From an optimization exercise on the open Yosys and OpenROAD flow, aimed at small area and a short achievable clock period; shortcuts taken in it are not production practice.
Function was checked by simulation only, so behaviour that the tests miss may differ from the original.
The series may have gaps, and a smaller design here may also do less where the tests do not look.

==> flow/design.v <==
`timescale 1 ns / 100 ps
module counter(out, enable, reset, clock);
  output [7:0] 	out;
  input 	clock, reset, enable;
  reg [7:0] 	out;
 always @ (posedge clock or posedge reset)
  if(reset)
    out <= 8'h00;
  else if(enable)
    if(out == 8'h5F)  
    	out <= 8'h00;
    else  out <= out+1;
endmodule
`timescale 1 ns / 100 ps
module fifo (size, data_out, full, empty, halffull, halfempty, data_in, write, read, clk_actual, rst);
    parameter   data_width = 8;
    parameter   data_depth = 96;
    parameter   address_width = 8;
    output [data_width-1:0]     data_out;
    output                      full;
    output                      empty;
    output                      halfempty;
    output                      halffull;
	 output [7:0]						size;
    input [data_width-1:0]      data_in;
    input                       write, read;
    input                       clk_actual, rst;  
    reg  [data_width-1:0]  	    data_out;
    reg                         full, empty, halffull, halfempty;
    reg  [data_width-1:0]        data [data_depth -1:0];  
    reg                         just_readorwrote;  
    reg  [7:0]                        size;
    wire [address_width-1:0]    nextread_ptr, nextwrite_ptr;
    wire                        nextread_en, nextwrite_en;  
    wire                        read_equals_write;  
    wire                        full_indicator, empty_indicator, halffull_indicator, halfempty_indicator;  
    counter write_counter(nextwrite_ptr, nextwrite_en, rst, clk_actual);  
    counter read_counter(nextread_ptr, nextread_en, rst, clk_actual);  
    always @ (posedge clk_actual or posedge rst)  
    begin
      if (rst)  
      begin
	    full <= 0;
	    halffull <= 0;
        empty <= 1;
        halfempty <=0;
        just_readorwrote <= 0;  
      end
      else 
      begin
        if(read & write & !full_indicator & !empty_indicator) begin
            data[nextwrite_ptr] <= data_in;
            data_out <= data[nextread_ptr];
            just_readorwrote <= 0; end
        else if(write & !full_indicator) begin  
            data[nextwrite_ptr] <= data_in; 
            just_readorwrote <= 1; end
        else if(read & !empty_indicator) begin  
            data_out <= data[nextread_ptr];
            just_readorwrote <= 0; end
        if(full_indicator) full <= 1; 
        else if(!just_readorwrote)
		  full <= 0;
        if(halffull_indicator) halffull <= 1;
        else halffull<=0;
        if(empty_indicator) empty <= 1; 
        else if (just_readorwrote)
		  empty <= 0;
        if(halfempty_indicator) halfempty <= 1;
        else  halfempty<=0;
      end
    end
    assign nextread_en = read & ~empty_indicator;  
    assign nextwrite_en = write & ~full_indicator;  
    assign read_equals_write = (nextwrite_ptr == nextread_ptr);
    assign empty_indicator = ~just_readorwrote & read_equals_write;  
    assign full_indicator = just_readorwrote & read_equals_write;  
    assign halfempty_indicator = (size == 48) & ~just_readorwrote;  
    assign halffull_indicator = (size == 48) & just_readorwrote;
    always @ (nextwrite_ptr or nextread_ptr or size or just_readorwrote)  
        begin
        if(nextwrite_ptr > nextread_ptr)
            size = nextwrite_ptr - nextread_ptr;  
        else if (nextwrite_ptr < nextread_ptr)
            size = data_depth - (nextread_ptr - nextwrite_ptr);
		  else  
				if (just_readorwrote)  
					size = data_depth;
				else						 
					size = 0;
        end
endmodule
==> flow/run.sh <==
#!/bin/bash
# synth_recipe.tcl (not shown) runs the flow's synth.tcl, then flattens the netlist and writes it again
# the make line also repeats each setting of config.mk as NAME=value (left out here)
make -C /OpenROAD-flow-scripts/flow DESIGN_CONFIG=/design/flow/config.mk WORK_HOME=/design/flow/orfs CLKGATE_MAP_FILE= SYNTH_SCRIPT=/design/flow/synth_recipe.tcl finish
==> flow/config.mk <==
export PLATFORM = sky130hd
export DESIGN_NAME = fifo
export DESIGN_NICKNAME = fifo
export VERILOG_FILES = /design/flow/design.v
export SDC_FILE = /design/flow/constraint.sdc
export NUM_CORES = 4
export LEC_CHECK = 0
export CAP_MARGIN = 20
export CORE_MARGIN = 2
export CORE_UTILIZATION = 40
export SETUP_SLACK_MARGIN = 0.4
export SLEW_MARGIN = 20
==> flow/constraint.sdc <==
create_clock -name core_clock -period 5.0 [get_ports {clk_actual}]
set_input_delay 1.0000 -clock core_clock [delete_from_list [all_inputs] [get_ports {clk_actual}]]
set_output_delay 1.0000 -clock core_clock [all_outputs]
set_load 0.01 [all_outputs]
Run 1, clock wires, drivers and flops:
The bar under the picture is 100 um long.
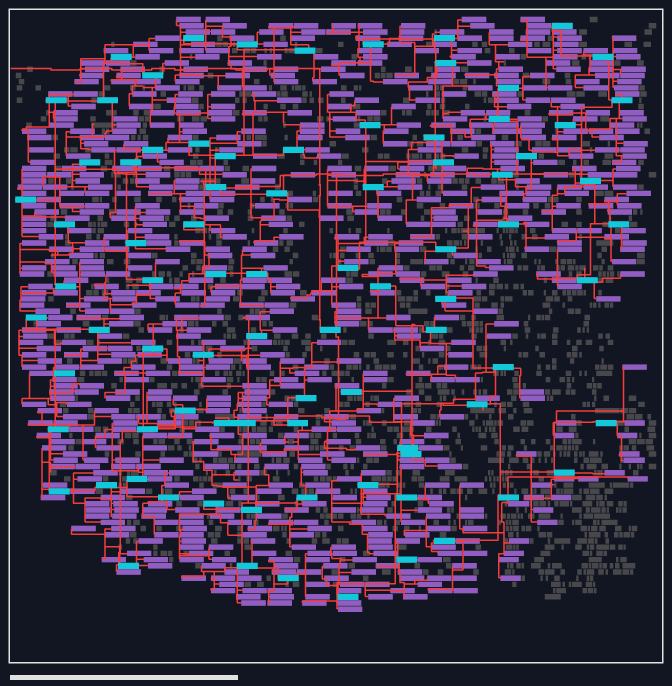
purple -> flip-flops  # count 797
red -> clock wires  # length 9400 um
cyan -> clock drivers  # count 84
routed clock nets = 85
flops lie = all over the die

Run 1, cells by drive strength:
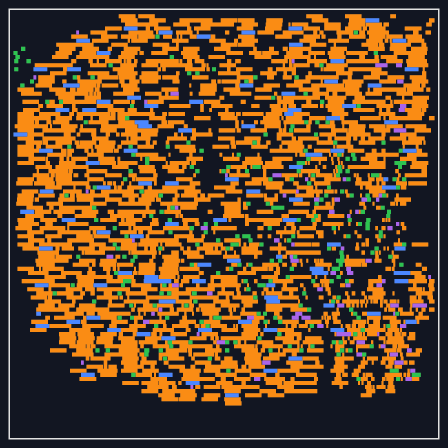
green -> _3 and _4 cells  # cells 257
purple -> _2 cells  # cells 79
orange -> _0 and _1 cells  # cells 1920
blue -> _6 and larger  # cells 99
fin area: 0.0376 mm^2
Area Overhead vs Synth: 18.3%
Non-clk bufs: 276

Run 1, M4 wires:
The bar under the picture is 100 um long. Supply wires on this layer in gray.
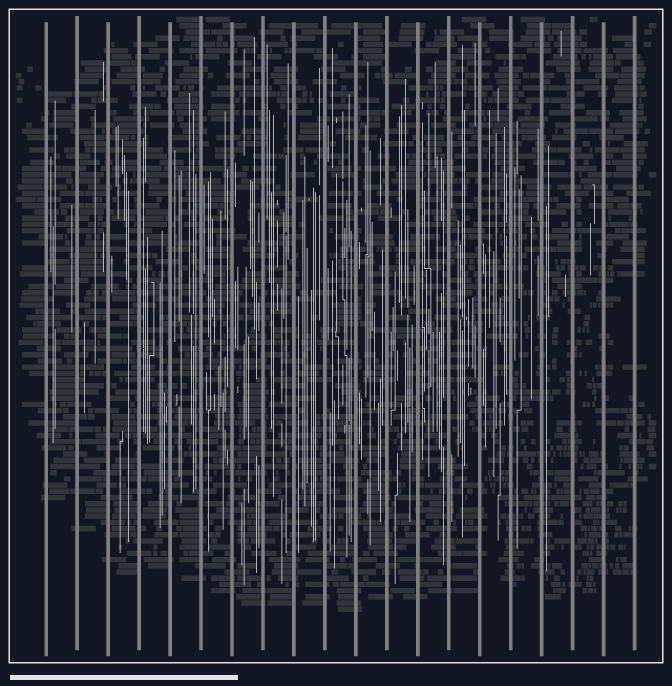
nets with wire on the layer = 149
longest straight run = 167 um
share of all routed wire = 7.4%
wire length on this layer = 11500 um
main direction = vertical

Run 1, cell density map:
29 x 29 tiles, from dark purple (low) to yellow (high), 0 to 100% covered.
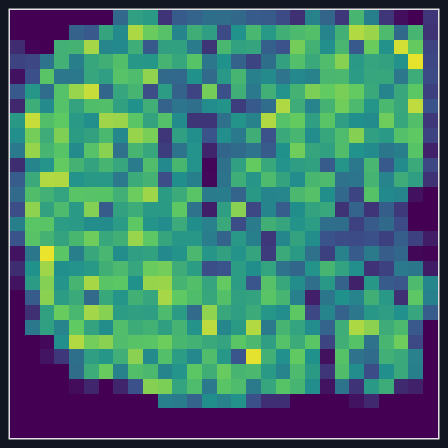
mean over tiles = 44%
nearly empty tiles = 14%
tiles over 75% full = 9.5%

==> summary.md, run 1 <==
| Metric | Value |
|---|---|
| DRT Wirelength | between 150 and 200 mm |
| FF-to-FF End | data_out[6] |
| Placer Congestion | 1.06 |
| Register area share after synthesis | between 70 and 80% |
| Synth top area share | 73.4% |
| CTS Buf Count | 84 |
| Crit path time final | approximately 4.6 ns |
| Synth top cells by count | 776 x edfxtp_1, 164 x nor2_1, 143 x a22oi_1 |
| Worst-path fanout max | 13 |
| Crit-path slowest cell | nor4_2 |
| Worst path cell trace | buf_4, ha_1, nand2b_1, nor3_2, buf_4, a221o_1, or4_1, nor4_2, buf_4, nand4b_1, mux2_2 |
| Final Core Density | a little under half |
| Pins Over Slew Limit | 0 |
| Drc violations | 0 |
| GRT overflow | 0 |
| WL/cell | approximately 45 um |
| CP peak stage delay | between 0.6 and 0.7 ns |
| CTS root buffer | clkbuf_16 |
| WS Path Type | flop to flop |
| Total GRT Usage | 37.8% |
| Core area | ~0.08 mm^2 |
| R2R Setup Slk | about 0.35 ns |
| Post-DRT Antenna Nets | 0 |
| CTS tree | built |
| Post-DP HPWL | ~110 mm |
| CP startpoint kind | flop |
| Slew HR | approximately 17% |
| #FFs+latches synth | between 700 and 800 |
| Crit. End Element | flop |
| First-pass GRT wire length | roughly 200 mm |
| Beginning of the critical path | read_counter.out[1] |
| RSZ-0062 raised after global routing | true |
| CTS H-tree depth | 3 |
| Critical path depth | 11 |
| Crit path required time | approximately 5.4 ns |
| Starting Density | between 40% and 50% |
| Final hold violation count | 0 |
| Max Fclk | around 0.22 GHz |
| Final Cycle Share | between 90% and 100% |
| FF-to-FF Start | read_counter.out[1] |
| Initial antenna violation count | 15 |
| CP Capture Point | data_out[6] |
| Vias per cell | just under 7 |
| Hold-fix buffers, CTS | 0 |
| I/O pin total | 32 |
| Number of enable flip-flop cells after synthesis | 776 |
| Chip Height | around 290 um |
| Most used cell, CP | buf_4 |
| Sink Count | roughly 800 |
| CP Buf/Inv Count | 3 |
| Area contributors post-synth | edfxtp_1 73%, a22oi_1 3.4%, and3_1 2.4% |
| Hold WC Path Type | flop to flop |
| Slew of the pin with the lowest slew margin | ~1.2 ns |
| Layout cells sized above 1 | roughly 18% |
| Top-count cell post-synth | edfxtp_1 |
| CP top delay family | simple AND/OR/NAND/NOR gates |
| Initial DRC count | about 5.1k |
| Ys async rst share | roughly 2.6% |
| Final setup violation count | 0 |
| Std cell rows | a little over 100 |
| Die area | 0.0816 mm^2 |
| Yosys top cell by area | edfxtp_1 |
| Clock Latency Late Sink | around 0.65 ns |
| Syn. warnings | 3 |
| Syn Nets | 2077 |
| Clock transition at path regs | 0.07 ns |
| Post-Synthesis Cells | slightly above 2k |
| Setup TNS | 0 ns |
| Avg Synthesized Cell Area | around 16 um^2 |
| Critical path data arrival time | between 5 and 6 ns |
| Largest net degree at the start of global routing | 65 |
| Die X | between 200 and 300 um |
| Clk_skew | approximately 0.019 ns |
| Most frequent cells in the layout | 776 x edfxtp_1, 247 x buf_4, 152 x nor2_1, 143 x a22oi_1, 122 x and3_1 |
| Number of global-route vias before repair | roughly 22k |
| FF-to-FF path depth | 11 |
| Final nets | approximately 2.3k |
| Routed vias | 23.6k |
| Max-cap violations | 0 |
| Mapped cell area | 0.0317 mm^2 |
| Pre-antenna DRT Iters | 6 |
| Outcome | complete, no violations |
| Most common cell after layout, fill and taps aside | edfxtp_1 |
| Placed inst area | roughly 0.035 mm^2 |
| Maximum clock path buffer count | 3 |
| Port-buffer cells | 31 |
| Distinct cells, synth | 70 |
| Most used DFF post-synth | edfxtp_1 |
[run 1: what timing repair did]
item / 4_1_cts / 5_1_grt
cloned: 0 / 0
pin swaps: 1 / 1
resized for setup: 10 / 10
endpoints found under the hold margin: 0 / 0
setup endpoints to repair: 12 / 13
setup buffers: 2 / 0
[run 1: worst register-to-register path, cell delays in order, from the launching register on]
cell      delay (ns)
dfrtp_1         0.38
buf_4           0.15
ha_1            0.45
nand2b_1        0.55
nor3_2          0.21
buf_4           0.29
a221o_1         0.39
or4_1           0.52
nor4_2          0.63
buf_4           0.25
nand4b_1        0.24
mux2_2          0.35
[run 1: area by class of cell]
type / instances / area [um^2]
flip-flops and latches: 797 / 23800
diodes: 7 / 17.5
multi-input cells: 1104 / 7540
repair buffers: 276 / 2170
fillers: 6794 / 41200
clock inverters: 43 / 358
well taps: 1050 / 1310
clock buffers: 103 / 2220
inverters: 32 / 120
[run 1: worst min path at each step]
stage                startpoint     to  cells after the start
5_1_grt                    full   full                      1
6_report                   full   full                      1
2_1_floorplan  just_readorwrote  empty                      1
3_3_place_gp               full   full                      1
3_5_place_dp               full   full                      1
4_1_cts                    full   full                      1
[run 1: layer usage]
metal	vias to the layer above	part of all wire (%)	global-route usage [%]
li1	8845	-	-
met1	12070	36	49.3
met2	2206	41	52.9
met3	446	15	16.0
met4	10	7.4	21.8
met5	-	0.072	0
[run 1: metrics by stage]
stage,hold slack (ns),setup slack (ns),instances
floorplan,0.473,0.788,2034
global placement,0.480,0.139,3252
detailed placement,0.484,0.163,3255
CTS,0.498,0.398,3403
global route,0.515,0.349,3405
finish,0.493,0.353,3412
[run 1: registers in the layout (all words and copies together), names as in the netlist]
name,flops
full,1
data,768
data_out,8
read_counter.out,8
empty,1
halffull,1
just_readorwrote,1
halfempty,1
write_counter.out,8
[run 1: kinds of logic (layout without fill, tap and decap cells)]
kind of cell / Yosys count / after routing / synth area share [%]
DFF: 797 / 797 / 75.1
and+or+nand+nor: 646 / 646 / 10.9
AOI/OAI and AO/OA: 392 / 392 / 9.85
buffers and inverters: 133 / 454 / 1.81
adders and majority gates: 31 / 31 / 1.34
xor gates and xnor gates: 18 / 18 / 0.497
muxes: 17 / 17 / 0.587
other: 0 / 7 / 0
--- run 2 (diff from run 1) ---
==> flow/design.v (replaced) <==
`timescale 1 ns / 100 ps
module counter(out, enable, reset, clock);
  output [7:0] 	out;
  input 	clock, reset, enable;
  reg [7:0] 	out;
 always @ (posedge clock or posedge reset)
  if(reset)
    out <= 8'h00;
  else if(enable)
    if(out == 8'h5F)  
    	out <= 8'h00;
    else  out <= out+1;
endmodule
`timescale 1 ns / 100 ps
module fifo (size, data_out, full, empty, halffull, halfempty, data_in, write, read, clk_actual, rst);
    output [7:0] data_out;
    output       full;
    output       empty;
    output       halfempty;
    output       halffull;
    output [7:0] size;
    input  [7:0] data_in;
    input        write, read;
    input        clk_actual, rst;
    reg  [7:0] data_out;
    reg        full, empty, halffull, halfempty;
    reg  [6:0] n;           
    reg        w;           
    reg        nz;          
    reg        nf;          
    reg  [7:0] mem [0:95];
    assign size = {1'b0, n};
    wire wa = write & nf;   
    wire ra = read & nz;    
    integer i;
    always @(posedge clk_actual)
        if (wa) begin
            mem[0] <= data_in;
            for (i = 1; i < 96; i = i + 1)
                mem[i] <= mem[i-1];
        end
    wire [7:0]  lo;
    wire [12:0] hi;
    genvar g;
    generate
        for (g = 0; g < 8; g = g + 1) begin : dlo
            assign lo[g] = (n[2:0] == g);
        end
        for (g = 0; g < 13; g = g + 1) begin : dhi
            assign hi[g] = (n[6:3] == g);
        end
    endgenerate
    reg [7:0] rd;
    integer p;
    always @* begin
        rd = 8'h00;
        for (p = 0; p < 96; p = p + 1)
            rd = rd | ({8{lo[(p+1)%8] & hi[(p+1)/8]}} & mem[p]);
    end
    always @(posedge clk_actual)
        if (ra) data_out <= rd;
    wire [6:0] n_inc = n + 7'd1;
    wire [6:0] n_dec = n - 7'd1;
    wire [6:0] n_next = (wa & ~ra) ? n_inc : (ra & ~wa) ? n_dec : n;
    always @(posedge clk_actual or posedge rst)
        if (rst) begin
            n <= 7'd0;
            nz <= 1'b0;
            nf <= 1'b1;
            w <= 1'b0;
            full <= 1'b0;
            empty <= 1'b1;
            halffull <= 1'b0;
            halfempty <= 1'b0;
        end else begin
            n <= n_next;
            nz <= (n_next != 7'd0);
            nf <= (n_next != 7'd96);
            if (ra) w <= 1'b0;
            else if (wa) w <= 1'b1;
            full <= ~nf | (w & full);
            empty <= ~nz | (~w & empty);
            halffull <= (n == 7'd48) & w;
            halfempty <= (n == 7'd48) & ~w;
        end
endmodule
Run 2, M4 wires:
The bar under the picture is 100 um long. Supply wires on this layer in gray.
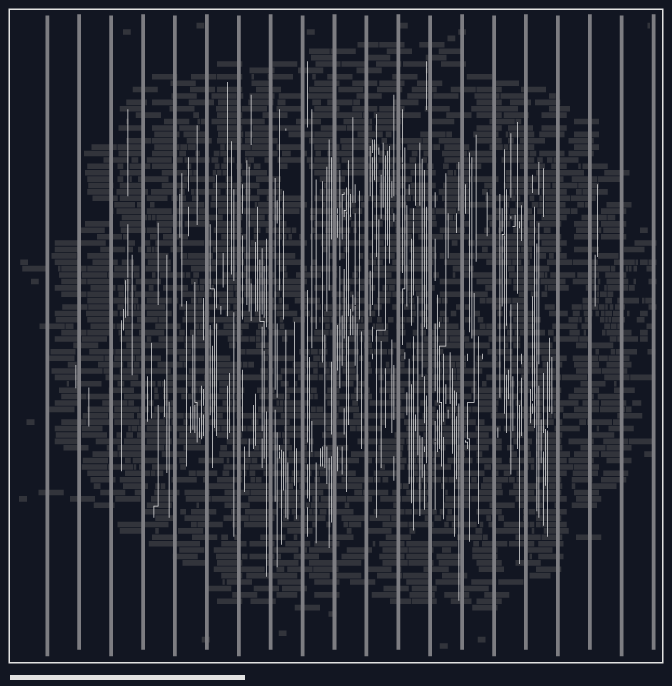
wire length on this layer = 8610 um
share of all routed wire = 7.5%
nets with wire on the layer = 154
routed vias: 19.9k
DRT Wirelength: 114 mm

Run 2, clock wires, drivers and flops:
The bar under the picture is 100 um long.
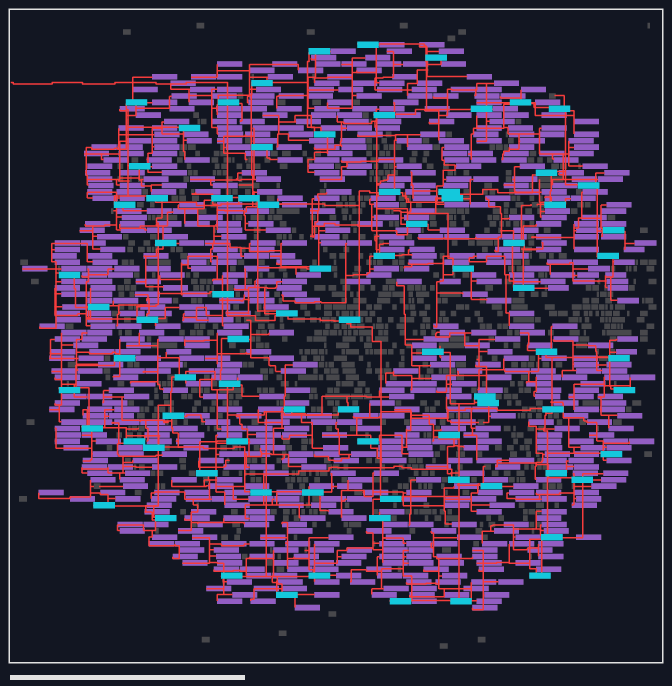
cyan -> clock drivers  # count 80
purple -> flip-flops  # count 790
red -> clock wires  # length 9480 um
routed clock nets = 81

Run 2, cells by drive strength:
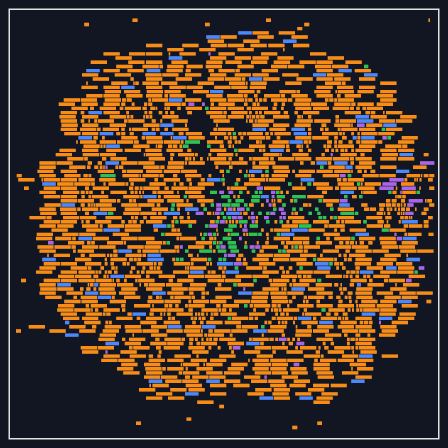
purple -> _2 cells  # cells 68
green -> _3 and _4 cells  # cells 123
orange -> _0 and _1 cells  # cells 1557
blue -> _6 and larger  # cells 99

==> summary.md, run 2 <==
| Metric | Value |
|---|---|
| Final non-filler cell total | 2820 (-17%) |
| Reg area | 0.0237 mm^2 (-0.71%) |
| Crit path time final | 3.89 ns (-0.758 ns) |
| Worst-path fanout max | 13 (unchanged) |
| Antenna cells | 4 (-3) |
| First-pass GRT wire length | 152 mm (-26%) |
| Syn. warnings | 2 (-1) |
| Seq cells | 790 (-0.88%) |
| CP Buf/Inv Count | 2 (-1) |
| Outcome | complete, no violations |
| DP Cell Count | 2676 (-18%) |
| Synth Area in XOR/XNOR | 0.176% (-0.32 points) |
| Mapped cell area | 0.0299 mm^2 (-5.9%) |
| Register area share after synthesis | 79.2% (+4.1 points) |
| Sequential cell area share | 68.5% (+5.0 points) |
| CP peak stage delay | 0.83 ns (+0.20 ns) |
| Slew HR | 9.58% (-7.1 points) |
| Initial DRC count | 4811 (-5.0%) |
| WS Path Type | flop to flop |
| Hold Slack | 0.419 ns (-0.0742 ns) |
| Critical path data arrival time | 4.26 ns (-0.78 ns) |
| Maximum clock path buffer count | 3 (unchanged) |
| Starting Density | 40.3% (-0.055 points) |
| Final non-clock buffer share | 3.02% (-2.7 points) |
| Top reg by flops | mem |
| CP startpoint kind | flop |
| Avg Synthesized Cell Area | 17.9 um^2 (+15%) |
| CTS H-tree depth | 3 (unchanged) |
| Die X | 277 um (-3.0%) |
| Hold WC Path Type | flop to flop |
| RSZ-0062 raised after global routing | false |
| Total GRT Usage | 28.9% (-8.9 points) |
| Adder-cell share of the synthesized area | 0.293% (-1.0 points) |
| Ys async rst share | 1.77% (-0.86 points) |
| Final Cycle Share | 77.8% (-15 points) |
| Die area | 0.0769 mm^2 (-5.8%) |
| Chip Height | 277 um (-3.0%) |
| Post-CTS Setup Bufs | 0 (-2) |
| Inverters | 7 (-78%) |
| CTS Buf Count | 80 (-4.8%) |
| Largest net degree at the start of global routing | 179 (+180%) |
| Synth Area in Simple Gates | 7.94% (-2.9 points) |
| Most frequent cells in the layout | 776 x edfxtp_1, 174 x a22oi_1, 101 x a32oi_1, 89 x buf_4, 83 x clkbuf_16 |
| Core area | 0.0742 mm^2 (-5.8%) |
| Tapcell count | 969 (-7.7%) |
| Post-DP HPWL | 74.9 mm (-30%) |
| Distinct cells, synth | 73 (+4.3%) |
| Crit. End Element | flop |
| Clock Latency Late Sink | 0.67 ns (+0.02 ns) |
| Most used DFF post-synth | edfxtp_1 |
| Top Registers | mem (768), data_out (8), n (7) |
| Top class by area | flip-flops and latches |
| Max reg flops | 768 (unchanged) |
| CTS tree | built |
| Max-cap violations | 0 (unchanged) |
| GRT overflow | 0 (unchanged) |
| Std cell rows | 100 (-2.9%) |
| Area Overhead vs Synth | 15.7% |
| Area contributors post-synth | edfxtp_1 78%, a22oi_1 4.4%, a32oi_1 3.0% |
| Vias per cell | 7.06 (+2.2%) |
| Clk_skew | 0.0377 ns (+0.0186 ns) |
| Initial antenna violation count | 10 (-5) |
| Yosys top cell by area | edfxtp_1 |
| Post-Synthesis Cells | 1666 (-18%) |
| #FFs+latches synth | 790 (-0.88%) |
| Pre-antenna DRT Iters | 9 (+3) |
| Max Fclk | 0.257 GHz (+19%) |
| Pins Over Slew Limit | 0 (unchanged) |
| Layout cells sized above 1 | 15.7% (-2.8 points) |
| Drc violations | 0 (unchanged) |
| Crit-path slowest cell | a2111oi_0 |
| WL/cell | 40.5 um (-11%) |
| Sink Count | 790 (-0.88%) |
| Top-count cell post-synth | edfxtp_1 |
| Placer Congestion | 1.01 (-5.4%) |
| Slew of the pin with the lowest slew margin | 1.35 ns (+0.113 ns) |
| Clock transition at path regs | 0.06 ns (about the same) |
| CTS root buffer | clkbuf_16 |
| Synth top cells by count | 776 x edfxtp_1, 174 x a22oi_1, 101 x a32oi_1 |
| Combinational family with the most area after synthesis | compound AO/OA/AOI/OAI gates |
| CP top delay family | simple AND/OR/NAND/NOR gates |
| Crit path required time | 5.37 ns (-0.02 ns) |
| Syn Nets | 1685 (-19%) |
| Most common cell after layout, fill and taps aside | edfxtp_1 |
| Post-DRT Antenna Nets | 0 (unchanged) |
| Multi-input comb cells | 788 (-29%) |
| Fraction of area in multi-input gates | 17.6% (-2.5 points) |
| Post-synthesis mux area share | 0.603% (+0.016 points) |
| Clock buffers | 97 (-5.8%) |
| Port-buffer cells | 30 (-3.2%) |
| Setup TNS | 0 ns (unchanged) |
| Final hold violation count | 0 (unchanged) |
| I/O pin total | 32 (unchanged) |
| Final nets | 1809 (-23%) |
| Synth Area in Compound Gates | 10.1% (+0.24 points) |
| Clock network area share | 7.26% (+0.40 points) |
| Final setup violation count | 0 (unchanged) |
| Synth top area share | 78.0% (+4.6 points) |
| Gates resized, CTS repair | 0 (-10) |
| Number of enable flip-flop cells after synthesis | 776 (unchanged) |
| Worst path cell trace | inv_1, ha_1, buf_4, and4b_1, and3_1, a2111oi_0, nand3_1, nor4_1, nand4_1 |
| Fillers | 6188 (-8.9%) |
| Number of global-route vias before repair | 18.5k (-15%) |
| Non-clk bufs | 123 (-55%) |
| Hold-fix buffers, CTS | 0 (unchanged) |
| Area of the multi-input gates | 0.00607 mm^2 (-19%) |
## run 2: changes by cell type after synthesis, moves of 13 or more
cell | before | now
a22oi_1 | 143 | 174
clkbuf_1 | 68 | 31
ha_1 | 26 | 7
nor2_1 | 164 | 24
and3_1 | 122 | 64
nand4_1 | 49 | 62
nand3_1 | 68 | 35
inv_1 | 32 | 5
nand2_1 | 79 | 37
a32oi_1 | 85 | 101
a2111oi_0 | 41 | 12
## run 2: per-stage QoR
step / area (um^2) / worst slack (ns) / util [%]
2_1_floorplan: 29900 / 0.514 / -
3_3_place_gp: 32000 / 1.14 / 43.1
3_5_place_dp: 32000 / 1.14 / 43.2
4_1_cts: 34500 / 1.36 / 46.5
5_1_grt: 34500 / 1.11 / 46.6
6_report: 34600 / 1.11 / 46.6
## run 2: routing by layer
layer / wire [um] / share of wire (%) / GRT usage, %
met1: 39100 / 34 / 37.4
met2: 45300 / 40 / 39.0
met3: 20900 / 18 / 14.5
met4: 8610 / 7.5 / 16.4
met5: 260 / 0.23 / 1.19
## run 2: worst reg2reg max path, stage by stage (launching register included)
cell       delay [ns]
dfrtp_1          0.52
inv_1            0.14
ha_1             0.42
buf_4            0.27
and4b_1          0.46
and3_1           0.33
a2111oi_0        0.83
nand3_1          0.18
nor4_1           0.31
nand4_1          0.15
## run 2: worst paths after layout
| check | start | depth (start not counted) | endpoint | slack, ns |
|---|---|---|---|---|
| worst min-delay path | mem[33][4] | 0 | mem[34][4] | 0.42 |
| min in group asynchronous | rst | 2 | halfempty | 0.71 |
| worst min register to register | mem[33][4] | 0 | mem[34][4] | 0.42 |
| worst max register to register | n[0] | 9 | data_out[6] | 1.11 |
| worst max-delay path | n[0] | 9 | data_out[6] | 1.11 |
| max in group asynchronous | rst | 2 | n[5] | 3.86 |
## run 2: kinds of logic (layout without fill, tap and decap cells)
group / Yosys count / after routing
AND/OR/NAND/NOR: 388 / 388
flip-flops: 790 / 790
other: 1 / 5
multiplexers: 17 / 17
AO/OA/AOI/OAI: 369 / 369
buffers and inverters: 88 / 269
XOR/XNOR: 6 / 6
adder cells (fa/ha/maj): 7 / 7
--- run 3 (diff from run 2) ---
==> flow/design.v (replaced) <==
`timescale 1 ns / 100 ps
module counter(out, enable, reset, clock);
  output [7:0] 	out;
  input 	clock, reset, enable;
  reg [7:0] 	out;
 always @ (posedge clock or posedge reset)
  if(reset)
    out <= 8'h00;
  else if(enable)
    if(out == 8'h5F)  
    	out <= 8'h00;
    else  out <= out+1;
endmodule
`timescale 1 ns / 100 ps
module fifo (size, data_out, full, empty, halffull, halfempty, data_in, write, read, clk_actual, rst);
    output [7:0] data_out;
    output       full;
    output       empty;
    output       halfempty;
    output       halffull;
    output [7:0] size;
    input  [7:0] data_in;
    input        write, read;
    input        clk_actual, rst;
    reg  [7:0]  data_out;
    reg         full, empty, halffull, halfempty;
    reg  [6:0]  n;           
    reg  [7:0]  lo;          
    reg  [12:0] hi;          
    reg         w;           
    reg         nz;          
    reg         nf;          
    reg  [7:0]  mem [0:95];
    assign size = {1'b0, n};
    wire wa = write & nf;   
    wire ra = read & nz;    
    integer i;
    always @(posedge clk_actual)
        if (wa) begin
            mem[0] <= data_in;
            for (i = 1; i < 96; i = i + 1)
                mem[i] <= mem[i-1];
        end
    reg [7:0] rd;
    integer p;
    always @* begin
        rd = 8'h00;
        for (p = 0; p < 96; p = p + 1)
            rd = rd | ({8{lo[(p+1)%8] & hi[(p+1)/8]}} & mem[p]);
    end
    always @(posedge clk_actual)
        if (ra) data_out <= rd;
    wire inc = wa & ~ra;
    wire dec = ra & ~wa;
    wire [7:0]  lo_up = {lo[6:0], lo[7]};
    wire [7:0]  lo_dn = {lo[0], lo[7:1]};
    wire [12:0] hi_up = lo[7] ? {hi[11:0], 1'b0} : hi;
    wire [12:0] hi_dn = lo[0] ? {1'b0, hi[12:1]} : hi;
    wire is1  = lo[1] & hi[0];
    wire is95 = lo[7] & hi[11];
    wire is48 = lo[0] & hi[6];
    always @(posedge clk_actual or posedge rst)
        if (rst) begin
            n <= 7'd0;
            lo <= 8'd1;
            hi <= 13'd1;
            nz <= 1'b0;
            nf <= 1'b1;
            w <= 1'b0;
            full <= 1'b0;
            empty <= 1'b1;
            halffull <= 1'b0;
            halfempty <= 1'b0;
        end else begin
            if (inc) begin
                n <= n + 7'd1;
                lo <= lo_up;
                hi <= hi_up;
            end else if (dec) begin
                n <= n - 7'd1;
                lo <= lo_dn;
                hi <= hi_dn;
            end
            nz <= inc | (nz & ~(dec & is1));
            nf <= dec | (nf & ~(inc & is95));
            if (ra) w <= 1'b0;
            else if (wa) w <= 1'b1;
            full <= ~nf | (w & full);
            empty <= ~nz | (~w & empty);
            halffull <= is48 & w;
            halfempty <= is48 & ~w;
        end
endmodule
Run 3, cells by drive strength:
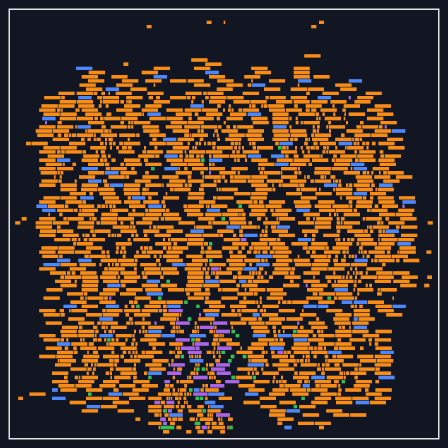
purple -> _2 cells  # cells 42
orange -> _0 and _1 cells  # cells 1666
blue -> _6 and larger  # cells 107
green -> _3 and _4 cells  # cells 41
Non-clk bufs: 69
fin area: 0.0343 mm^2
Area Overhead vs Synth: 13.7%
final setup margin: 1.83 ns

Run 3, M4 wires:
The bar under the picture is 100 um long. Supply wires on this layer in gray.
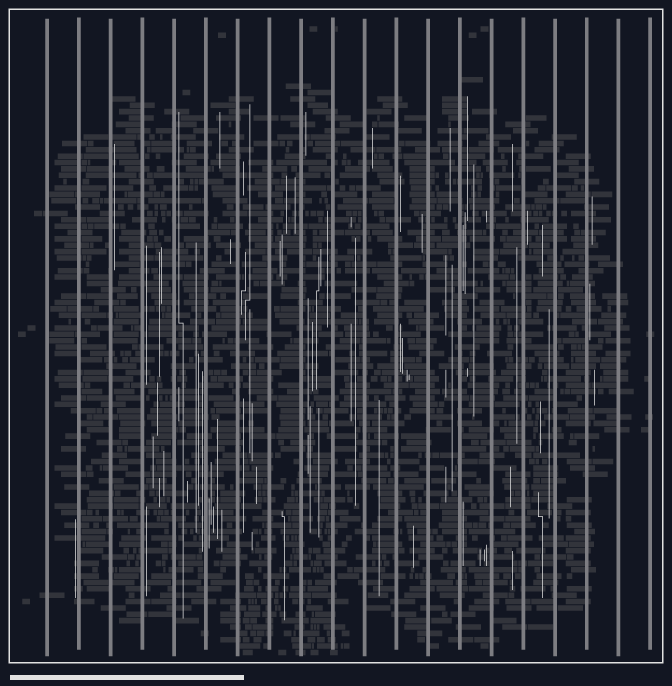
main direction = vertical
longest straight run = 126 um
DRT Wirelength: 83.9 mm
routed vias: 17.9k

Run 3, cell density map:
28 x 28 tiles, from dark purple (low) to yellow (high), 0 to 100% covered.
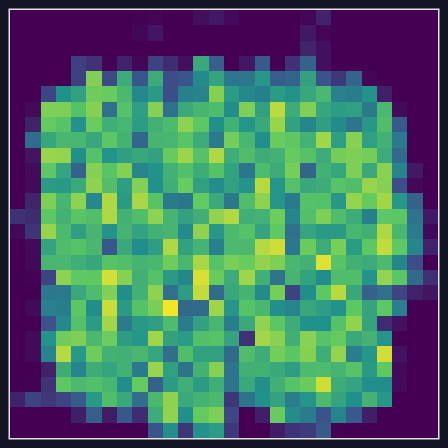
mean over tiles = 43%
tiles over 75% full = 14%
densest ninth of the die = middle

==> summary.md, run 3 <==
| Metric | Value |
|---|---|
| Outcome | complete, no violations |
| Placer Congestion | 0.859 (-15%) |
| Pre-antenna DRT Iters | 6 (-3) |
| First-pass GRT wire length | 121 mm (-20%) |
| CP peak stage delay | 0.70 ns (-0.13 ns) |
| Post-CTS Setup Bufs | 0 (unchanged) |
| Mapped cell area | 0.0302 mm^2 (+1.1%) |
| Crit-path slowest cell | buf_12 |
| Synth top area share | 77.2% (-0.82 points) |
| Syn Nets | 1782 (+5.8%) |
| Total GRT Usage | 21.2% (-7.7 points) |
| Gates resized, CTS repair | 0 (unchanged) |
| Slew HR | 26.7% (+17 points) |
| Worst path cell trace | clkdlybuf4s50_1, nand2_4, clkinvlp_4, buf_12, buf_12 |
| Chip Height | 279 um (+0.52%) |
| Pins Over Slew Limit | 0 (unchanged) |
| Final nets | 1813 (+0.22%) |
| Max-cap violations | 0 (unchanged) |
| CP startpoint kind | input port |
| Antenna cells | 0 (-4) |
| Post-Synthesis Cells | 1761 (+5.7%) |
| Critical path data arrival time | 3.42 ns (-0.84 ns) |
| Crit. End Element | flop |
| Number of enable flip-flop cells after synthesis | 776 (unchanged) |
| FF-to-FF path depth | 6 (-3) |
| WS Path Type | input port to flop |
| RSZ-0062 raised after global routing | false |
| Top-count cell post-synth | edfxtp_1 |
| GRT overflow | 0 (unchanged) |
| Most used cell, CP | buf_12 |
| #FFs+latches synth | 811 (+2.7%) |
| Layout cells sized above 1 | 10.2% (-5.5 points) |
| Crit path required time | 5.24 ns (-0.13 ns) |
| CTS tree | built |
| Port-buffer cells | 30 (unchanged) |
| CTS root buffer | clkbuf_16 |
| Die X | 279 um (+0.52%) |
| Largest net degree at the start of global routing | 194 (+8.4%) |
| Slew of the pin with the lowest slew margin | 1.10 ns (-0.254 ns) |
| Area contributors post-synth | edfxtp_1 77%, a22oi_1 6.1%, dfrtp_1 2.6% |
| FF-to-FF End | data_out[1] |
| Max reg flops | 768 (unchanged) |
| CP top delay family | buffers and inverters |
| CP Buf/Inv Count | 4 (+2) |
| Hold EP | mem[74][3] |
| Starting Density | 40.5% (+0.22 points) |
| Distinct cells, synth | 53 (-27%) |
| Crit path time final | 3.17 ns (-0.714 ns) |
| Setup TNS | 0 ns (unchanged) |
| Top Registers | mem (768), hi (13) |
| Final setup violation count | 0 (unchanged) |
| R2R Setup Slk | 1.93 ns (+0.82 ns) |
| Most frequent cells in the layout | 776 x edfxtp_1, 244 x a22oi_1, 116 x nand3_1, 87 x clkbuf_16, 60 x a21oi_1 |
| Grt peak-use layer | met2 |
| Hold_sp | mem[73][3] |
| Final Cycle Share | 63.5% (-14 points) |
| Avg Synthesized Cell Area | 17.1 um^2 (-4.4%) |
| Placed inst area | 0.0316 mm^2 (-1.3%) |
| Beginning of the critical path | write |
| Vias per cell | 6.34 (-10%) |
| Die area | 0.0777 mm^2 (+1.0%) |
| Synth top cells by count | 776 x edfxtp_1, 244 x a22oi_1, 116 x nand3_1 |
| Std cell rows | 100 (unchanged) |
| Most common cell after layout, fill and taps aside | edfxtp_1 |
| Final non-filler cell total | 2825 (+0.18%) |
| Clock transition at path regs | 0.06 ns (about the same) |
| Worst-path fanout max | 183 (+170) |
| Sink Count | 811 (+2.7%) |
| Initial DRC count | 3166 (-34%) |
| Hold WC Path Type | flop to flop |
| Final hold violation count | 0 (unchanged) |
| Core area | 0.0746 mm^2 (+0.51%) |
| Number of global-route vias before repair | 17.8k (-3.7%) |
| Yosys top cell by area | edfxtp_1 |
| Hold-fix buffers, CTS | 0 (unchanged) |
| Met2 usage | 32.3% (-6.7 points) |
| Initial antenna violation count | 0 (-10) |
| Most used DFF post-synth | edfxtp_1 |
| Ys async rst share | 4.32% (+2.5 points) |
| Met1 Use GR | 29.5% (-7.9 points) |
| Max Fclk | 0.315 GHz (+23%) |
| CTS H-tree depth | 3 (unchanged) |
| Register area share after synthesis | 80.1% (+0.92 points) |
| FF-to-FF Start | hi[8] |
| Post-DP HPWL | 48.3 mm (-36%) |
| DP Cell Count | 2675 (-0.037%) |
| Hold Slack | 0.444 ns (+0.0247 ns) |
| Clock Latency Late Sink | 0.64 ns (-0.03 ns) |
| Syn. warnings | 2 (unchanged) |
| CTS Buf Count | 84 (+5.0%) |
| Maximum clock path buffer count | 3 (unchanged) |
| I/O pin total | 32 (unchanged) |
| Met3 GRT Util | 5.38% (-9.1 points) |
| WL/cell | 29.7 um (-27%) |
| Post-DRT Antenna Nets | 0 (unchanged) |
| Top reg by flops | mem |
| Clk_skew | 0.0192 ns (-0.0185 ns) |
| Drc violations | 0 (unchanged) |
| Worst hold path depth | 0 (unchanged) |
run 3: how the worst max path moves through the flow:
stage,to,slack [ns],cells after the start
after floorplan,n[5],-9.31,11
after global placement,mem[0][4],1.34,5
after detailed placement,mem[15][5],1.27,5
after CTS,mem[37][0],1.96,5
after global routing,mem[54][3],1.76,5
final,mem[60][4],1.83,5
run 3: layout make-up:
| cell class | count | area (um^2) |
|---|---|---|
| clock buffers | 108 | 2300 |
| clock inverters | 42 | 433 |
| fillers | 6331 | 40200 |
| inverters | 26 | 109 |
| multi-input cells | 800 | 5440 |
| flip-flops and latches | 811 | 24200 |
| well taps | 969 | 1210 |
| repair buffers | 69 | 643 |
run 3: metrics by stage:
stage / util (%) / setup slack (ns)
final: 46.0 / 1.83
after global placement: 42.4 / 1.34
after CTS: 46.0 / 1.96
after detailed placement: 42.4 / 1.27
after floorplan: - / -9.31
after global routing: 46.0 / 1.76
run 3: routing by layer:
metal | wire (um) | part of all wire, %
met2 | 38200 | 45
met3 | 9310 | 11
met1 | 33400 | 40
met4 | 3020 | 3.6
met5 | 0 | 0
run 3: worst reg2reg max path, cell delays in order (launching register included):
cell and delay, ns:
dfrtp_2 0.59, buf_4 0.38, inv_1 0.72, o22ai_1 0.22, a21oi_1 0.20, nand4_1 0.12
or4_1 0.58
run 3: kinds of logic after synthesis:
group                    after synthesis  synth area share (%)
AND/OR/NAND/NOR                      269                  4.55
XOR/XNOR                               5                 0.145
multiplexers                          21                 0.713
flip-flops                           811                  80.1
AO/OA/AOI/OAI                        495                  12.1
other                                  1                0.0124
adder cells (fa/ha/maj)                9                 0.398
buffers and inverters                150                  2.02
--- run 4 (diff from run 3) ---
--- a/flow/config.mk
+++ b/flow/config.mk
@@ -8,5 +8,5 @@
 export CAP_MARGIN = 20
 export CORE_MARGIN = 2
 export CORE_UTILIZATION = 40
-export SETUP_SLACK_MARGIN = 0.4
+export SETUP_SLACK_MARGIN = 2.5
 export SLEW_MARGIN = 20
Run 4, M4 wires:
The bar under the picture is 100 um long. Supply wires on this layer in gray.
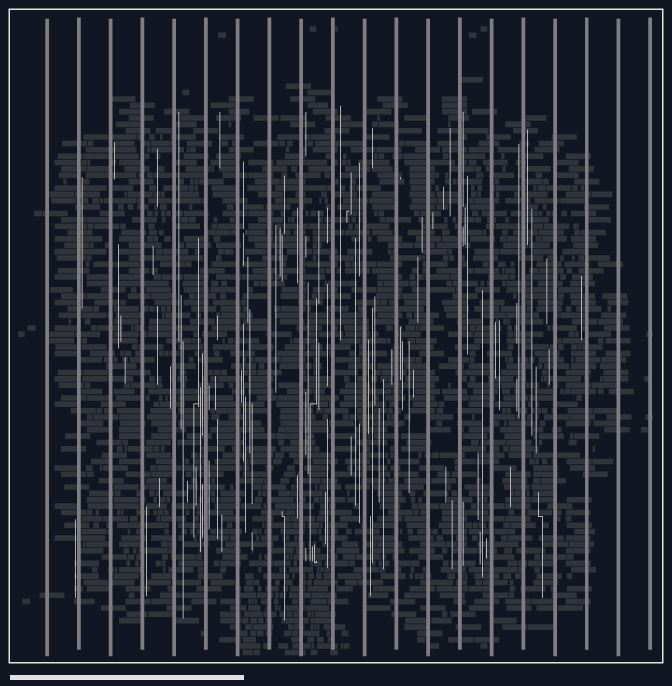
main direction = vertical
share of all routed wire = 4.4%
longest straight run = 122 um
wire length on this layer = 3910 um
nets with wire on the layer = 64

Run 4, cells by drive strength:
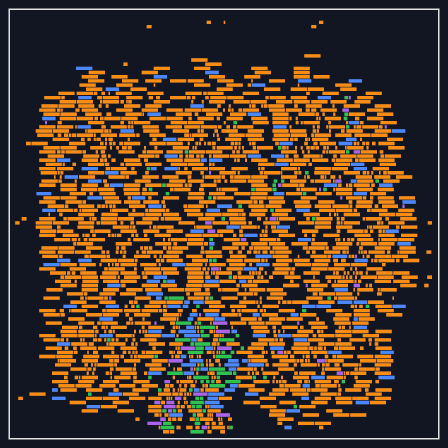
blue -> _6 and larger  # cells 145
green -> _3 and _4 cells  # cells 94
purple -> _2 cells  # cells 43
orange -> _0 and _1 cells  # cells 1631

Run 4, clock wires, drivers and flops:
The bar under the picture is 100 um long.
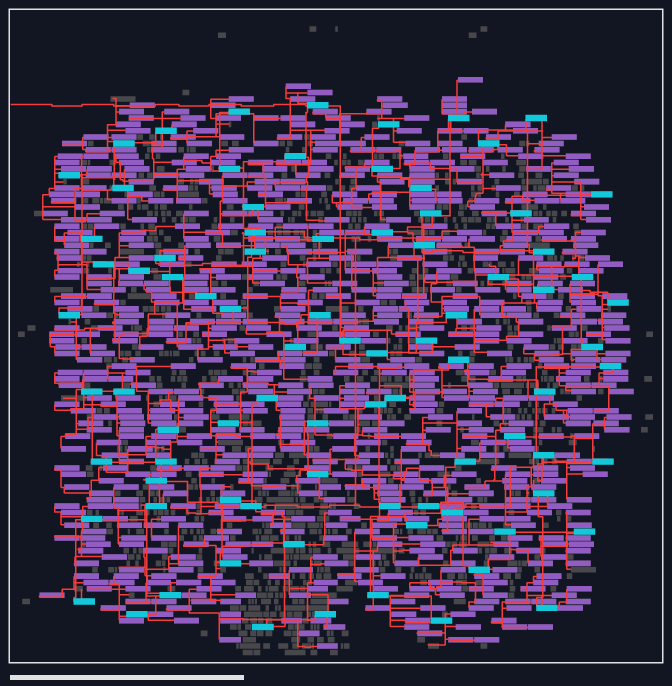
red -> clock wires  # length 9850 um
cyan -> clock drivers  # count 84
purple -> flip-flops  # count 811
routed clock nets = 85
flops lie = all over the die
clk_skew: 0.0174 ns
Clock Latency Late Sink: 0.64 ns

==> summary.md, run 4 <==
| Metric | Value |
|---|---|
| Final setup violation count | 0 (unchanged) |
| Final non-filler cell total | 2884 (+2.1%) |
| Maximum clock path buffer count | 3 (unchanged) |
| Hold WC Path Type | flop to flop |
| Initial antenna violation count | 3 (+3) |
| Area contributors post-synth | edfxtp_1 77%, a22oi_1 6.1%, dfrtp_1 2.6% |
| Slew of the pin with the lowest slew margin | 0.958 ns (-0.140 ns) |
| Top Registers | mem (768), hi (13) |
| Number of enable flip-flop cells after synthesis | 776 (unchanged) |
| CP startpoint kind | input port |
| Port-buffer cells | 30 (unchanged) |
| Worst-path fanout max | 11 (-94%) |
| Fillers | 6226 (-1.7%) |
| Final hold violation count | 0 (unchanged) |
| Vias per cell | 6.43 (+1.5%) |
| Syn. warnings | 2 (unchanged) |
| Max reg flops | 768 (unchanged) |
| Std cell rows | 100 (unchanged) |
| Area Overhead vs Synth | 17.2% |
| DP Cell Count | 2675 (unchanged) |
| Number of global-route vias before repair | 18.2k (+2.1%) |
| Most common cell after layout, fill and taps aside | edfxtp_1 |
| Die X | 279 um (unchanged) |
| Crit path time final | 2.48 ns (-0.695 ns) |
| Routed vias | 18.6k (+3.6%) |
| Hold-fix buffers, CTS | 0 (unchanged) |
| Layout cells sized above 1 | 14.7% (+4.5 points) |
| Starting Density | 40.5% (unchanged) |
| Placer Congestion | 0.859 (unchanged) |
| Crit. End Element | flop |
| Post-DRT Antenna Nets | 0 (unchanged) |
| I/O pin total | 32 (unchanged) |
| Pre-antenna DRT Iters | 8 (+2) |
| RSZ-0062 raised after global routing | false |
| Critical path data arrival time | 3.04 ns (-0.38 ns) |
| WL/cell | 30.7 um (+3.4%) |
| Initial DRC count | 3207 (+1.3%) |
| CTS H-tree depth | 3 (unchanged) |
| Drc violations | 0 (unchanged) |
| Final nets | 1870 (+3.1%) |
| First-pass GRT wire length | 126 mm (+4.8%) |
| Outcome | complete, no violations |
| Post-DP HPWL | 48.3 mm (unchanged) |
| Most used DFF post-synth | edfxtp_1 |
| Placed inst area | 0.0316 mm^2 (unchanged) |
| Die area | 0.0777 mm^2 (unchanged) |
| Pins Over Slew Limit | 0 (unchanged) |
| Total GRT Usage | 22.3% (+1.1 points) |
| Sink Count | 811 (unchanged) |
| Final Cycle Share | 49.6% (-14 points) |
| WS Path Type | input port to flop |
| Register area share after synthesis | 80.1% (unchanged) |
| Gates resized, CTS repair | 83 (+83) |
| R2R Setup Slk | 2.54 ns (+0.61 ns) |
| Top reg by flops | mem |
| Synth top area share | 77.2% (unchanged) |
| Clock transition at path regs | 0.06 ns (about the same) |
| CTS root buffer | clkbuf_16 |
| Yosys top cell by area | edfxtp_1 |
| Syn Nets | 1782 (unchanged) |
| Post-CTS Setup Bufs | 32 (+32) |
| Mapped cell area | 0.0302 mm^2 (unchanged) |
| Chip Height | 279 um (unchanged) |
| GRT overflow | 0 (unchanged) |
| DRT Wirelength | 88.6 mm (+5.6%) |
| CTS tree | built |
| Distinct cells, synth | 53 (unchanged) |
| Slew HR | 36.1% (+9.4 points) |
| Crit path required time | 5.56 ns (+0.32 ns) |
| Avg Synthesized Cell Area | 17.1 um^2 (unchanged) |
| Largest net degree at the start of global routing | 98 (-49%) |
| CTS Buf Count | 84 (unchanged) |
| Most frequent cells in the layout | 776 x edfxtp_1, 241 x a22oi_1, 116 x nand3_1, 89 x clkbuf_16, 60 x a21oi_1 |
| Synth top cells by count | 776 x edfxtp_1, 244 x a22oi_1, 116 x nand3_1 |
| Max-cap violations | 0 (unchanged) |
| Post-Synthesis Cells | 1761 (unchanged) |
| Ys async rst share | 4.32% (unchanged) |
| Fin area | 0.0354 mm^2 (+3.0%) |
| #FFs+latches synth | 811 (unchanged) |
| Core area | 0.0746 mm^2 (unchanged) |
| Top-count cell post-synth | edfxtp_1 |
| Max Fclk | 0.403 GHz (+28%) |
run 4: cell counts after synthesis:
Identical to the previous run, type by type.
run 4: area by class of cell:
class	instances	area, um^2	share of cell area, %
Clock buffer	108	2300	6.49
Timing Repair Buffer	125	1450	4.11
Multi-Input combinational cell	801	5560	15.7
Clock inverter	42	433	1.22
Tap cell	969	1210	3.43
Inverter	26	169	0.477
Antenna cell	2	5.00	0.0141
Sequential cell	811	24200	68.5
run 4: worst max-delay path: stages:
cell and delay [ns]:
clkdlybuf4s50_1 0.45, nand2_4 0.10, ha_4 0.16, inv_8 0.06, fa_2 0.43, a21oi_4 0.19, a2bb2oi_2 0.20, nor3_1 0.08
a211oi_2 0.23, xnor2_1 0.14
run 4: layer usage:
| metal | wire length (um) | global-route usage [%] | vias up | part of all wire [%] |
|---|---|---|---|---|
| li1 | - | - | 7487 | - |
| met1 | 34500 | 31.0 | 9383 | 39 |
| met2 | 40000 | 34.0 | 1434 | 45 |
| met3 | 10100 | 5.27 | 254 | 11 |
| met4 | 3910 | 8.96 | 0 | 4.4 |
| met5 | 0 | 0 | - | 0 |
run 4: cells by family (layout without fill, tap and decap cells):
family	count (synthesis)	in the layout	share of synthesized area, %
and+or+nand+nor	269	269	4.55
buffers and inverters	150	301	2.02
DFF	811	811	80.1
muxes	21	21	0.713
adders and majority gates	9	9	0.398
AOI/OAI and AO/OA	495	496	12.1
other	1	3	0.0124
xor gates and xnor gates	5	5	0.145
run 4: path summary, 6_finish.rpt:
| kind | to | from | cells after the start |
|---|---|---|---|
| max | n[6] | read | 10 |
| min | mem[87][0] | mem[86][0] | 0 |
| max reg2reg | data_out[7] | hi[7] | 6 |
| min reg2reg | mem[87][0] | mem[86][0] | 0 |
| max in group asynchronous | lo[2] | rst | 3 |
| min in group asynchronous | nz | rst | 3 |
run 4: through the flow:
| stage | TNS, ns | hold WS, ns | setup WS (ns) | utilization [%] |
|---|---|---|---|---|
| after CTS | 0 | 0.439 | 2.42 | 47.0 |
| after detailed placement | 0 | 0.433 | 1.27 | 42.4 |
| after floorplan | -6436.06 | 0.417 | -9.31 | - |
| final | 0 | 0.443 | 2.52 | 47.4 |
| after global routing | 0 | 0.452 | 2.48 | 47.4 |
| after global placement | 0 | 0.430 | 1.34 | 42.4 |
--- run 5 (diff from run 4) ---
--- a/flow/design.v
+++ b/flow/design.v
@@ -23,16 +23,18 @@
     input        write, read;
     input        clk_actual, rst;
     reg  [7:0]  data_out;
-    reg         full, empty, halffull, halfempty;
+    wire        empty;
+    reg         full, empty_n, halffull, halfempty;
+    assign      empty = ~empty_n;
     reg  [6:0]  n;           
     reg  [7:0]  lo;          
     reg  [12:0] hi;          
     reg         w;           
     reg         nz;          
-    reg         nf;          
+    reg         fl;          
     reg  [7:0]  mem [0:95];
     assign size = {1'b0, n};
-    wire wa = write & nf;   
+    wire wa = write & ~fl;   
     wire ra = read & nz;    
     integer i;
     always @(posedge clk_actual)
@@ -41,17 +43,32 @@
             for (i = 1; i < 96; i = i + 1)
                 mem[i] <= mem[i-1];
         end
+    reg [7:0] grp [0:12];
     reg [7:0] rd;
-    integer p;
+    integer g, k;
     always @* begin
+        for (g = 0; g < 13; g = g + 1) begin
+            grp[g] = 8'h00;
+            for (k = 0; k < 8; k = k + 1)
+                if (8*g + k >= 1 && 8*g + k <= 96)
+                    grp[g] = grp[g] | ({8{lo[k]}} & mem[8*g + k - 1]);
+        end
         rd = 8'h00;
-        for (p = 0; p < 96; p = p + 1)
-            rd = rd | ({8{lo[(p+1)%8] & hi[(p+1)/8]}} & mem[p]);
+        for (g = 0; g < 13; g = g + 1)
+            rd = rd | ({8{hi[g] & ra}} & grp[g]);
     end
     always @(posedge clk_actual)
-        if (ra) data_out <= rd;
+        data_out <= rd | ({8{~ra}} & data_out);
     wire inc = wa & ~ra;
     wire dec = ra & ~wa;
+    reg  [6:0]  n_up, n_dn;
+    integer b;
+    always @* begin
+        for (b = 0; b < 7; b = b + 1) begin
+            n_up[b] = n[b] ^ ((n & ((7'd1 << b) - 7'd1)) == ((7'd1 << b) - 7'd1));
+            n_dn[b] = n[b] ^ ((n & ((7'd1 << b) - 7'd1)) == 7'd0);
+        end
+    end
     wire [7:0]  lo_up = {lo[6:0], lo[7]};
     wire [7:0]  lo_dn = {lo[0], lo[7:1]};
     wire [12:0] hi_up = lo[7] ? {hi[11:0], 1'b0} : hi;
@@ -65,28 +82,28 @@
             lo <= 8'd1;
             hi <= 13'd1;
             nz <= 1'b0;
-            nf <= 1'b1;
+            fl <= 1'b0;
             w <= 1'b0;
             full <= 1'b0;
-            empty <= 1'b1;
+            empty_n <= 1'b0;
             halffull <= 1'b0;
             halfempty <= 1'b0;
         end else begin
             if (inc) begin
-                n <= n + 7'd1;
+                n <= n_up;
                 lo <= lo_up;
                 hi <= hi_up;
             end else if (dec) begin
-                n <= n - 7'd1;
+                n <= n_dn;
                 lo <= lo_dn;
                 hi <= hi_dn;
             end
             nz <= inc | (nz & ~(dec & is1));
-            nf <= dec | (nf & ~(inc & is95));
+            fl <= ~dec & (fl | (inc & is95));
             if (ra) w <= 1'b0;
             else if (wa) w <= 1'b1;
-            full <= ~nf | (w & full);
-            empty <= ~nz | (~w & empty);
+            full <= fl | (w & full);
+            empty_n <= nz & (w | empty_n);
             halffull <= is48 & w;
             halfempty <= is48 & ~w;
         end
==> flow/flow/run.sh (new file) <==
#!/bin/bash
# Layout flow: the standard ORFS flow (standard.sh), with clock tree
# synthesis set to larger sink clusters and no dummy loads, and repair free to
# change a cell's footprint. Make's output goes to flow_make.log here; each
# ORFS step keeps its own log under orfs/logs/.
set -euo pipefail
CTS="-sink_clustering_enable -repair_clock_nets -dont_use_dummy_load"
CTS="$CTS -sink_clustering_size 25 -sink_clustering_max_diameter 90"
bash standard.sh MATCH_CELL_FOOTPRINT=0 "CTS_ARGS=$CTS" finish > flow_make.log 2>&1
==> flow/standard.sh (new file) <==
#!/bin/bash
# synth_recipe.tcl (not shown) runs the flow's synth.tcl, then flattens the netlist and writes it again
# the make line also repeats each setting of config.mk as NAME=value (left out here)
make -C /OpenROAD-flow-scripts/flow DESIGN_CONFIG=/design/flow/config.mk WORK_HOME=/design/flow/orfs CLKGATE_MAP_FILE= SYNTH_SCRIPT=/design/flow/synth_recipe.tcl "${@:-finish}"
--- a/flow/config.mk
+++ b/flow/config.mk
@@ -7,6 +7,7 @@
 export LEC_CHECK = 0
 export CAP_MARGIN = 20
 export CORE_MARGIN = 2
-export CORE_UTILIZATION = 40
-export SETUP_SLACK_MARGIN = 2.5
+export CORE_UTILIZATION = 55
+export SETUP_SLACK_MARGIN = 3.0
 export SLEW_MARGIN = 20
+export TNS_END_PERCENT = 5
removed: flow/run.sh
Run 5, M4 wires:
The bar under the picture is 50 um long. Supply wires on this layer in gray.
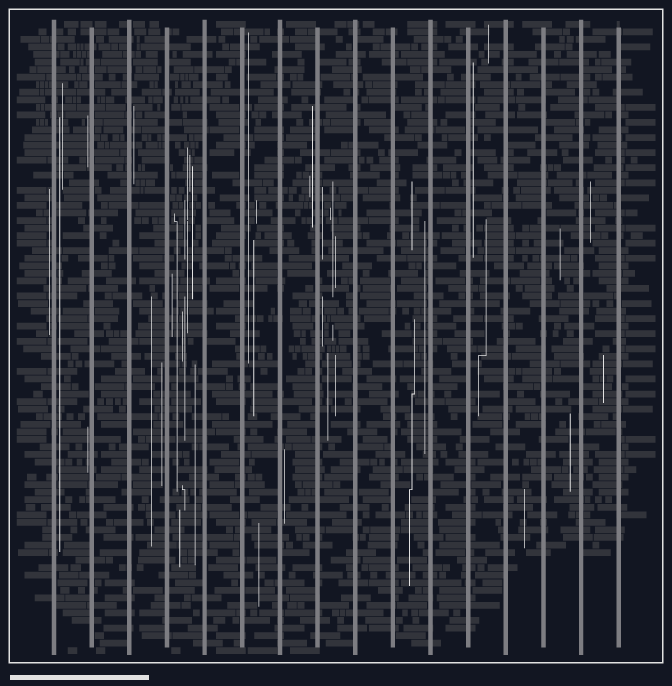
share of all routed wire = 2.4%
longest straight run = 156 um
wire length on this layer = 1820 um
nets with wire on the layer = 30

Run 5, cell density map:
23 x 23 tiles, from dark purple (low) to yellow (high), 0 to 100% covered.
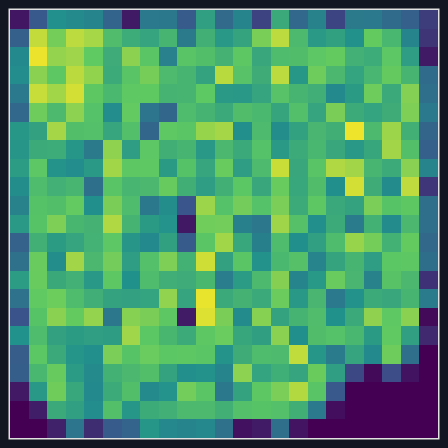
nearly empty tiles = 4.2%
tiles over 75% full = 20%
emptiest ninth of the die = bottom right
Starting Density: 55.7%
Final Core Density: 62.3%
core area: 0.0527 mm^2

Run 5, cells by drive strength:
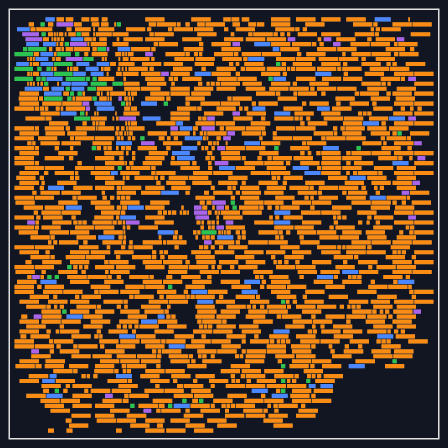
blue -> _6 and larger  # cells 91
purple -> _2 cells  # cells 49
green -> _3 and _4 cells  # cells 64
orange -> _0 and _1 cells  # cells 1461
final setup margin: 2.62 ns
Area Overhead vs Synth: 11.8%

==> summary.md, run 5 <==
| Metric | Value |
|---|---|
| Synth top area share | 78.6% (+1.4 points) |
| Most frequent cells in the layout | 768 x edfxtp_1, 368 x a22oi_1, 97 x nand4_1, 51 x clkbuf_16, 46 x buf_4 |
| Antenna cells | 0 (-2) |
| Worst path cell trace | buf_12, buf_12, clkbuf_16, a22oi_1, nand4_1, a22o_1, or3_1 |
| Die X | 235 um (-16%) |
| Chip Height | 235 um (-16%) |
| FF-to-FF Start | lo[3] |
| Post-DRT Antenna Nets | 0 (unchanged) |
| CTS H-tree depth | 2 (-1) |
| Critical path depth | 7 (-3) |
| Initial antenna violation count | 0 (-3) |
| Most used cell, CP | buf_12 |
| Number of global-route vias before repair | 15.4k (-16%) |
| CP startpoint kind | flop |
| CTS Buf Count | 38 (-55%) |
| Port-buffer cells | 30 (unchanged) |
| Avg Synthesized Cell Area | 18.3 um^2 (+6.6%) |
| WS Path Type | flop to flop |
| Layout cells sized above 1 | 12.3% (-2.5 points) |
| DP Cell Count | 2239 (-16%) |
| Max-cap violations | 0 (unchanged) |
| Clk_skew | 0.0468 ns (+0.0294 ns) |
| Beginning of the critical path | lo[3] |
| Final setup violation count | 0 (unchanged) |
| Placed inst area | 0.0304 mm^2 (-3.9%) |
| Drc violations | 0 (unchanged) |
| Die area | 0.0552 mm^2 (-29%) |
| Setup TNS | 0 ns (unchanged) |
| Crit path required time | 5.46 ns (-0.10 ns) |
| Hold-fix buffers, CTS | 0 (unchanged) |
| I/O pin total | 32 (unchanged) |
| CTS tree | built |
| Total GRT Usage | 26.0% (+3.6 points) |
| Top reg by flops | mem |
| Crit. End Element | flop |
| FF-to-FF End | data_out[4] |
| Hold WC Path Type | flop to flop |
| Final Cycle Share | 47.7% (-1.9 points) |
| Number of enable flip-flop cells after synthesis | 768 (-1.0%) |
| Area contributors post-synth | edfxtp_1 79%, a22oi_1 10%, dfrtp_1 2.8% |
| CP Buf/Inv Count | 3 (+1) |
| Post-DP HPWL | 36.8 mm (-24%) |
| DRT Wirelength | 75.3 mm (-15%) |
| Register area share after synthesis | 82.1% (+2.0 points) |
| CP Capture Point | data_out[4] |
| Mapped cell area | 0.0293 mm^2 (-2.8%) |
| Crit-path slowest cell | dfrtp_4 |
| Syn. warnings | 3 (+1) |
| Worst-path fanout max | 20 (+9) |
| Pre-antenna DRT Iters | 6 (-2) |
| Initial DRC count | 2213 (-31%) |
| Vias per cell | 6.96 (+8.1%) |
| WL/cell | 32.0 um (+4.2%) |
| Setup WS pre-CTS | 1.49 ns (+0.219 ns) |
| Hold Slack | 0.425 ns (-0.0180 ns) |
| Syn Nets | 1621 (-9.0%) |
| Pins Over Slew Limit | 0 (unchanged) |
| FF-to-FF path depth | 7 (+1) |
| Std cell rows | 84 (-16%) |
| GRT overflow | 0 (unchanged) |
| Slew HR | 43.0% (+6.8 points) |
| Final hold violation count | 0 (unchanged) |
| Clock transition at path regs | 0.10 ns (+0.04 ns) |
| #FFs+latches synth | 811 (unchanged) |
| Distinct cells, synth | 39 (-26%) |
| Most common cell after layout, fill and taps aside | edfxtp_1 |
| Most used DFF post-synth | edfxtp_1 |
| Max reg flops | 768 (unchanged) |
| Ys async rst share | 4.32% (unchanged) |
| Largest net degree at the start of global routing | 102 (+4.1%) |
| RSZ-0062 raised after global routing | true |
| Fin area | 0.0328 mm^2 (-7.3%) |
| Final non-filler cell total | 2353 (-18%) |
| Top-count cell post-synth | edfxtp_1 |
| Max Fclk | 0.419 GHz (+4.0%) |
| CP top delay family | simple AND/OR/NAND/NOR gates |
| Final nets | 1682 (-10%) |
| R2R Setup Slk | 2.62 ns (+0.08 ns) |
| First-pass GRT wire length | 106 mm (-16%) |
| Crit path time final | 2.38 ns (-0.0956 ns) |
| Slew of the pin with the lowest slew margin | 0.856 ns (-0.102 ns) |
| Sink Count | 811 (unchanged) |
| Top Registers | mem (768), hi (13) |
| CP peak stage delay | 0.56 ns (+0.11 ns) |
| Post-Synthesis Cells | 1606 (-8.8%) |
| Routed vias | 16.4k (-12%) |
| Synth top cells by count | 768 x edfxtp_1, 400 x a22oi_1, 97 x nand4_1 |
| Critical path data arrival time | 2.84 ns (-0.20 ns) |
| CTS root buffer | clkbuf_16 |
| Maximum clock path buffer count | 3 (unchanged) |
| Yosys top cell by area | edfxtp_1 |
| Outcome | complete, no violations |
| Clock Latency Late Sink | 0.60 ns (-0.04 ns) |
run 5: changes by cell type after synthesis, moves of 15 or more:
cell	change
nand3_1	-97
a22o_1	-20
o22a_1	-21
nor2_1	-18
nor4_1	-18
a222oi_1	-22
a22oi_1	+156
buf_1	-25
a21oi_1	-44
inv_1	-15
o22ai_1	-36
nand4_1	+64
run 5: what timing repair did:
| item | CTS | global route |
|---|---|---|
| gates resized for setup | 60 | 49 |
| pin swaps | 13 | 53 |
| setup buffers | 27 | 35 |
| setup endpoints to repair | 796 | 795 |
| cloned | 7 | 7 |
run 5: cell families (layout without fill, tap and decap cells):
| family | after synthesis | count (layout) | synth area share (%) |
|---|---|---|---|
| flops | 811 | 811 | 82.1 |
| compound gates | 463 | 464 | 11.6 |
| simple gates | 188 | 188 | 3.55 |
| buf+inv | 114 | 172 | 1.72 |
| mux | 18 | 18 | 0.618 |
| xor+xnor | 8 | 8 | 0.239 |
| fa+ha+maj | 3 | 3 | 0.128 |
| other cells | 1 | 1 | 0.0128 |
run 5: layout make-up:
class	count	area, um^2	area share (%)
repair buffers	129	1820	5.55
flip-flops and latches	811	24100	73.6
clock buffers	38	951	2.90
multi-input cells	682	4990	15.2
inverters	5	26.3	0.0801
well taps	688	861	2.62
run 5: metal layers:
metal / up-vias / wire length, um / GRT usage [%]
met5: - / 0 / 0
met4: 0 / 1820 / 7.10
met3: 107 / 6460 / 4.18
met2: 877 / 35700 / 39.8
met1: 8589 / 31300 / 39.1
li1: 6801 / - / -
run 5: worst min-delay path by stage:
stage	from	end	slack, ns	cells past startpoint
final	mem[21][5]	mem[22][5]	0.43	0
after global routing	mem[21][5]	mem[22][5]	0.43	0
after CTS	mem[21][5]	mem[22][5]	0.42	0
after detailed placement	mem[26][6]	mem[27][6]	0.43	0
after global placement	mem[18][4]	mem[19][4]	0.43	0
after floorplan	mem[4][0]	mem[5][0]	0.43	0
--- run 6 (diff from run 5) ---
--- a/flow/design.v
+++ b/flow/design.v
@@ -43,19 +43,19 @@
             for (i = 1; i < 96; i = i + 1)
                 mem[i] <= mem[i-1];
         end
-    reg [7:0] grp [0:12];
+    reg [7:0] col [0:7];
     reg [7:0] rd;
     integer g, k;
     always @* begin
-        for (g = 0; g < 13; g = g + 1) begin
-            grp[g] = 8'h00;
-            for (k = 0; k < 8; k = k + 1)
+        for (k = 0; k < 8; k = k + 1) begin
+            col[k] = 8'h00;
+            for (g = 0; g < 13; g = g + 1)
                 if (8*g + k >= 1 && 8*g + k <= 96)
-                    grp[g] = grp[g] | ({8{lo[k]}} & mem[8*g + k - 1]);
+                    col[k] = col[k] | ({8{hi[g]}} & mem[8*g + k - 1]);
         end
         rd = 8'h00;
-        for (g = 0; g < 13; g = g + 1)
-            rd = rd | ({8{hi[g] & ra}} & grp[g]);
+        for (k = 0; k < 8; k = k + 1)
+            rd = rd | ({8{lo[k] & ra}} & col[k]);
     end
     always @(posedge clk_actual)
         data_out <= rd | ({8{~ra}} & data_out);
Run 6, M4 wires:
The bar under the picture is 50 um long. Supply wires on this layer in gray.
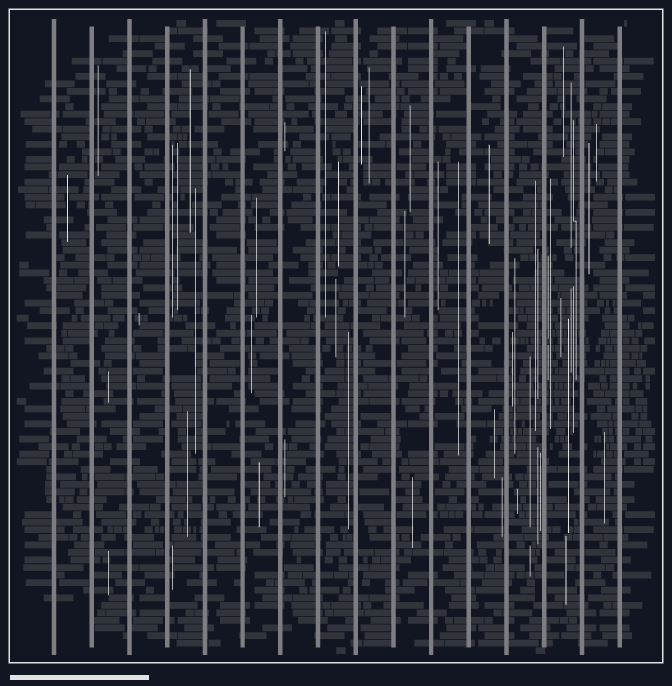
wire length on this layer = 2220 um
longest straight run = 105 um
DRT Wirelength: 75.3 mm
routed vias: 16.0k

Run 6, cell density map:
23 x 23 tiles, from dark purple (low) to yellow (high), 0 to 100% covered.
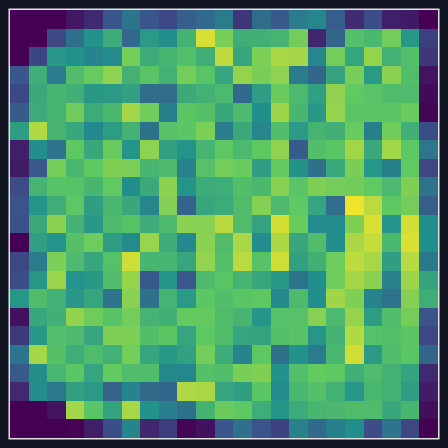
tiles over 75% full = 22%
mean over tiles = 58%
fullest tile = 98%
nearly empty tiles = 3.2%

Run 6, clock wires, drivers and flops:
The bar under the picture is 50 um long.
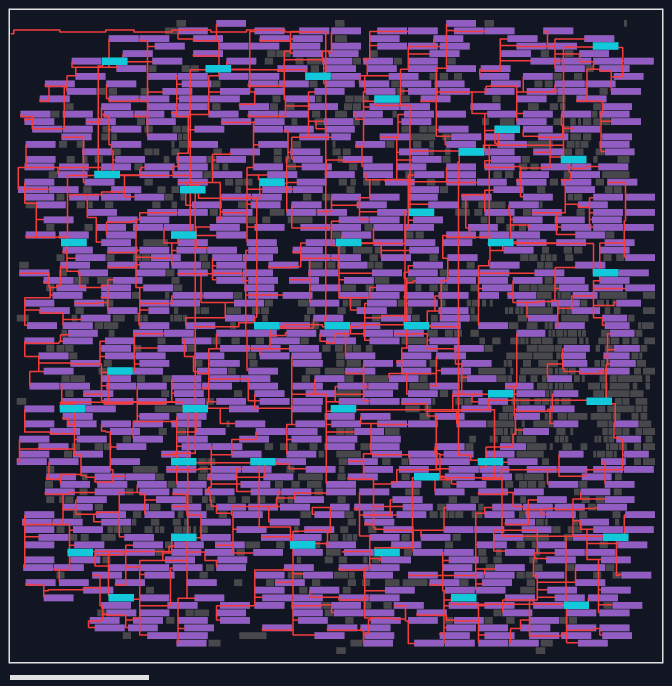
red -> clock wires  # length 8000 um
cyan -> clock drivers  # count 38
purple -> flip-flops  # count 811
routed clock nets = 39
flops lie = all over the die
clk_skew: 0.0427 ns
Clock Latency Late Sink: 0.58 ns

==> summary.md, run 6 <==
| Metric | Value |
|---|---|
| Pins Over Slew Limit | 0 (unchanged) |
| Fin area | 0.0327 mm^2 (-0.34%) |
| Syn. warnings | 3 (unchanged) |
| Initial DRC count | 2287 (+3.3%) |
| Total GRT Usage | 26.4% (+0.41 points) |
| Final nets | 1605 (-4.6%) |
| CTS tree | built |
| FF-to-FF path depth | 7 (unchanged) |
| Register area share after synthesis | 82.4% (+0.24 points) |
| Ys async rst share | 4.32% (unchanged) |
| FF-to-FF End | data_out[3] |
| Vias per cell | 7.02 (+0.94%) |
| Most common cell after layout, fill and taps aside | edfxtp_1 |
| Hold Slack | 0.429 ns (+0.00391 ns) |
| WS Path Type | flop to flop |
| Max Fclk | 0.466 GHz (+11%) |
| Initial antenna violation count | 1 (+1) |
| FF-to-FF Start | hi[3] |
| CTS H-tree depth | 2 (unchanged) |
| Chip Height | 235 um (-0.14%) |
| Worst-path fanout max | 7 (-65%) |
| Post-DP HPWL | 40.3 mm (+9.5%) |
| Most used DFF post-synth | edfxtp_1 |
| Max reg flops | 768 (unchanged) |
| Layout cells sized above 1 | 12.8% (+0.53 points) |
| I/O pin total | 32 (unchanged) |
| #FFs+latches synth | 811 (unchanged) |
| CTS Buf Count | 38 (unchanged) |
| Placed inst area | 0.0303 mm^2 (-0.19%) |
| Area contributors post-synth | edfxtp_1 79%, a22o_1 5.7%, a221oi_1 5.6% |
| Crit path required time | 5.45 ns (about the same) |
| Post-Synthesis Cells | 1515 (-5.7%) |
| Synth top area share | 78.8% (+0.23 points) |
| Die area | 0.0551 mm^2 (-0.29%) |
| Die X | 235 um (-0.14%) |
| Outcome | complete, no violations |
| Pre-antenna DRT Iters | 5 (-1) |
| Crit-path slowest cell | dfrtp_4 |
| Hold WC Path Type | flop to flop |
| Beginning of the critical path | hi[3] |
| Max-cap violations | 0 (unchanged) |
| Crit path time final | 2.15 ns (-0.237 ns) |
| Drc violations | 0 (unchanged) |
| R2R Setup Slk | 2.85 ns (+0.24 ns) |
| Final setup violation count | 0 (unchanged) |
| Final hold violation count | 0 (unchanged) |
| Core area | 0.0526 mm^2 (-0.20%) |
| Syn Nets | 1530 (-5.6%) |
| RSZ-0062 raised after global routing | true |
| Sink Count | 811 (unchanged) |
| Std cell rows | 84 (unchanged) |
| GRT overflow | 0 (unchanged) |
| Number of global-route vias before repair | 15.4k (-0.019%) |
| Setup TNS | 0 ns (unchanged) |
| CP top delay family | compound AO/OA/AOI/OAI gates |
| Starting Density | 55.7% (about the same) |
| Post-DRT Antenna Nets | 0 (unchanged) |
| Port-buffer cells | 30 (unchanged) |
| Crit. End Element | flop |
| Critical path data arrival time | 2.60 ns (-0.24 ns) |
| Largest net degree at the start of global routing | 82 (-20%) |
| Top-count cell post-synth | edfxtp_1 |
| Yosys top cell by area | edfxtp_1 |
| WL/cell | 33.1 um (+3.3%) |
| CP startpoint kind | flop |
| Maximum clock path buffer count | 3 (unchanged) |
| First-pass GRT wire length | 105 mm (-0.92%) |
| CP Buf/Inv Count | 2 (-1) |
| Mapped cell area | 0.0293 mm^2 (-0.29%) |
| Most frequent cells in the layout | 768 x edfxtp_1, 192 x a22o_1, 169 x a221oi_1, 50 x clkbuf_16, 48 x a31oi_1 |
| Clock transition at path regs | 0.10 ns (about the same) |
| Number of enable flip-flop cells after synthesis | 768 (unchanged) |
| Critical path depth | 7 (unchanged) |
| CP Capture Point | data_out[3] |
| Area Overhead vs Synth | 11.7% (about the same) |
| Worst path cell trace | buf_12, clkbuf_16, a22o_1, a221oi_1, a31oi_1, nor4_1, a41oi_1 |
run 6: logic make-up after synthesis:
group | synth area share, %
multiplexers | 0.620
AO/OA/AOI/OAI | 13.7
adder cells (fa/ha/maj) | 0.128
AND/OR/NAND/NOR | 1.23
XOR/XNOR | 0.239
buffers and inverters | 1.70
other | 0.0128
flip-flops | 82.4
run 6: routing by layer:
metal,track usage [%],share of wire (%)
met4,8.55,2.9
met1,39.7,41
met2,39.8,46
met5,0,0
met3,4.43,9.6
run 6: stage by stage:
step | instances | utilization [%] | setup slack, ns
floorplan | 1515 | - | -8.95
global placement | 2168 | 57.7 | 1.43
detailed placement | 2168 | 57.7 | 1.40
CTS | 2254 | 61.3 | 2.82
global route | 2276 | 62.2 | 2.81
finish | 2276 | 62.2 | 2.85
run 6: repair_timing:
item                                    in CTS  in global routing
hold buffers                                 0                  0
cloned                                      13                  5
endpoints found under the setup margin     808                768
pin swaps                                    5                 23
buffers inserted                            35                 17
gates resized for setup                     91                 51
run 6: worst reg2reg max path: stages (launching register included):
cell       delay [ns]
dfrtp_4          0.52
buf_12           0.17
clkbuf_16        0.19
a22o_1           0.21
a221oi_1         0.27
a31oi_1          0.15
nor4_1           0.35
a41oi_1          0.15
run 6: cell type report:
| cell class | count | area, um^2 | area share (%) |
|---|---|---|---|
| tap | 688 | 861 | 2.63 |
| inverter | 12 | 52.6 | 0.161 |
| clock buffer | 38 | 951 | 2.91 |
| timing repair buffer | 129 | 1760 | 5.40 |
| multi-input combinational | 598 | 4910 | 15.0 |
| sequential | 811 | 24100 | 73.9 |
run 6: worst min path at each step:
stage,slack [ns],start,cells past startpoint,to
after floorplan,0.43,mem[9][0],0,mem[10][0]
after global placement,0.43,mem[5][0],0,mem[6][0]
after detailed placement,0.43,mem[59][0],0,mem[60][0]
after CTS,0.43,mem[32][1],0,mem[33][1]
after global routing,0.44,mem[32][1],0,mem[33][1]
final,0.43,mem[32][1],0,mem[33][1]
--- run 7 (diff from run 6) ---
--- a/flow/design.v
+++ b/flow/design.v
@@ -30,11 +30,11 @@
     reg  [7:0]  lo;          
     reg  [12:0] hi;          
     reg         w;           
-    reg         nz;          
-    reg         fl;          
     reg  [7:0]  mem [0:95];
     assign size = {1'b0, n};
-    wire wa = write & ~fl;   
+    wire fl = hi[12];             
+    wire nz = ~(lo[0] & hi[0]);   
+    wire wa = write & ~fl;        
     wire ra = read & nz;    
     integer i;
     always @(posedge clk_actual)
@@ -73,16 +73,12 @@
     wire [7:0]  lo_dn = {lo[0], lo[7:1]};
     wire [12:0] hi_up = lo[7] ? {hi[11:0], 1'b0} : hi;
     wire [12:0] hi_dn = lo[0] ? {1'b0, hi[12:1]} : hi;
-    wire is1  = lo[1] & hi[0];
-    wire is95 = lo[7] & hi[11];
     wire is48 = lo[0] & hi[6];
     always @(posedge clk_actual or posedge rst)
         if (rst) begin
             n <= 7'd0;
             lo <= 8'd1;
             hi <= 13'd1;
-            nz <= 1'b0;
-            fl <= 1'b0;
             w <= 1'b0;
             full <= 1'b0;
             empty_n <= 1'b0;
@@ -98,8 +94,6 @@
                 lo <= lo_dn;
                 hi <= hi_dn;
             end
-            nz <= inc | (nz & ~(dec & is1));
-            fl <= ~dec & (fl | (inc & is95));
             if (ra) w <= 1'b0;
             else if (wa) w <= 1'b1;
             full <= fl | (w & full);
--- a/flow/config.mk
+++ b/flow/config.mk
@@ -8,6 +8,6 @@
 export CAP_MARGIN = 20
 export CORE_MARGIN = 2
 export CORE_UTILIZATION = 55
-export SETUP_SLACK_MARGIN = 3.0
+export SETUP_SLACK_MARGIN = 2.9
 export SLEW_MARGIN = 20
-export TNS_END_PERCENT = 5
+export TNS_END_PERCENT = 0
Run 7, clock wires, drivers and flops:
The bar under the picture is 50 um long.
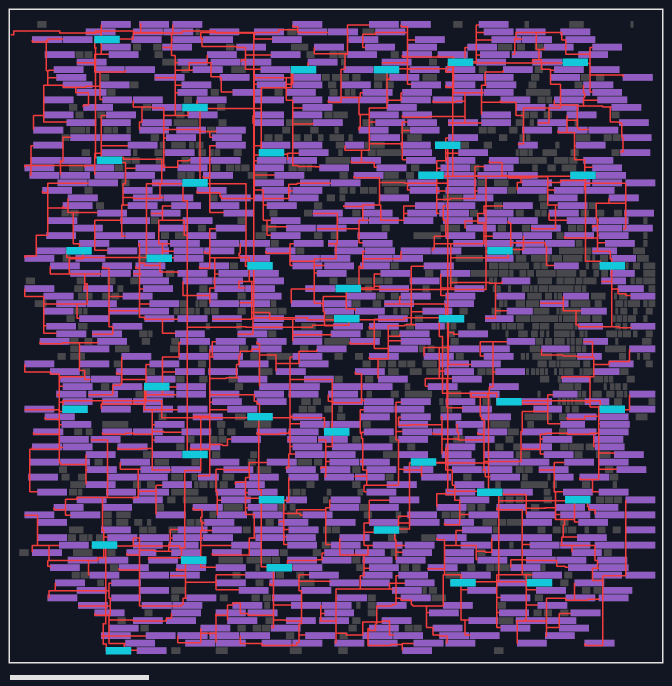
cyan -> clock drivers  # count 38
purple -> flip-flops  # count 809
red -> clock wires  # length 8130 um
routed clock nets = 39
flops lie = all over the die
clk_skew: 0.0283 ns

Run 7, cell density map:
24 x 24 tiles, from dark purple (low) to yellow (high), 0 to 100% covered.
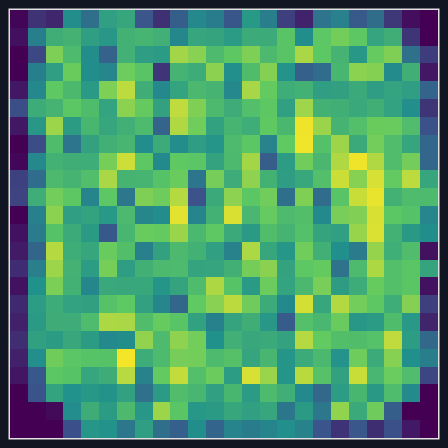
fullest tile = 99%
tiles over 75% full = 22%
nearly empty tiles = 3.1%
mean over tiles = 58%

Run 7, M4 wires:
The bar under the picture is 50 um long. Supply wires on this layer in gray.
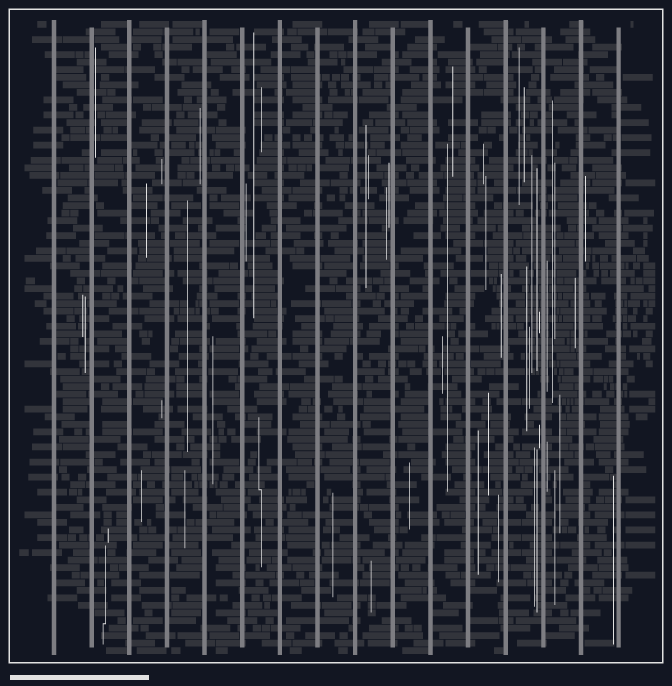
share of all routed wire = 2.7%
longest straight run = 125 um
nets with wire on the layer = 33
wire length on this layer = 2090 um
DRT Wirelength: 77.2 mm
routed vias: 16.0k

==> summary.md, run 7 <==
| Metric | Value |
|---|---|
| Clock transition at path regs | 0.10 ns (about the same) |
| Placer Congestion | 0.794 |
| Final Cycle Share | a little over two fifths |
| Port-buffer cells | 30 (unchanged) |
| Core area | 0.0527 mm^2 (+0.20%) |
| CTS H-tree depth | 2 (unchanged) |
| Std cell rows | 84 (unchanged) |
| Crit. End Element | flop |
| Slew of the pin with the lowest slew margin | roughly 1.3 ns |
| CTS Buf Count | 38 (unchanged) |
| Layout cells sized above 1 | 16.0% (+3.3 points) |
| R2R Setup Slk | 2.84 ns (-0.02 ns) |
| Crit path time final | 2.16 ns (+0.0154 ns) |
| Die area | 0.0552 mm^2 (+0.33%) |
| Final hold violation count | 0 (unchanged) |
| Drc violations | 0 (unchanged) |
| #FFs+latches synth | 809 (-0.25%) |
| Number of global-route vias before repair | 15.5k (+0.79%) |
| FF-to-FF End | data_out[7] |
| Distinct cells, synth | 40 |
| Area Overhead vs Synth | 11.9% |
| Die X | 235 um (+0.17%) |
| Worst hold path depth | 0 (unchanged) |
| Max Fclk | 0.462 GHz (-0.71%) |
| Worst-path fanout max | 45 (+38) |
| Pre-antenna DRT Iters | 7 (+2) |
| Antenna cells | 0 |
| Chip Height | 235 um (+0.17%) |
| Maximum clock path buffer count | 3 (unchanged) |
| Area contributors post-synth | edfxtp_1 79%, a22o_1 5.7%, a221oi_1 5.3% |
| FF-to-FF path depth | 6 (-1) |
| Post-DRT Antenna Nets | 0 (unchanged) |
| Syn. warnings | 3 (unchanged) |
| Synth top area share | 78.5% (-0.27 points) |
| Final nets | 1600 (-0.31%) |
| WS Path Type | flop to flop |
| CP startpoint kind | flop |
| Pins Over Slew Limit | 0 (unchanged) |
| Final setup margin | 2.84 ns (-0.0154 ns) |
| Hold WC Path Type | flop to flop |
| Mapped cell area | 0.0294 mm^2 (+0.34%) |
| Avg Synthesized Cell Area | 19.5 um^2 |
| Starting Density | 55.8% (+0.079 points) |
| Most frequent cells in the layout | 768 x edfxtp_1, 191 x a22o_1, 146 x a221oi_1, 49 x clkbuf_16, 48 x buf_4 |
| Top Registers | mem (768), hi (13) |
| WL/cell | 34.0 um (+2.7%) |
| Top-count cell post-synth | edfxtp_1 |
| Yosys top cell by area | edfxtp_1 |
| Post-DP HPWL | 40.4 mm (+0.41%) |
| Syn Nets | 1523 (-0.46%) |
| First-pass GRT wire length | 108 mm (+2.2%) |
| Critical path data arrival time | 2.62 ns (+0.02 ns) |
| Initial antenna violation count | 0 (-1) |
| Outcome | complete, no violations |
| Total GRT Usage | 26.9% (+0.57 points) |
| Max-cap violations | 0 (unchanged) |
| CP peak stage delay | 0.54 ns |
| Setup WS pre-CTS | 0.936 ns (-0.463 ns) |
| Final setup violation count | 0 (unchanged) |
| Number of enable flip-flop cells after synthesis | 768 (unchanged) |
| Clock Latency Late Sink | 0.59 ns (about the same) |
| Hold EP | mem[2][7] |
| Post-Synthesis Cells | 1509 (-0.40%) |
| GRT overflow | 0 (unchanged) |
| Largest net degree at the start of global routing | 80 (-2.4%) |
| RSZ-0062 raised after global routing | true |
| Most used DFF post-synth | edfxtp_1 |
| Initial DRC count | 2308 (+0.92%) |
| I/O pin total | 32 (unchanged) |
| Ys async rst share | 4.08% (-0.24 points) |
| Slew HR | between 10% and 20% |
| CTS tree | built |
| CTS root buffer | clkbuf_16 |
| Worst path cell trace | buf_12, a22o_1, a221oi_1, a31oi_2, a2111oi_4, a41oi_1 |
| Final Core Density | 62.4% (+0.23 points) |
| Most common cell after layout, fill and taps aside | edfxtp_1 |
| Sink Count | 809 (-0.25%) |
| CP top delay family | compound AO/OA/AOI/OAI gates |
| CP Buf/Inv Count | 1 (-1) |
| Crit path required time | 5.45 ns (about the same) |
| Register area share after synthesis | 81.9% (-0.45 points) |
| Vias per cell | 7.06 (+0.46%) |
| Max reg flops | 768 (unchanged) |
| Top reg by flops | mem |
| FF-to-FF Start | hi[7] |
| Synth top cells by count | 768 x edfxtp_1, 192 x a22o_1, 178 x a221oi_1 |
| Hold-fix buffers, CTS | 0 (unchanged) |
| Hold_sp | mem[1][7] |
| Crit-path slowest cell | dfrtp_4 |
==> run 7: cell families (layout without fill, tap and decap cells) <==
logic type / count (synthesis) / count (layout) / share of synthesized area, %
adder cells (fa/ha/maj): 2 / 2 / 0.0852
flip-flops: 809 / 809 / 81.9
other: 1 / 1 / 0.0128
multiplexers: 18 / 18 / 0.618
AO/OA/AOI/OAI: 485 / 486 / 14.0
buffers and inverters: 109 / 183 / 1.91
AND/OR/NAND/NOR: 77 / 77 / 1.18
XOR/XNOR: 8 / 8 / 0.239
==> run 7: per-layer routing <==
layer	routed length, um	part of all wire, %	track usage [%]	up-vias
li1	-	-	-	6586
met1	32100	42	40.4	8420
met2	35800	46	41.1	913
met3	7180	9.3	5.12	114
met4	2090	2.7	7.08	0
met5	0	0	0	-
==> run 7: what timing repair did <==
action | 4_1_cts | 5_1_grt
endpoints found under the setup margin | 811 | 50
cloned | 10 | 5
buffers inserted | 47 | 15
endpoints found under the hold margin | 0 | 0
pin swaps | 5 | 25
resized for setup | 89 | 89
==> run 7: how the worst max path moves through the flow <==
stage	startpoint	end	slack, ns	cells past startpoint
2_1_floorplan	write	n[6]	-8.93	9
3_3_place_gp	read	hi[12]	1.06	9
3_5_place_dp	write	hi[4]	0.94	8
4_1_cts	lo[0]	hi[11]	2.78	11
5_1_grt	hi[3]	data_out[6]	2.80	7
6_report	hi[7]	data_out[7]	2.84	6
==> run 7: per-stage QoR <==
step,cell area [um^2],TNS (ns),hold WS (ns),cells
after floorplan,29400,-6422.68,0.427,1509
after global placement,30300,0,0.429,2157
after detailed placement,30300,0,0.434,2157
after CTS,32200,0,0.427,2252
after global routing,32900,0,0.442,2272
final,32900,0,0.422,2272
==> run 7: layout make-up <==
cell class                 instances  area (um^2)
sequential                       809        24100
fill                            3663        19800
multi-input combinational        592         5160
timing repair buffer             135         1740
clock buffer                      38          951
tap                              688          861
inverter                          10         48.8
--- run 8 (diff from run 7) ---
--- a/flow/design.v
+++ b/flow/design.v
@@ -35,7 +35,7 @@
     wire fl = hi[12];             
     wire nz = ~(lo[0] & hi[0]);   
     wire wa = write & ~fl;        
-    wire ra = read & nz;    
+    wire ra = read & nz;          
     integer i;
     always @(posedge clk_actual)
         if (wa) begin
@@ -61,6 +61,10 @@
         data_out <= rd | ({8{~ra}} & data_out);
     wire inc = wa & ~ra;
     wire dec = ra & ~wa;
+    integer j;
+    always @*
+        for (j = 0; j < 8; j = j + 1)
+            lo[j] = (n[2:0] == j);
     reg  [6:0]  n_up, n_dn;
     integer b;
     always @* begin
@@ -69,15 +73,12 @@
             n_dn[b] = n[b] ^ ((n & ((7'd1 << b) - 7'd1)) == 7'd0);
         end
     end
-    wire [7:0]  lo_up = {lo[6:0], lo[7]};
-    wire [7:0]  lo_dn = {lo[0], lo[7:1]};
     wire [12:0] hi_up = lo[7] ? {hi[11:0], 1'b0} : hi;
     wire [12:0] hi_dn = lo[0] ? {1'b0, hi[12:1]} : hi;
     wire is48 = lo[0] & hi[6];
     always @(posedge clk_actual or posedge rst)
         if (rst) begin
             n <= 7'd0;
-            lo <= 8'd1;
             hi <= 13'd1;
             w <= 1'b0;
             full <= 1'b0;
@@ -87,11 +88,9 @@
         end else begin
             if (inc) begin
                 n <= n_up;
-                lo <= lo_up;
                 hi <= hi_up;
             end else if (dec) begin
                 n <= n_dn;
-                lo <= lo_dn;
                 hi <= hi_dn;
             end
             if (ra) w <= 1'b0;
Run 8, clock wires, drivers and flops:
The bar under the picture is 50 um long.
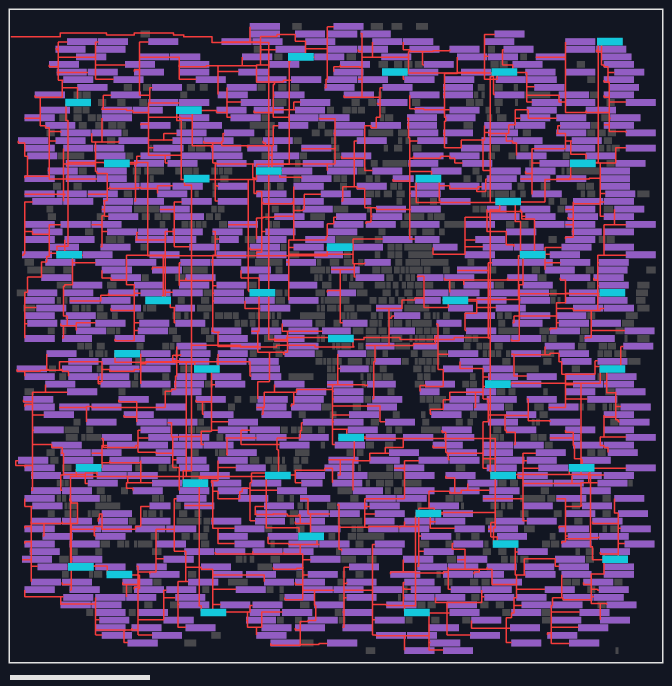
red -> clock wires  # length 8000 um
cyan -> clock drivers  # count 38
purple -> flip-flops  # count 801
routed clock nets = 39
flops lie = all over the die
clk_skew: 0.0437 ns

Run 8, cells by drive strength:
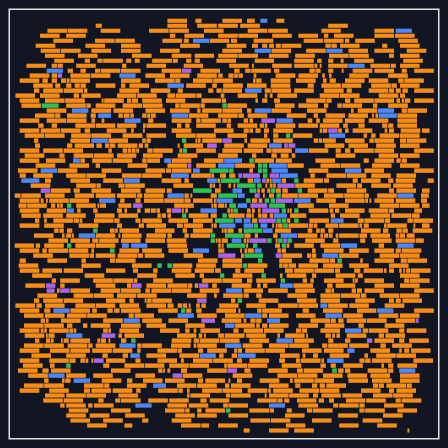
blue -> _6 and larger  # cells 93
orange -> _0 and _1 cells  # cells 1401
green -> _3 and _4 cells  # cells 68
purple -> _2 cells  # cells 39

Run 8, M4 wires:
The bar under the picture is 50 um long. Supply wires on this layer in gray.
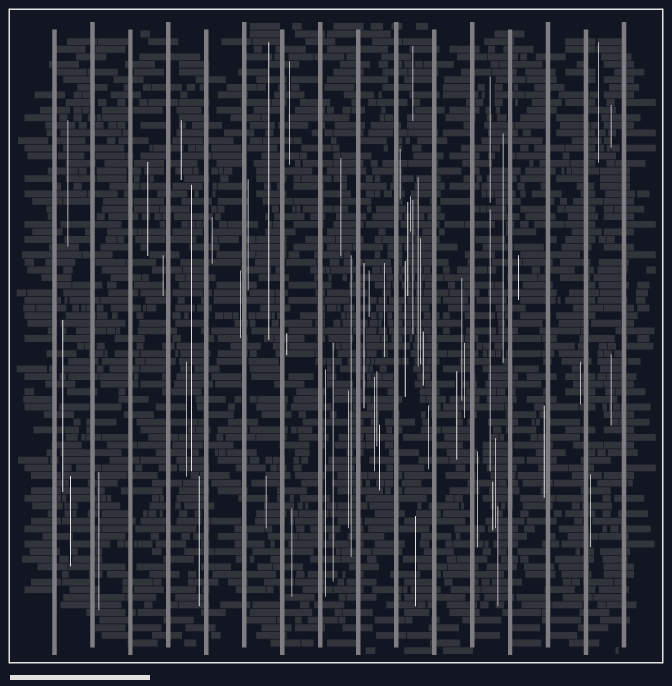
nets with wire on the layer = 36
main direction = vertical
longest straight run = 107 um
share of all routed wire = 2.9%
wire length on this layer = 2250 um

==> summary.md, run 8 <==
| Metric | Value |
|---|---|
| Outcome | complete, no violations |
| Mapped cell area | 0.0288 mm^2 (-1.8%) |
| First-pass GRT wire length | 109 mm (+1.0%) |
| CTS tree | built |
| Largest net degree at the start of global routing | 75 (-6.3%) |
| Slew HR | 35.9% (+23 points) |
| GRT overflow | 0 (unchanged) |
| I/O pin total | 32 (unchanged) |
| Distinct cells, synth | 43 (+7.5%) |
| CTS root buffer | clkbuf_16 |
| #FFs+latches synth | 801 (-0.99%) |
| Core area | 0.0516 mm^2 (-2.0%) |
| Post-DRT Antenna Nets | 0 (unchanged) |
| Clock transition at path regs | 0.10 ns (about the same) |
| Post-DP HPWL | 41.2 mm (+1.8%) |
| Final hold violation count | 0 (unchanged) |
| Ys async rst share | 3.12% (-0.96 points) |
| Most common cell after layout, fill and taps aside | edfxtp_1 |
| Clock Latency Late Sink | 0.61 ns (+0.02 ns) |
| Final nets | 1617 (+1.1%) |
| Register area share after synthesis | 82.7% (+0.79 points) |
| Setup TNS | 0 ns (unchanged) |
| WS Path Type | flop to output pin |
| Final Cycle Share | 46.3% (+3.1 points) |
| Die X | 233 um (-0.88%) |
| Number of enable flip-flop cells after synthesis | 768 (unchanged) |
| Area of the multi-input gates | 0.00472 mm^2 (-8.5%) |
| Area contributors post-synth | edfxtp_1 80%, a221oi_1 3.6%, a22oi_1 2.9% |
| Routed vias | 16.1k (+0.56%) |
| Setup WS pre-CTS | 1.08 ns (+0.144 ns) |
| Crit path time final | 2.32 ns (+0.154 ns) |
| Starting Density | 55.9% (+0.11 points) |
| Pre-antenna DRT Iters | 6 (-1) |
| Hold WC Path Type | flop to flop |
| Top reg by flops | mem |
| Number of global-route vias before repair | 15.5k (-0.24%) |
| CTS H-tree depth | 2 (unchanged) |
| Final setup violation count | 0 (unchanged) |
| Worst-path fanout max | 3 (-93%) |
| Post-Synthesis Cells | 1528 (+1.3%) |
| Total GRT Usage | 28.3% (+1.4 points) |
| RSZ-0062 raised after global routing | true |
| Fillers | 3608 (-1.5%) |
| Max reg flops | 768 (unchanged) |
| Port-buffer cells | 30 (unchanged) |
| Most frequent cells in the layout | 768 x edfxtp_1, 111 x a22oi_1, 109 x a221oi_1, 93 x a22o_1, 55 x clkbuf_16 |
| Chip Height | 233 um (-0.88%) |
| Maximum clock path buffer count | 3 (unchanged) |
| Crit path required time | 4.00 ns (-1.45 ns) |
| CP startpoint kind | flop |
| Most used DFF post-synth | edfxtp_1 |
| Vias per cell | 7.06 (about the same) |
| Reg area | 0.0239 mm^2 (-0.85%) |
| Slew of the pin with the lowest slew margin | 0.956 ns (-0.350 ns) |
| Syn. warnings | 3 (unchanged) |
| Area Overhead vs Synth | 11.8% (about the same) |
| Syn Nets | 1542 (+1.2%) |
| Top-count cell post-synth | edfxtp_1 |
| Layout cells sized above 1 | 12.5% (-3.5 points) |
| Initial DRC count | 2598 (+13%) |
| Sink Count | 801 (-0.99%) |
| Pins Over Slew Limit | 0 (unchanged) |
| Top Registers | mem (768), hi (13), data_out (8) |
| Synth top cells by count | 768 x edfxtp_1, 120 x a221oi_1, 111 x a22oi_1 |
| Initial antenna violation count | 3 (+3) |
| Drc violations | 0 (unchanged) |
| Yosys top cell by area | edfxtp_1 |
| DRT Wirelength | 76.9 mm (-0.31%) |
| Synth top area share | 80.0% (+1.4 points) |
| Max Fclk | 0.432 GHz (-6.7%) |
| WL/cell | 33.7 um (-0.79%) |
| Max-cap violations | 0 (unchanged) |
| Placer Congestion | 0.812 (+2.2%) |
| Std cell rows | 83 (-1.2%) |
| Die area | 0.0543 mm^2 (-1.8%) |
| Final setup margin | 2.68 ns (-0.154 ns) |
| CTS Buf Count | 38 (unchanged) |
| Critical path data arrival time | 1.32 ns (-1.30 ns) |
| Avg Synthesized Cell Area | 18.9 um^2 (-3.0%) |
## run 8: logic make-up (layout without fill, tap and decap cells)
group           count (synthesis)  count (layout)  share of synthesized area [%]
simple gates                  148             149                           2.50
buf+inv                       107             179                           1.53
fa+ha+maj                       2               2                         0.0868
compound gates                449             449                           12.5
xor+xnor                        8               8                          0.243
other cells                     1               3                         0.0130
mux                            12              12                          0.421
flops                         801             801                           82.7
## run 8: repair_timing
item	4_1_cts	5_1_grt
setup buffers	41	10
pin swaps	7	6
endpoints found under the setup margin	815	772
endpoints found under the hold margin	0	0
gates cloned	20	6
gates resized for setup	99	24
hold buffers	0	0
## run 8: path summary, 6_finish.rpt
check                            from           to  slack, ns  cells past startpoint
setup / recovery                 n[0]      size[0]       2.68                      2
hold / removal             mem[85][0]   mem[86][0]       0.43                      0
setup reg to reg                 n[1]  data_out[0]       2.71                      8
hold reg to reg            mem[85][0]   mem[86][0]       0.43                      0
max in group asynchronous         rst        hi[4]       3.51                      2
min in group asynchronous         rst        hi[1]       0.96                      2
## run 8: critical path, cell delays in order (launching register included)
cell and delay [ns]:
dfrtp_2 0.44, clkbuf_16 0.16, buf_6 0.11
## run 8: routing by layer
metal	track usage (%)	part of all wire [%]
met5	0	0
met4	9.00	2.9
met1	42.4	41
met2	43.6	46
met3	3.90	10
## run 8: metrics by stage
step / hold WS, ns / instance area, um^2 / cells / util [%]
2_1_floorplan: 0.422 / 28800 / 1528 / -
3_3_place_gp: 0.424 / 29900 / 2166 / 57.9
3_5_place_dp: 0.430 / 29900 / 2166 / 57.9
4_1_cts: 0.422 / 32000 / 2265 / 61.9
5_1_grt: 0.434 / 32200 / 2281 / 62.5
6_report: 0.427 / 32200 / 2283 / 62.5
## run 8: layout make-up
cell class	count	area share (%)
Inverter	4	0.0582
Sequential cell	801	74.1
Clock buffer	38	2.95
Timing Repair Buffer	137	5.58
Multi-Input combinational cell	621	14.6
Tap cell	680	2.64
Antenna cell	2	0.0155
--- run 9 (diff from run 8) ---
--- a/flow/design.v
+++ b/flow/design.v
@@ -35,7 +35,7 @@
     wire fl = hi[12];             
     wire nz = ~(lo[0] & hi[0]);   
     wire wa = write & ~fl;        
-    wire ra = read & nz;          
+    wire ra = read & nz;    
     integer i;
     always @(posedge clk_actual)
         if (wa) begin
@@ -61,10 +61,6 @@
         data_out <= rd | ({8{~ra}} & data_out);
     wire inc = wa & ~ra;
     wire dec = ra & ~wa;
-    integer j;
-    always @*
-        for (j = 0; j < 8; j = j + 1)
-            lo[j] = (n[2:0] == j);
     reg  [6:0]  n_up, n_dn;
     integer b;
     always @* begin
@@ -73,12 +69,15 @@
             n_dn[b] = n[b] ^ ((n & ((7'd1 << b) - 7'd1)) == 7'd0);
         end
     end
+    wire [7:0]  lo_up = {lo[6:0], lo[7]};
+    wire [7:0]  lo_dn = {lo[0], lo[7:1]};
     wire [12:0] hi_up = lo[7] ? {hi[11:0], 1'b0} : hi;
     wire [12:0] hi_dn = lo[0] ? {1'b0, hi[12:1]} : hi;
     wire is48 = lo[0] & hi[6];
     always @(posedge clk_actual or posedge rst)
         if (rst) begin
             n <= 7'd0;
+            lo <= 8'd1;
             hi <= 13'd1;
             w <= 1'b0;
             full <= 1'b0;
@@ -88,9 +87,11 @@
         end else begin
             if (inc) begin
                 n <= n_up;
+                lo <= lo_up;
                 hi <= hi_up;
             end else if (dec) begin
                 n <= n_dn;
+                lo <= lo_dn;
                 hi <= hi_dn;
             end
             if (ra) w <= 1'b0;
==> flow/flow/run.sh (replaced) <==
#!/bin/bash
# Layout flow: the standard ORFS flow (standard.sh), with clock tree
# synthesis set to larger sink clusters and no dummy loads, buf_4 as the port
# buffer, and repair free to change a cell's footprint. Make's output goes to
# flow_make.log here; each ORFS step keeps its own log under orfs/logs/.
set -euo pipefail
CTS="-sink_clustering_enable -repair_clock_nets -dont_use_dummy_load"
CTS="$CTS -sink_clustering_size 25 -sink_clustering_max_diameter 90"
bash standard.sh MATCH_CELL_FOOTPRINT=0 "CTS_ARGS=$CTS" \
  "BUFFER_PORTS_ARGS=-buffer_cell sky130_fd_sc_hd__buf_4" finish > flow_make.log 2>&1
Run 9, cells by drive strength:
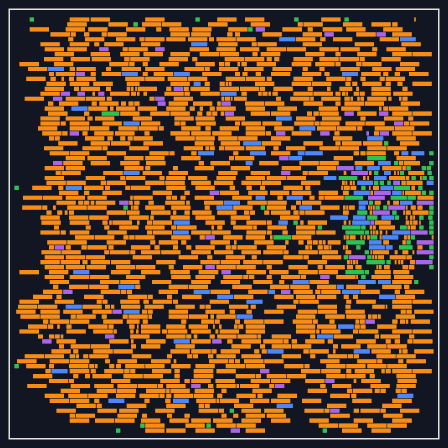
orange -> _0 and _1 cells  # cells 1329
blue -> _6 and larger  # cells 81
green -> _3 and _4 cells  # cells 83
purple -> _2 cells  # cells 60
Non-clk bufs: 103
final setup margin: 2.85 ns
fin area: 0.0323 mm^2
Area Overhead vs Synth: 9.91%

Run 9, cell density map:
24 x 24 tiles, from dark purple (low) to yellow (high), 0 to 100% covered.
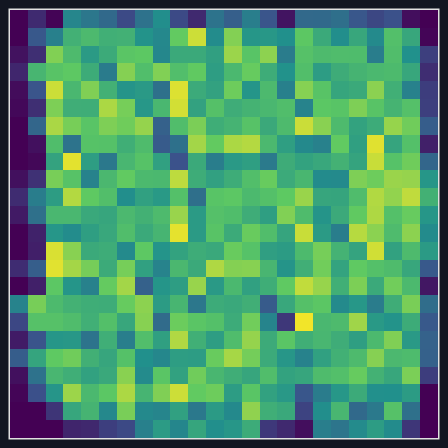
fullest tile = 98%
mean over tiles = 57%
nearly empty tiles = 3.5%
Final Core Density: 61.3%
Starting Density: 55.8%

Run 9, clock wires, drivers and flops:
The bar under the picture is 50 um long.
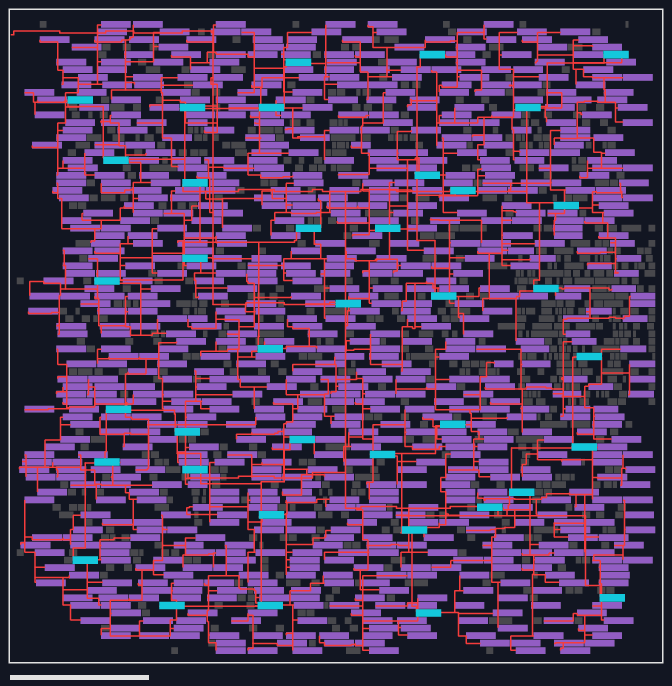
purple -> flip-flops  # count 809
cyan -> clock drivers  # count 38
red -> clock wires  # length 8060 um
routed clock nets = 39
clk_skew: 0.0228 ns
Clock Latency Late Sink: 0.60 ns

==> summary.md, run 9 <==
| Metric | Value |
|---|---|
| Ys async rst share | 4.08% (+0.96 points) |
| CP startpoint kind | flop |
| Yosys top cell by area | edfxtp_1 |
| Pre-antenna DRT Iters | 6 (unchanged) |
| Initial antenna violation count | 0 (-3) |
| Most common cell after layout, fill and taps aside | edfxtp_1 |
| Clock transition at path regs | 0.10 ns (about the same) |
| Top reg by flops | mem |
| Max reg flops | 768 (unchanged) |
| Outcome | complete, no violations |
| Critical path depth | 1 (-1) |
| Final hold violation count | 0 (unchanged) |
| Placed inst area | 0.0303 mm^2 (+1.2%) |
| Hold WC Path Type | flop to flop |
| FF-to-FF path depth | 6 (-2) |
| Core area | 0.0527 mm^2 (+2.0%) |
| Antenna cells | 0 (-2) |
| Post-Synthesis Cells | 1509 (-1.2%) |
| Syn. warnings | 3 (unchanged) |
| Initial DRC count | 2249 (-13%) |
| Total GRT Usage | 26.1% (-2.2 points) |
| Synth top cells by count | 768 x edfxtp_1, 192 x a22o_1, 178 x a221oi_1 |
| Post-DRT Antenna Nets | 0 (unchanged) |
| Die X | 235 um (+0.89%) |
| DRT Wirelength | 74.2 mm (-3.6%) |
| GRT overflow | 0 (unchanged) |
| Pins Over Slew Limit | 0 (unchanged) |
| Top-count cell post-synth | edfxtp_1 |
| Post-DP HPWL | 38.6 mm (-6.3%) |
| Worst-path fanout max | 4 (+1) |
| Setup WS pre-CTS | 1.26 ns (+0.180 ns) |
| Std cell rows | 84 (+1.2%) |
| Most frequent cells in the layout | 768 x edfxtp_1, 192 x a22o_1, 156 x a221oi_1, 60 x buf_4, 46 x clkbuf_16 |
| Drc violations | 0 (unchanged) |
| Distinct cells, synth | 40 (-7.0%) |
| Critical path data arrival time | 1.15 ns (-0.17 ns) |
| Maximum clock path buffer count | 3 (unchanged) |
| Slew of the pin with the lowest slew margin | 1.06 ns (+0.108 ns) |
| CTS tree | built |
| CTS root buffer | clkbuf_16 |
| CP top delay family | flip-flops |
| CP peak stage delay | 0.44 ns (about the same) |
| Avg Synthesized Cell Area | 19.5 um^2 (+3.1%) |
| CP Buf/Inv Count | 1 (-1) |
| Synth top area share | 78.5% (-1.4 points) |
| Crit-path slowest cell | dfrtp_2 |
| Slew HR | 29.0% (-6.8 points) |
| Max-cap violations | 0 (unchanged) |
| CTS H-tree depth | 2 (unchanged) |
| #FFs+latches synth | 809 (+1.0%) |
| RSZ-0062 raised after global routing | true |
| Chip Height | 235 um (+0.89%) |
| Max Fclk | 0.465 GHz (+7.7%) |
| CTS Buf Count | 38 (unchanged) |
| Port-buffer cells | 30 (unchanged) |
| WL/cell | 33.1 um (-1.8%) |
| Syn Nets | 1523 (-1.2%) |
| Hold-fix buffers, CTS | 0 (unchanged) |
| Routed vias | 15.6k (-3.3%) |
| Placer Congestion | 0.795 (-2.1%) |
| Number of enable flip-flop cells after synthesis | 768 (unchanged) |
| First-pass GRT wire length | 105 mm (-3.7%) |
| Crit path required time | 4.00 ns (about the same) |
| Final setup violation count | 0 (unchanged) |
| Setup TNS | 0 ns (unchanged) |
| Most used DFF post-synth | edfxtp_1 |
| Crit path time final | 2.15 ns (-0.166 ns) |
| Mapped cell area | 0.0294 mm^2 (+1.8%) |
| Area contributors post-synth | edfxtp_1 79%, a22o_1 5.7%, a221oi_1 5.3% |
| I/O pin total | 32 (unchanged) |
| Number of global-route vias before repair | 15.4k (-0.19%) |
| Crit. End Element | output pin |
| Fillers | 3714 (+2.9%) |
| Layout cells sized above 1 | 14.4% (+1.9 points) |
| Final nets | 1569 (-3.0%) |
| Register area share after synthesis | 81.9% (-0.79 points) |
| WS Path Type | flop to output pin |
| Sink Count | 809 (+1.0%) |
| Die area | 0.0552 mm^2 (+1.8%) |
| Worst path cell trace | buf_6 |
| Top Registers | mem (768), hi (13) |
| Vias per cell | 6.95 (-1.5%) |
| Final Cycle Share | 43.0% (-3.3 points) |
| Largest net degree at the start of global routing | 97 (+29%) |
| Worst hold path depth | 0 (unchanged) |
-- run 9: repair_timing --
item	4_1_cts	5_1_grt
cloned	9	2
endpoints found under the setup margin	823	627
pin swaps	2	13
resized for setup	52	45
setup buffers	26	14
-- run 9: per-layer routing --
layer	global-route usage [%]	up-vias	wire [um]
li1	-	6510	-
met1	38.7	8158	30800
met2	40.5	820	35000
met3	5.00	96	6920
met4	6.16	0	1420
met5	0	-	0
-- run 9: worst paths after layout --
path	from	to	slack, ns
min	mem[45][3]	mem[46][3]	0.44
max reg2reg	hi[7]	data_out[3]	2.86
max	n[3]	size[3]	2.85
min in group asynchronous	rst	lo[4]	0.51
max in group asynchronous	rst	hi[7]	4.15
min reg2reg	mem[45][3]	mem[46][3]	0.44
-- run 9: layout make-up --
type / count / area [um^2] / share of cell area, %
inverters: 10 / 55.1 / 0.171
flip-flops and latches: 809 / 24100 / 74.7
multi-input cells: 592 / 5020 / 15.6
repair inverters: 1 / 5.00 / 0.0155
repair buffers: 103 / 1290 / 3.99
clock buffers: 38 / 951 / 2.95
well taps: 688 / 861 / 2.67
-- run 9: cells by family (layout without fill, tap and decap cells) --
group	after synthesis	after routing	share of synthesized area (%)
DFF	809	809	81.9
AOI/OAI and AO/OA	485	486	14.0
buffers and inverters	109	152	1.91
and+or+nand+nor	77	77	1.18
muxes	18	18	0.618
xor gates and xnor gates	8	8	0.239
adders and majority gates	2	2	0.0852
other	1	1	0.0128
-- run 9: per-stage QoR --
step | cells | hold slack [ns] | util (%)
5_1_grt | 2241 | 0.458 | 61.3
6_report | 2241 | 0.443 | 61.3
3_3_place_gp | 2152 | 0.429 | 57.5
3_5_place_dp | 2152 | 0.434 | 57.5
4_1_cts | 2225 | 0.437 | 60.5
2_1_floorplan | 1509 | 0.427 | -
--- run 10 (diff from run 9) ---
--- a/flow/config.mk
+++ b/flow/config.mk
@@ -7,7 +7,7 @@
 export LEC_CHECK = 0
 export CAP_MARGIN = 20
 export CORE_MARGIN = 2
-export CORE_UTILIZATION = 55
+export CORE_UTILIZATION = 60
 export SETUP_SLACK_MARGIN = 2.9
 export SLEW_MARGIN = 20
 export TNS_END_PERCENT = 0
Run 10, cell density map:
23 x 23 tiles, from dark purple (low) to yellow (high), 0 to 100% covered.
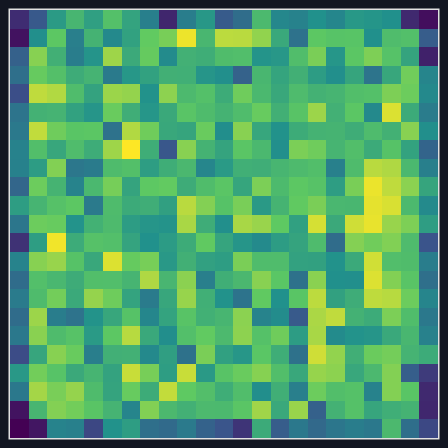
nearly empty tiles = 0.20%
tiles over 75% full = 25%
fullest tile = 100%
Final Core Density: 66.5%
core area: 0.0486 mm^2
Starting Density: 60.4%

Run 10, M4 wires:
The bar under the picture is 50 um long. Supply wires on this layer in gray.
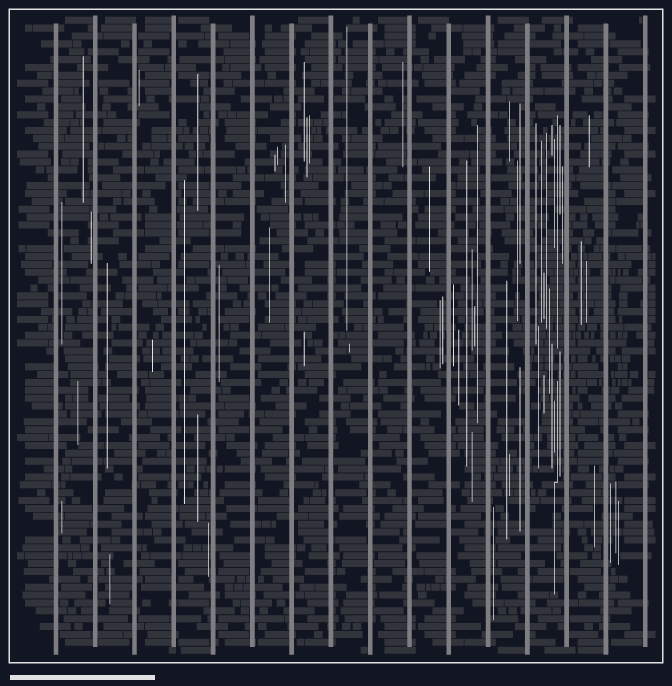
share of all routed wire = 3.2%
wire length on this layer = 2410 um
nets with wire on the layer = 45
routed vias: 15.9k
DRT Wirelength: 75.2 mm

Run 10, clock wires, drivers and flops:
The bar under the picture is 50 um long.
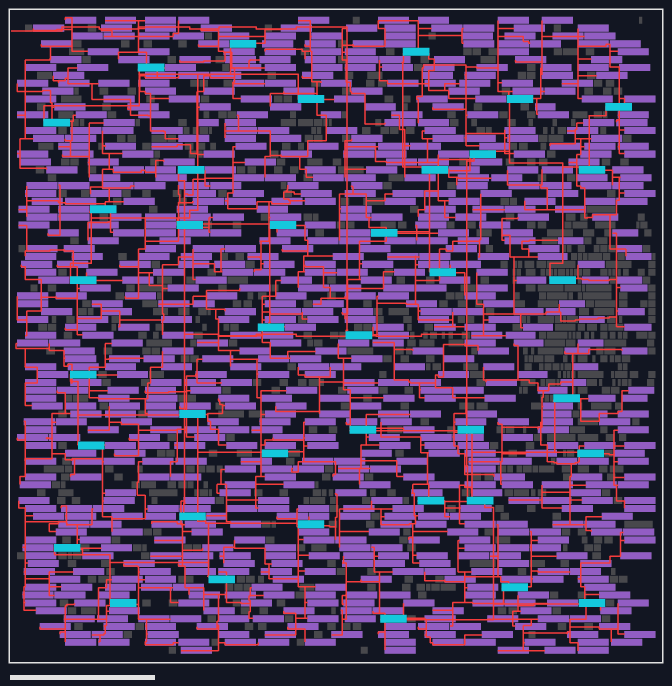
cyan -> clock drivers  # count 38
purple -> flip-flops  # count 809
red -> clock wires  # length 7860 um
flops lie = all over the die
clk_skew: 0.0224 ns

==> summary.md, run 10 <==
| Metric | Value |
|---|---|
| Outcome | complete, no violations |
| Hold WC Path Type | flop to flop |
| Most common cell after layout, fill and taps aside | edfxtp_1 |
| Ys async rst share | 4.08% (unchanged) |
| FF-to-FF path depth | 6 (unchanged) |
| Chip Height | 225 um (-4.2%) |
| Mapped cell area | 0.0294 mm^2 (unchanged) |
| Std cell rows | 81 (-3.6%) |
| RSZ-0062 raised after global routing | true |
| Slew of the pin with the lowest slew margin | 1.14 ns (+0.0756 ns) |
| Die area | 0.0507 mm^2 (-8.2%) |
| Hold Slack | 0.442 ns (-0.000923 ns) |
| Max reg flops | 768 (unchanged) |
| Max-cap violations | 0 (unchanged) |
| Hold EP | mem[7][1] |
| Largest net degree at the start of global routing | 103 (+6.2%) |
| R2R Setup Slk | 2.82 ns (-0.04 ns) |
| Setup TNS | 0 ns (unchanged) |
| First-pass GRT wire length | 105 mm (+0.28%) |
| Clock Latency Late Sink | 0.60 ns (about the same) |
| Top reg by flops | mem |
| Hold_sp | mem[6][1] |
| #FFs+latches synth | 809 (unchanged) |
| Area Overhead vs Synth | 10.2% |
| FF-to-FF End | data_out[4] |
| Area of the multi-input gates | 0.00497 mm^2 (-0.87%) |
| Initial antenna violation count | 2 (+2) |
| Syn Nets | 1523 (unchanged) |
| Pins Over Slew Limit | 0 (unchanged) |
| Worst-path fanout max | 10 (+6) |
| Post-DP HPWL | 39.8 mm (+3.2%) |
| Final setup violation count | 0 (unchanged) |
| Initial DRC count | 2141 (-4.8%) |
| Synth top area share | 78.5% (unchanged) |
| Most used DFF post-synth | edfxtp_1 |
| Register area share after synthesis | 81.9% (unchanged) |
| Vias per cell | 7.24 (+4.1%) |
| Beginning of the critical path | hi[8] |
| Total GRT Usage | 29.5% (+3.4 points) |
| FF-to-FF Start | hi[8] |
| Most frequent cells in the layout | 768 x edfxtp_1, 192 x a22o_1, 160 x a221oi_1, 79 x buf_4, 47 x clkbuf_16 |
| Max Fclk | 0.459 GHz (-1.4%) |
| Slew HR | 24.0% (-5.0 points) |
| Crit path time final | 2.18 ns (+0.0301 ns) |
| Antenna cells | 0 (unchanged) |
| Post-DRT Antenna Nets | 0 (unchanged) |
| Drc violations | 0 (unchanged) |
| Final hold violation count | 0 (unchanged) |
| Placer Congestion | 0.788 (-0.87%) |
| CTS tree | built |
| Final Cycle Share | 43.6% (+0.60 points) |
| Port-buffer cells | 30 (unchanged) |
| Fin area | 0.0324 mm^2 (+0.27%) |
| Distinct cells, synth | 40 (unchanged) |
| Die X | 225 um (-4.2%) |
| GRT overflow | 0 (unchanged) |
| WS Path Type | flop to flop |
| Top Registers | mem (768), hi (13) |
| Number of enable flip-flop cells after synthesis | 768 (unchanged) |
| Sink Count | 809 (unchanged) |
| Placed inst area | 0.0302 mm^2 (-0.21%) |
| Worst hold path depth | 0 (unchanged) |
| Area contributors post-synth | edfxtp_1 79%, a22o_1 5.7%, a221oi_1 5.3% |
| Yosys top cell by area | edfxtp_1 |
| Crit path required time | 5.47 ns (+1.47 ns) |
| CTS H-tree depth | 2 (unchanged) |
| CP startpoint kind | flop |
| Syn. warnings | 3 (unchanged) |
| CTS root buffer | clkbuf_16 |
| Critical path data arrival time | 2.65 ns (+1.50 ns) |
| Fillers | 3199 (-14%) |
| Pre-antenna DRT Iters | 6 (unchanged) |
| Clock transition at path regs | 0.10 ns (about the same) |
| Synth top cells by count | 768 x edfxtp_1, 192 x a22o_1, 178 x a221oi_1 |
| Hold-fix buffers, CTS | 0 (unchanged) |
| Reg area | 0.0241 mm^2 (about the same) |
| Post-Synthesis Cells | 1509 (unchanged) |
| Top-count cell post-synth | edfxtp_1 |
| Final nets | 1590 (+1.3%) |
| WL/cell | 34.2 um (+3.5%) |
| Maximum clock path buffer count | 3 (unchanged) |
| I/O pin total | 32 (unchanged) |
| Number of global-route vias before repair | 15.1k (-2.3%) |
| Crit. End Element | flop |
| Layout cells sized above 1 | 15.1% (+0.70 points) |
| CTS Buf Count | 38 (unchanged) |
| Avg Synthesized Cell Area | 19.5 um^2 (unchanged) |
==> run 10: cell counts after synthesis <==
No cell type changed its count.
==> run 10: through the flow <==
stage | utilization (%) | worst slack, ns | cells
after floorplan | - | -8.93 | 1509
after global placement | 62.1 | 1.55 | 2092
after detailed placement | 62.1 | 1.48 | 2092
after CTS | 65.9 | 2.83 | 2183
after global routing | 66.5 | 2.80 | 2196
final | 66.5 | 2.82 | 2196
==> run 10: layout make-up <==
class,count,share of cell area (%)
multi-input cells,592,15.4
clock buffers,38,2.94
well taps,622,2.41
inverters,10,0.147
flip-flops and latches,809,74.5
repair buffers,125,4.66
==> run 10: logic make-up (layout without fill, tap and decap cells) <==
logic type	count (synthesis)	in the layout	synth area share [%]
AND/OR/NAND/NOR	77	77	1.18
XOR/XNOR	8	8	0.239
buffers and inverters	109	173	1.91
flip-flops	809	809	81.9
AO/OA/AOI/OAI	485	486	14.0
other	1	1	0.0128
multiplexers	18	18	0.618
adder cells (fa/ha/maj)	2	2	0.0852
==> run 10: worst max path at each step <==
| stage | cells past startpoint | end | slack [ns] |
|---|---|---|---|
| global route | 11 | n[6] | 2.80 |
| detailed placement | 5 | mem[4][5] | 1.48 |
| global placement | 5 | mem[84][5] | 1.55 |
| floorplan | 9 | n[6] | -8.93 |
| CTS | 1 | size[4] | 2.83 |
| finish | 6 | data_out[4] | 2.82 |
==> run 10: timing repair <==
item / in CTS / in global routing
pin swaps: 2 / 14
setup endpoints to repair: 823 / 503
cloned: 6 / 2
resized for setup: 57 / 34
setup buffers: 47 / 11
==> run 10: critical path, cell delays in order, from the launching register on <==
cell       delay, ns
dfrtp_4         0.57
buf_4           0.25
a22o_1          0.22
a221oi_1        0.29
a31oi_1         0.20
a2111oi_2       0.37
a41oi_1         0.15
==> run 10: metal layers <==
metal  up-vias  wire (um)  track usage, %
li1       6563          -               -
met5         -         13               0
met1      8286      30600            43.9
met3       150       7690            6.69
met2       901      34500            44.1
met4         2       2410            9.49

## Gallery

Cells by drive strength.
shot_01.png
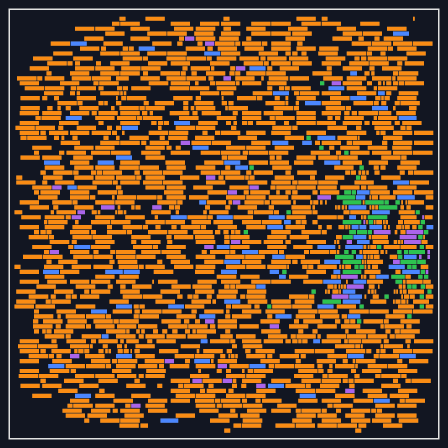
shot_02.png
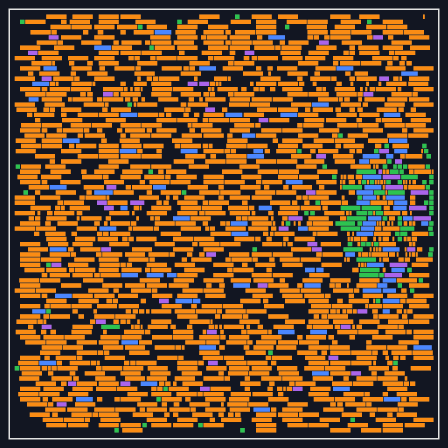
shot_03.png
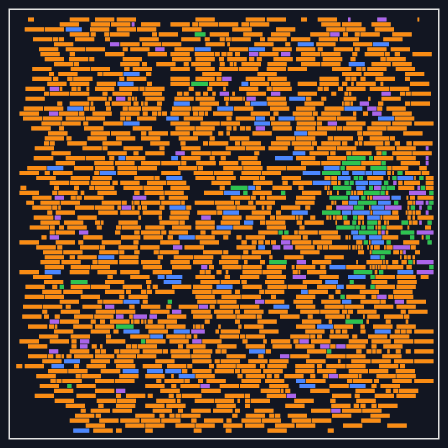
| from | picture |
|---|---|
| run 7 | shot_03.png |
| run 6 | shot_01.png |
| run 10 | shot_02.png |

Key to shot_01.png:
blue -> _6 and larger  # cells 94
purple -> _2 cells  # cells 44
orange -> _0 and _1 cells  # cells 1385
green -> _3 and _4 cells  # cells 65


==> gallery <==
Cell density map.
picture 1
28 x 28 tiles, from dark purple (low) to yellow (high), 0 to 100% covered.
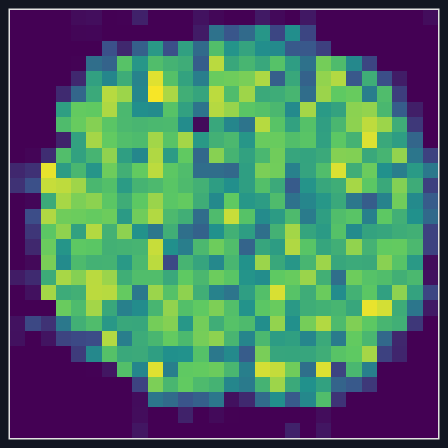
picture 2
23 x 23 tiles, from dark purple (low) to yellow (high), 0 to 100% covered.
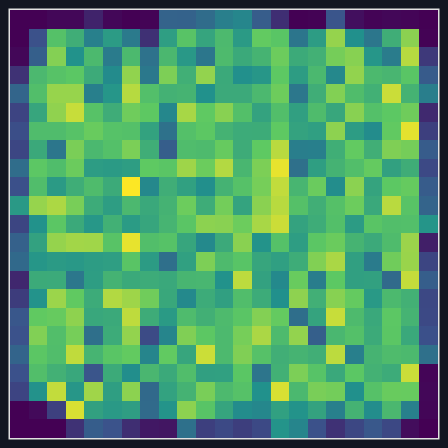
picture 3
28 x 28 tiles, from dark purple (low) to yellow (high), 0 to 100% covered.
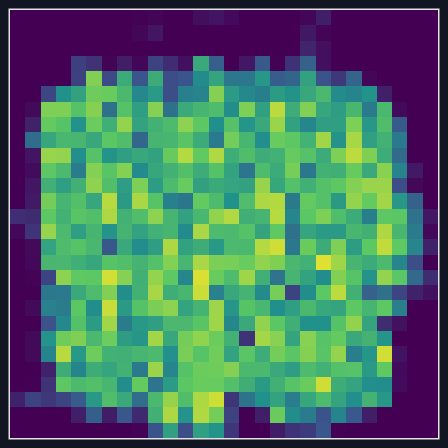
The one with the highest utilization is picture 2.
- run 2 = picture 1
- run 8 = picture 2
- run 4 = picture 3

Key to picture 2:
mean over tiles = 58%
fullest tile = 100%
densest ninth of the die = middle
nearly empty tiles = 4.5%

## separate check: timing with driven ports
Ports are ideal in the flow. The routed layouts listed here were re-timed in OpenROAD. Step 1, drivers: a clkbuf_16 drives clk_actual and a buf_2 each remaining input, both assumed. Step 2 adds t to the input delays and takes it off the output delays; t is the mean of the earliest and latest rising clock arrival at the registers after step 1. Input paths then give back, and output paths get back, about the clock's delay inside the block. Three values: ideal, step 1, step 2; two values: the first two.
| run | t (ns) | setup WS [ns] | hold slack, ns |
|---|---|---|---|
| run 1 | 0.706 | 0.353 / 0.353 / 0.353 | 0.493 / 0.493 / 0.493 |
| run 2 | 0.712 | 1.111 / 1.111 / 1.100 | 0.419 / 0.419 / 0.419 |
| run 3 | 0.688 | 1.825 / 1.863 / 1.176 | 0.444 / 0.444 / 0.444 |
| run 4 | 0.692 | 2.520 / 2.488 / 1.864 | 0.443 / 0.443 / 0.443 |
| run 5 | 0.641 | 2.616 / 2.616 / 2.252 | 0.425 / 0.425 / 0.425 |
| run 6 | 0.625 | 2.853 / 2.798 / 2.602 | 0.429 / 0.429 / 0.429 |
| run 7 | 0.638 | 2.837 / 2.797 / 2.333 | 0.422 / 0.422 / 0.422 |
| run 8 | 0.646 | 2.683 / 2.622 / 2.272 | 0.427 / 0.427 / 0.427 |
| run 9 | 0.641 | 2.849 / 2.790 / 2.331 | 0.443 / 0.443 / 0.443 |
| run 10 | 0.645 | 2.819 / 2.800 / 2.327 | 0.442 / 0.442 / 0.442 |
After both steps setup and hold are still met in every run listed. The setup slack of run 4, which loses most, moves by -0.032 ns with the drivers and by -0.656 ns with both steps.
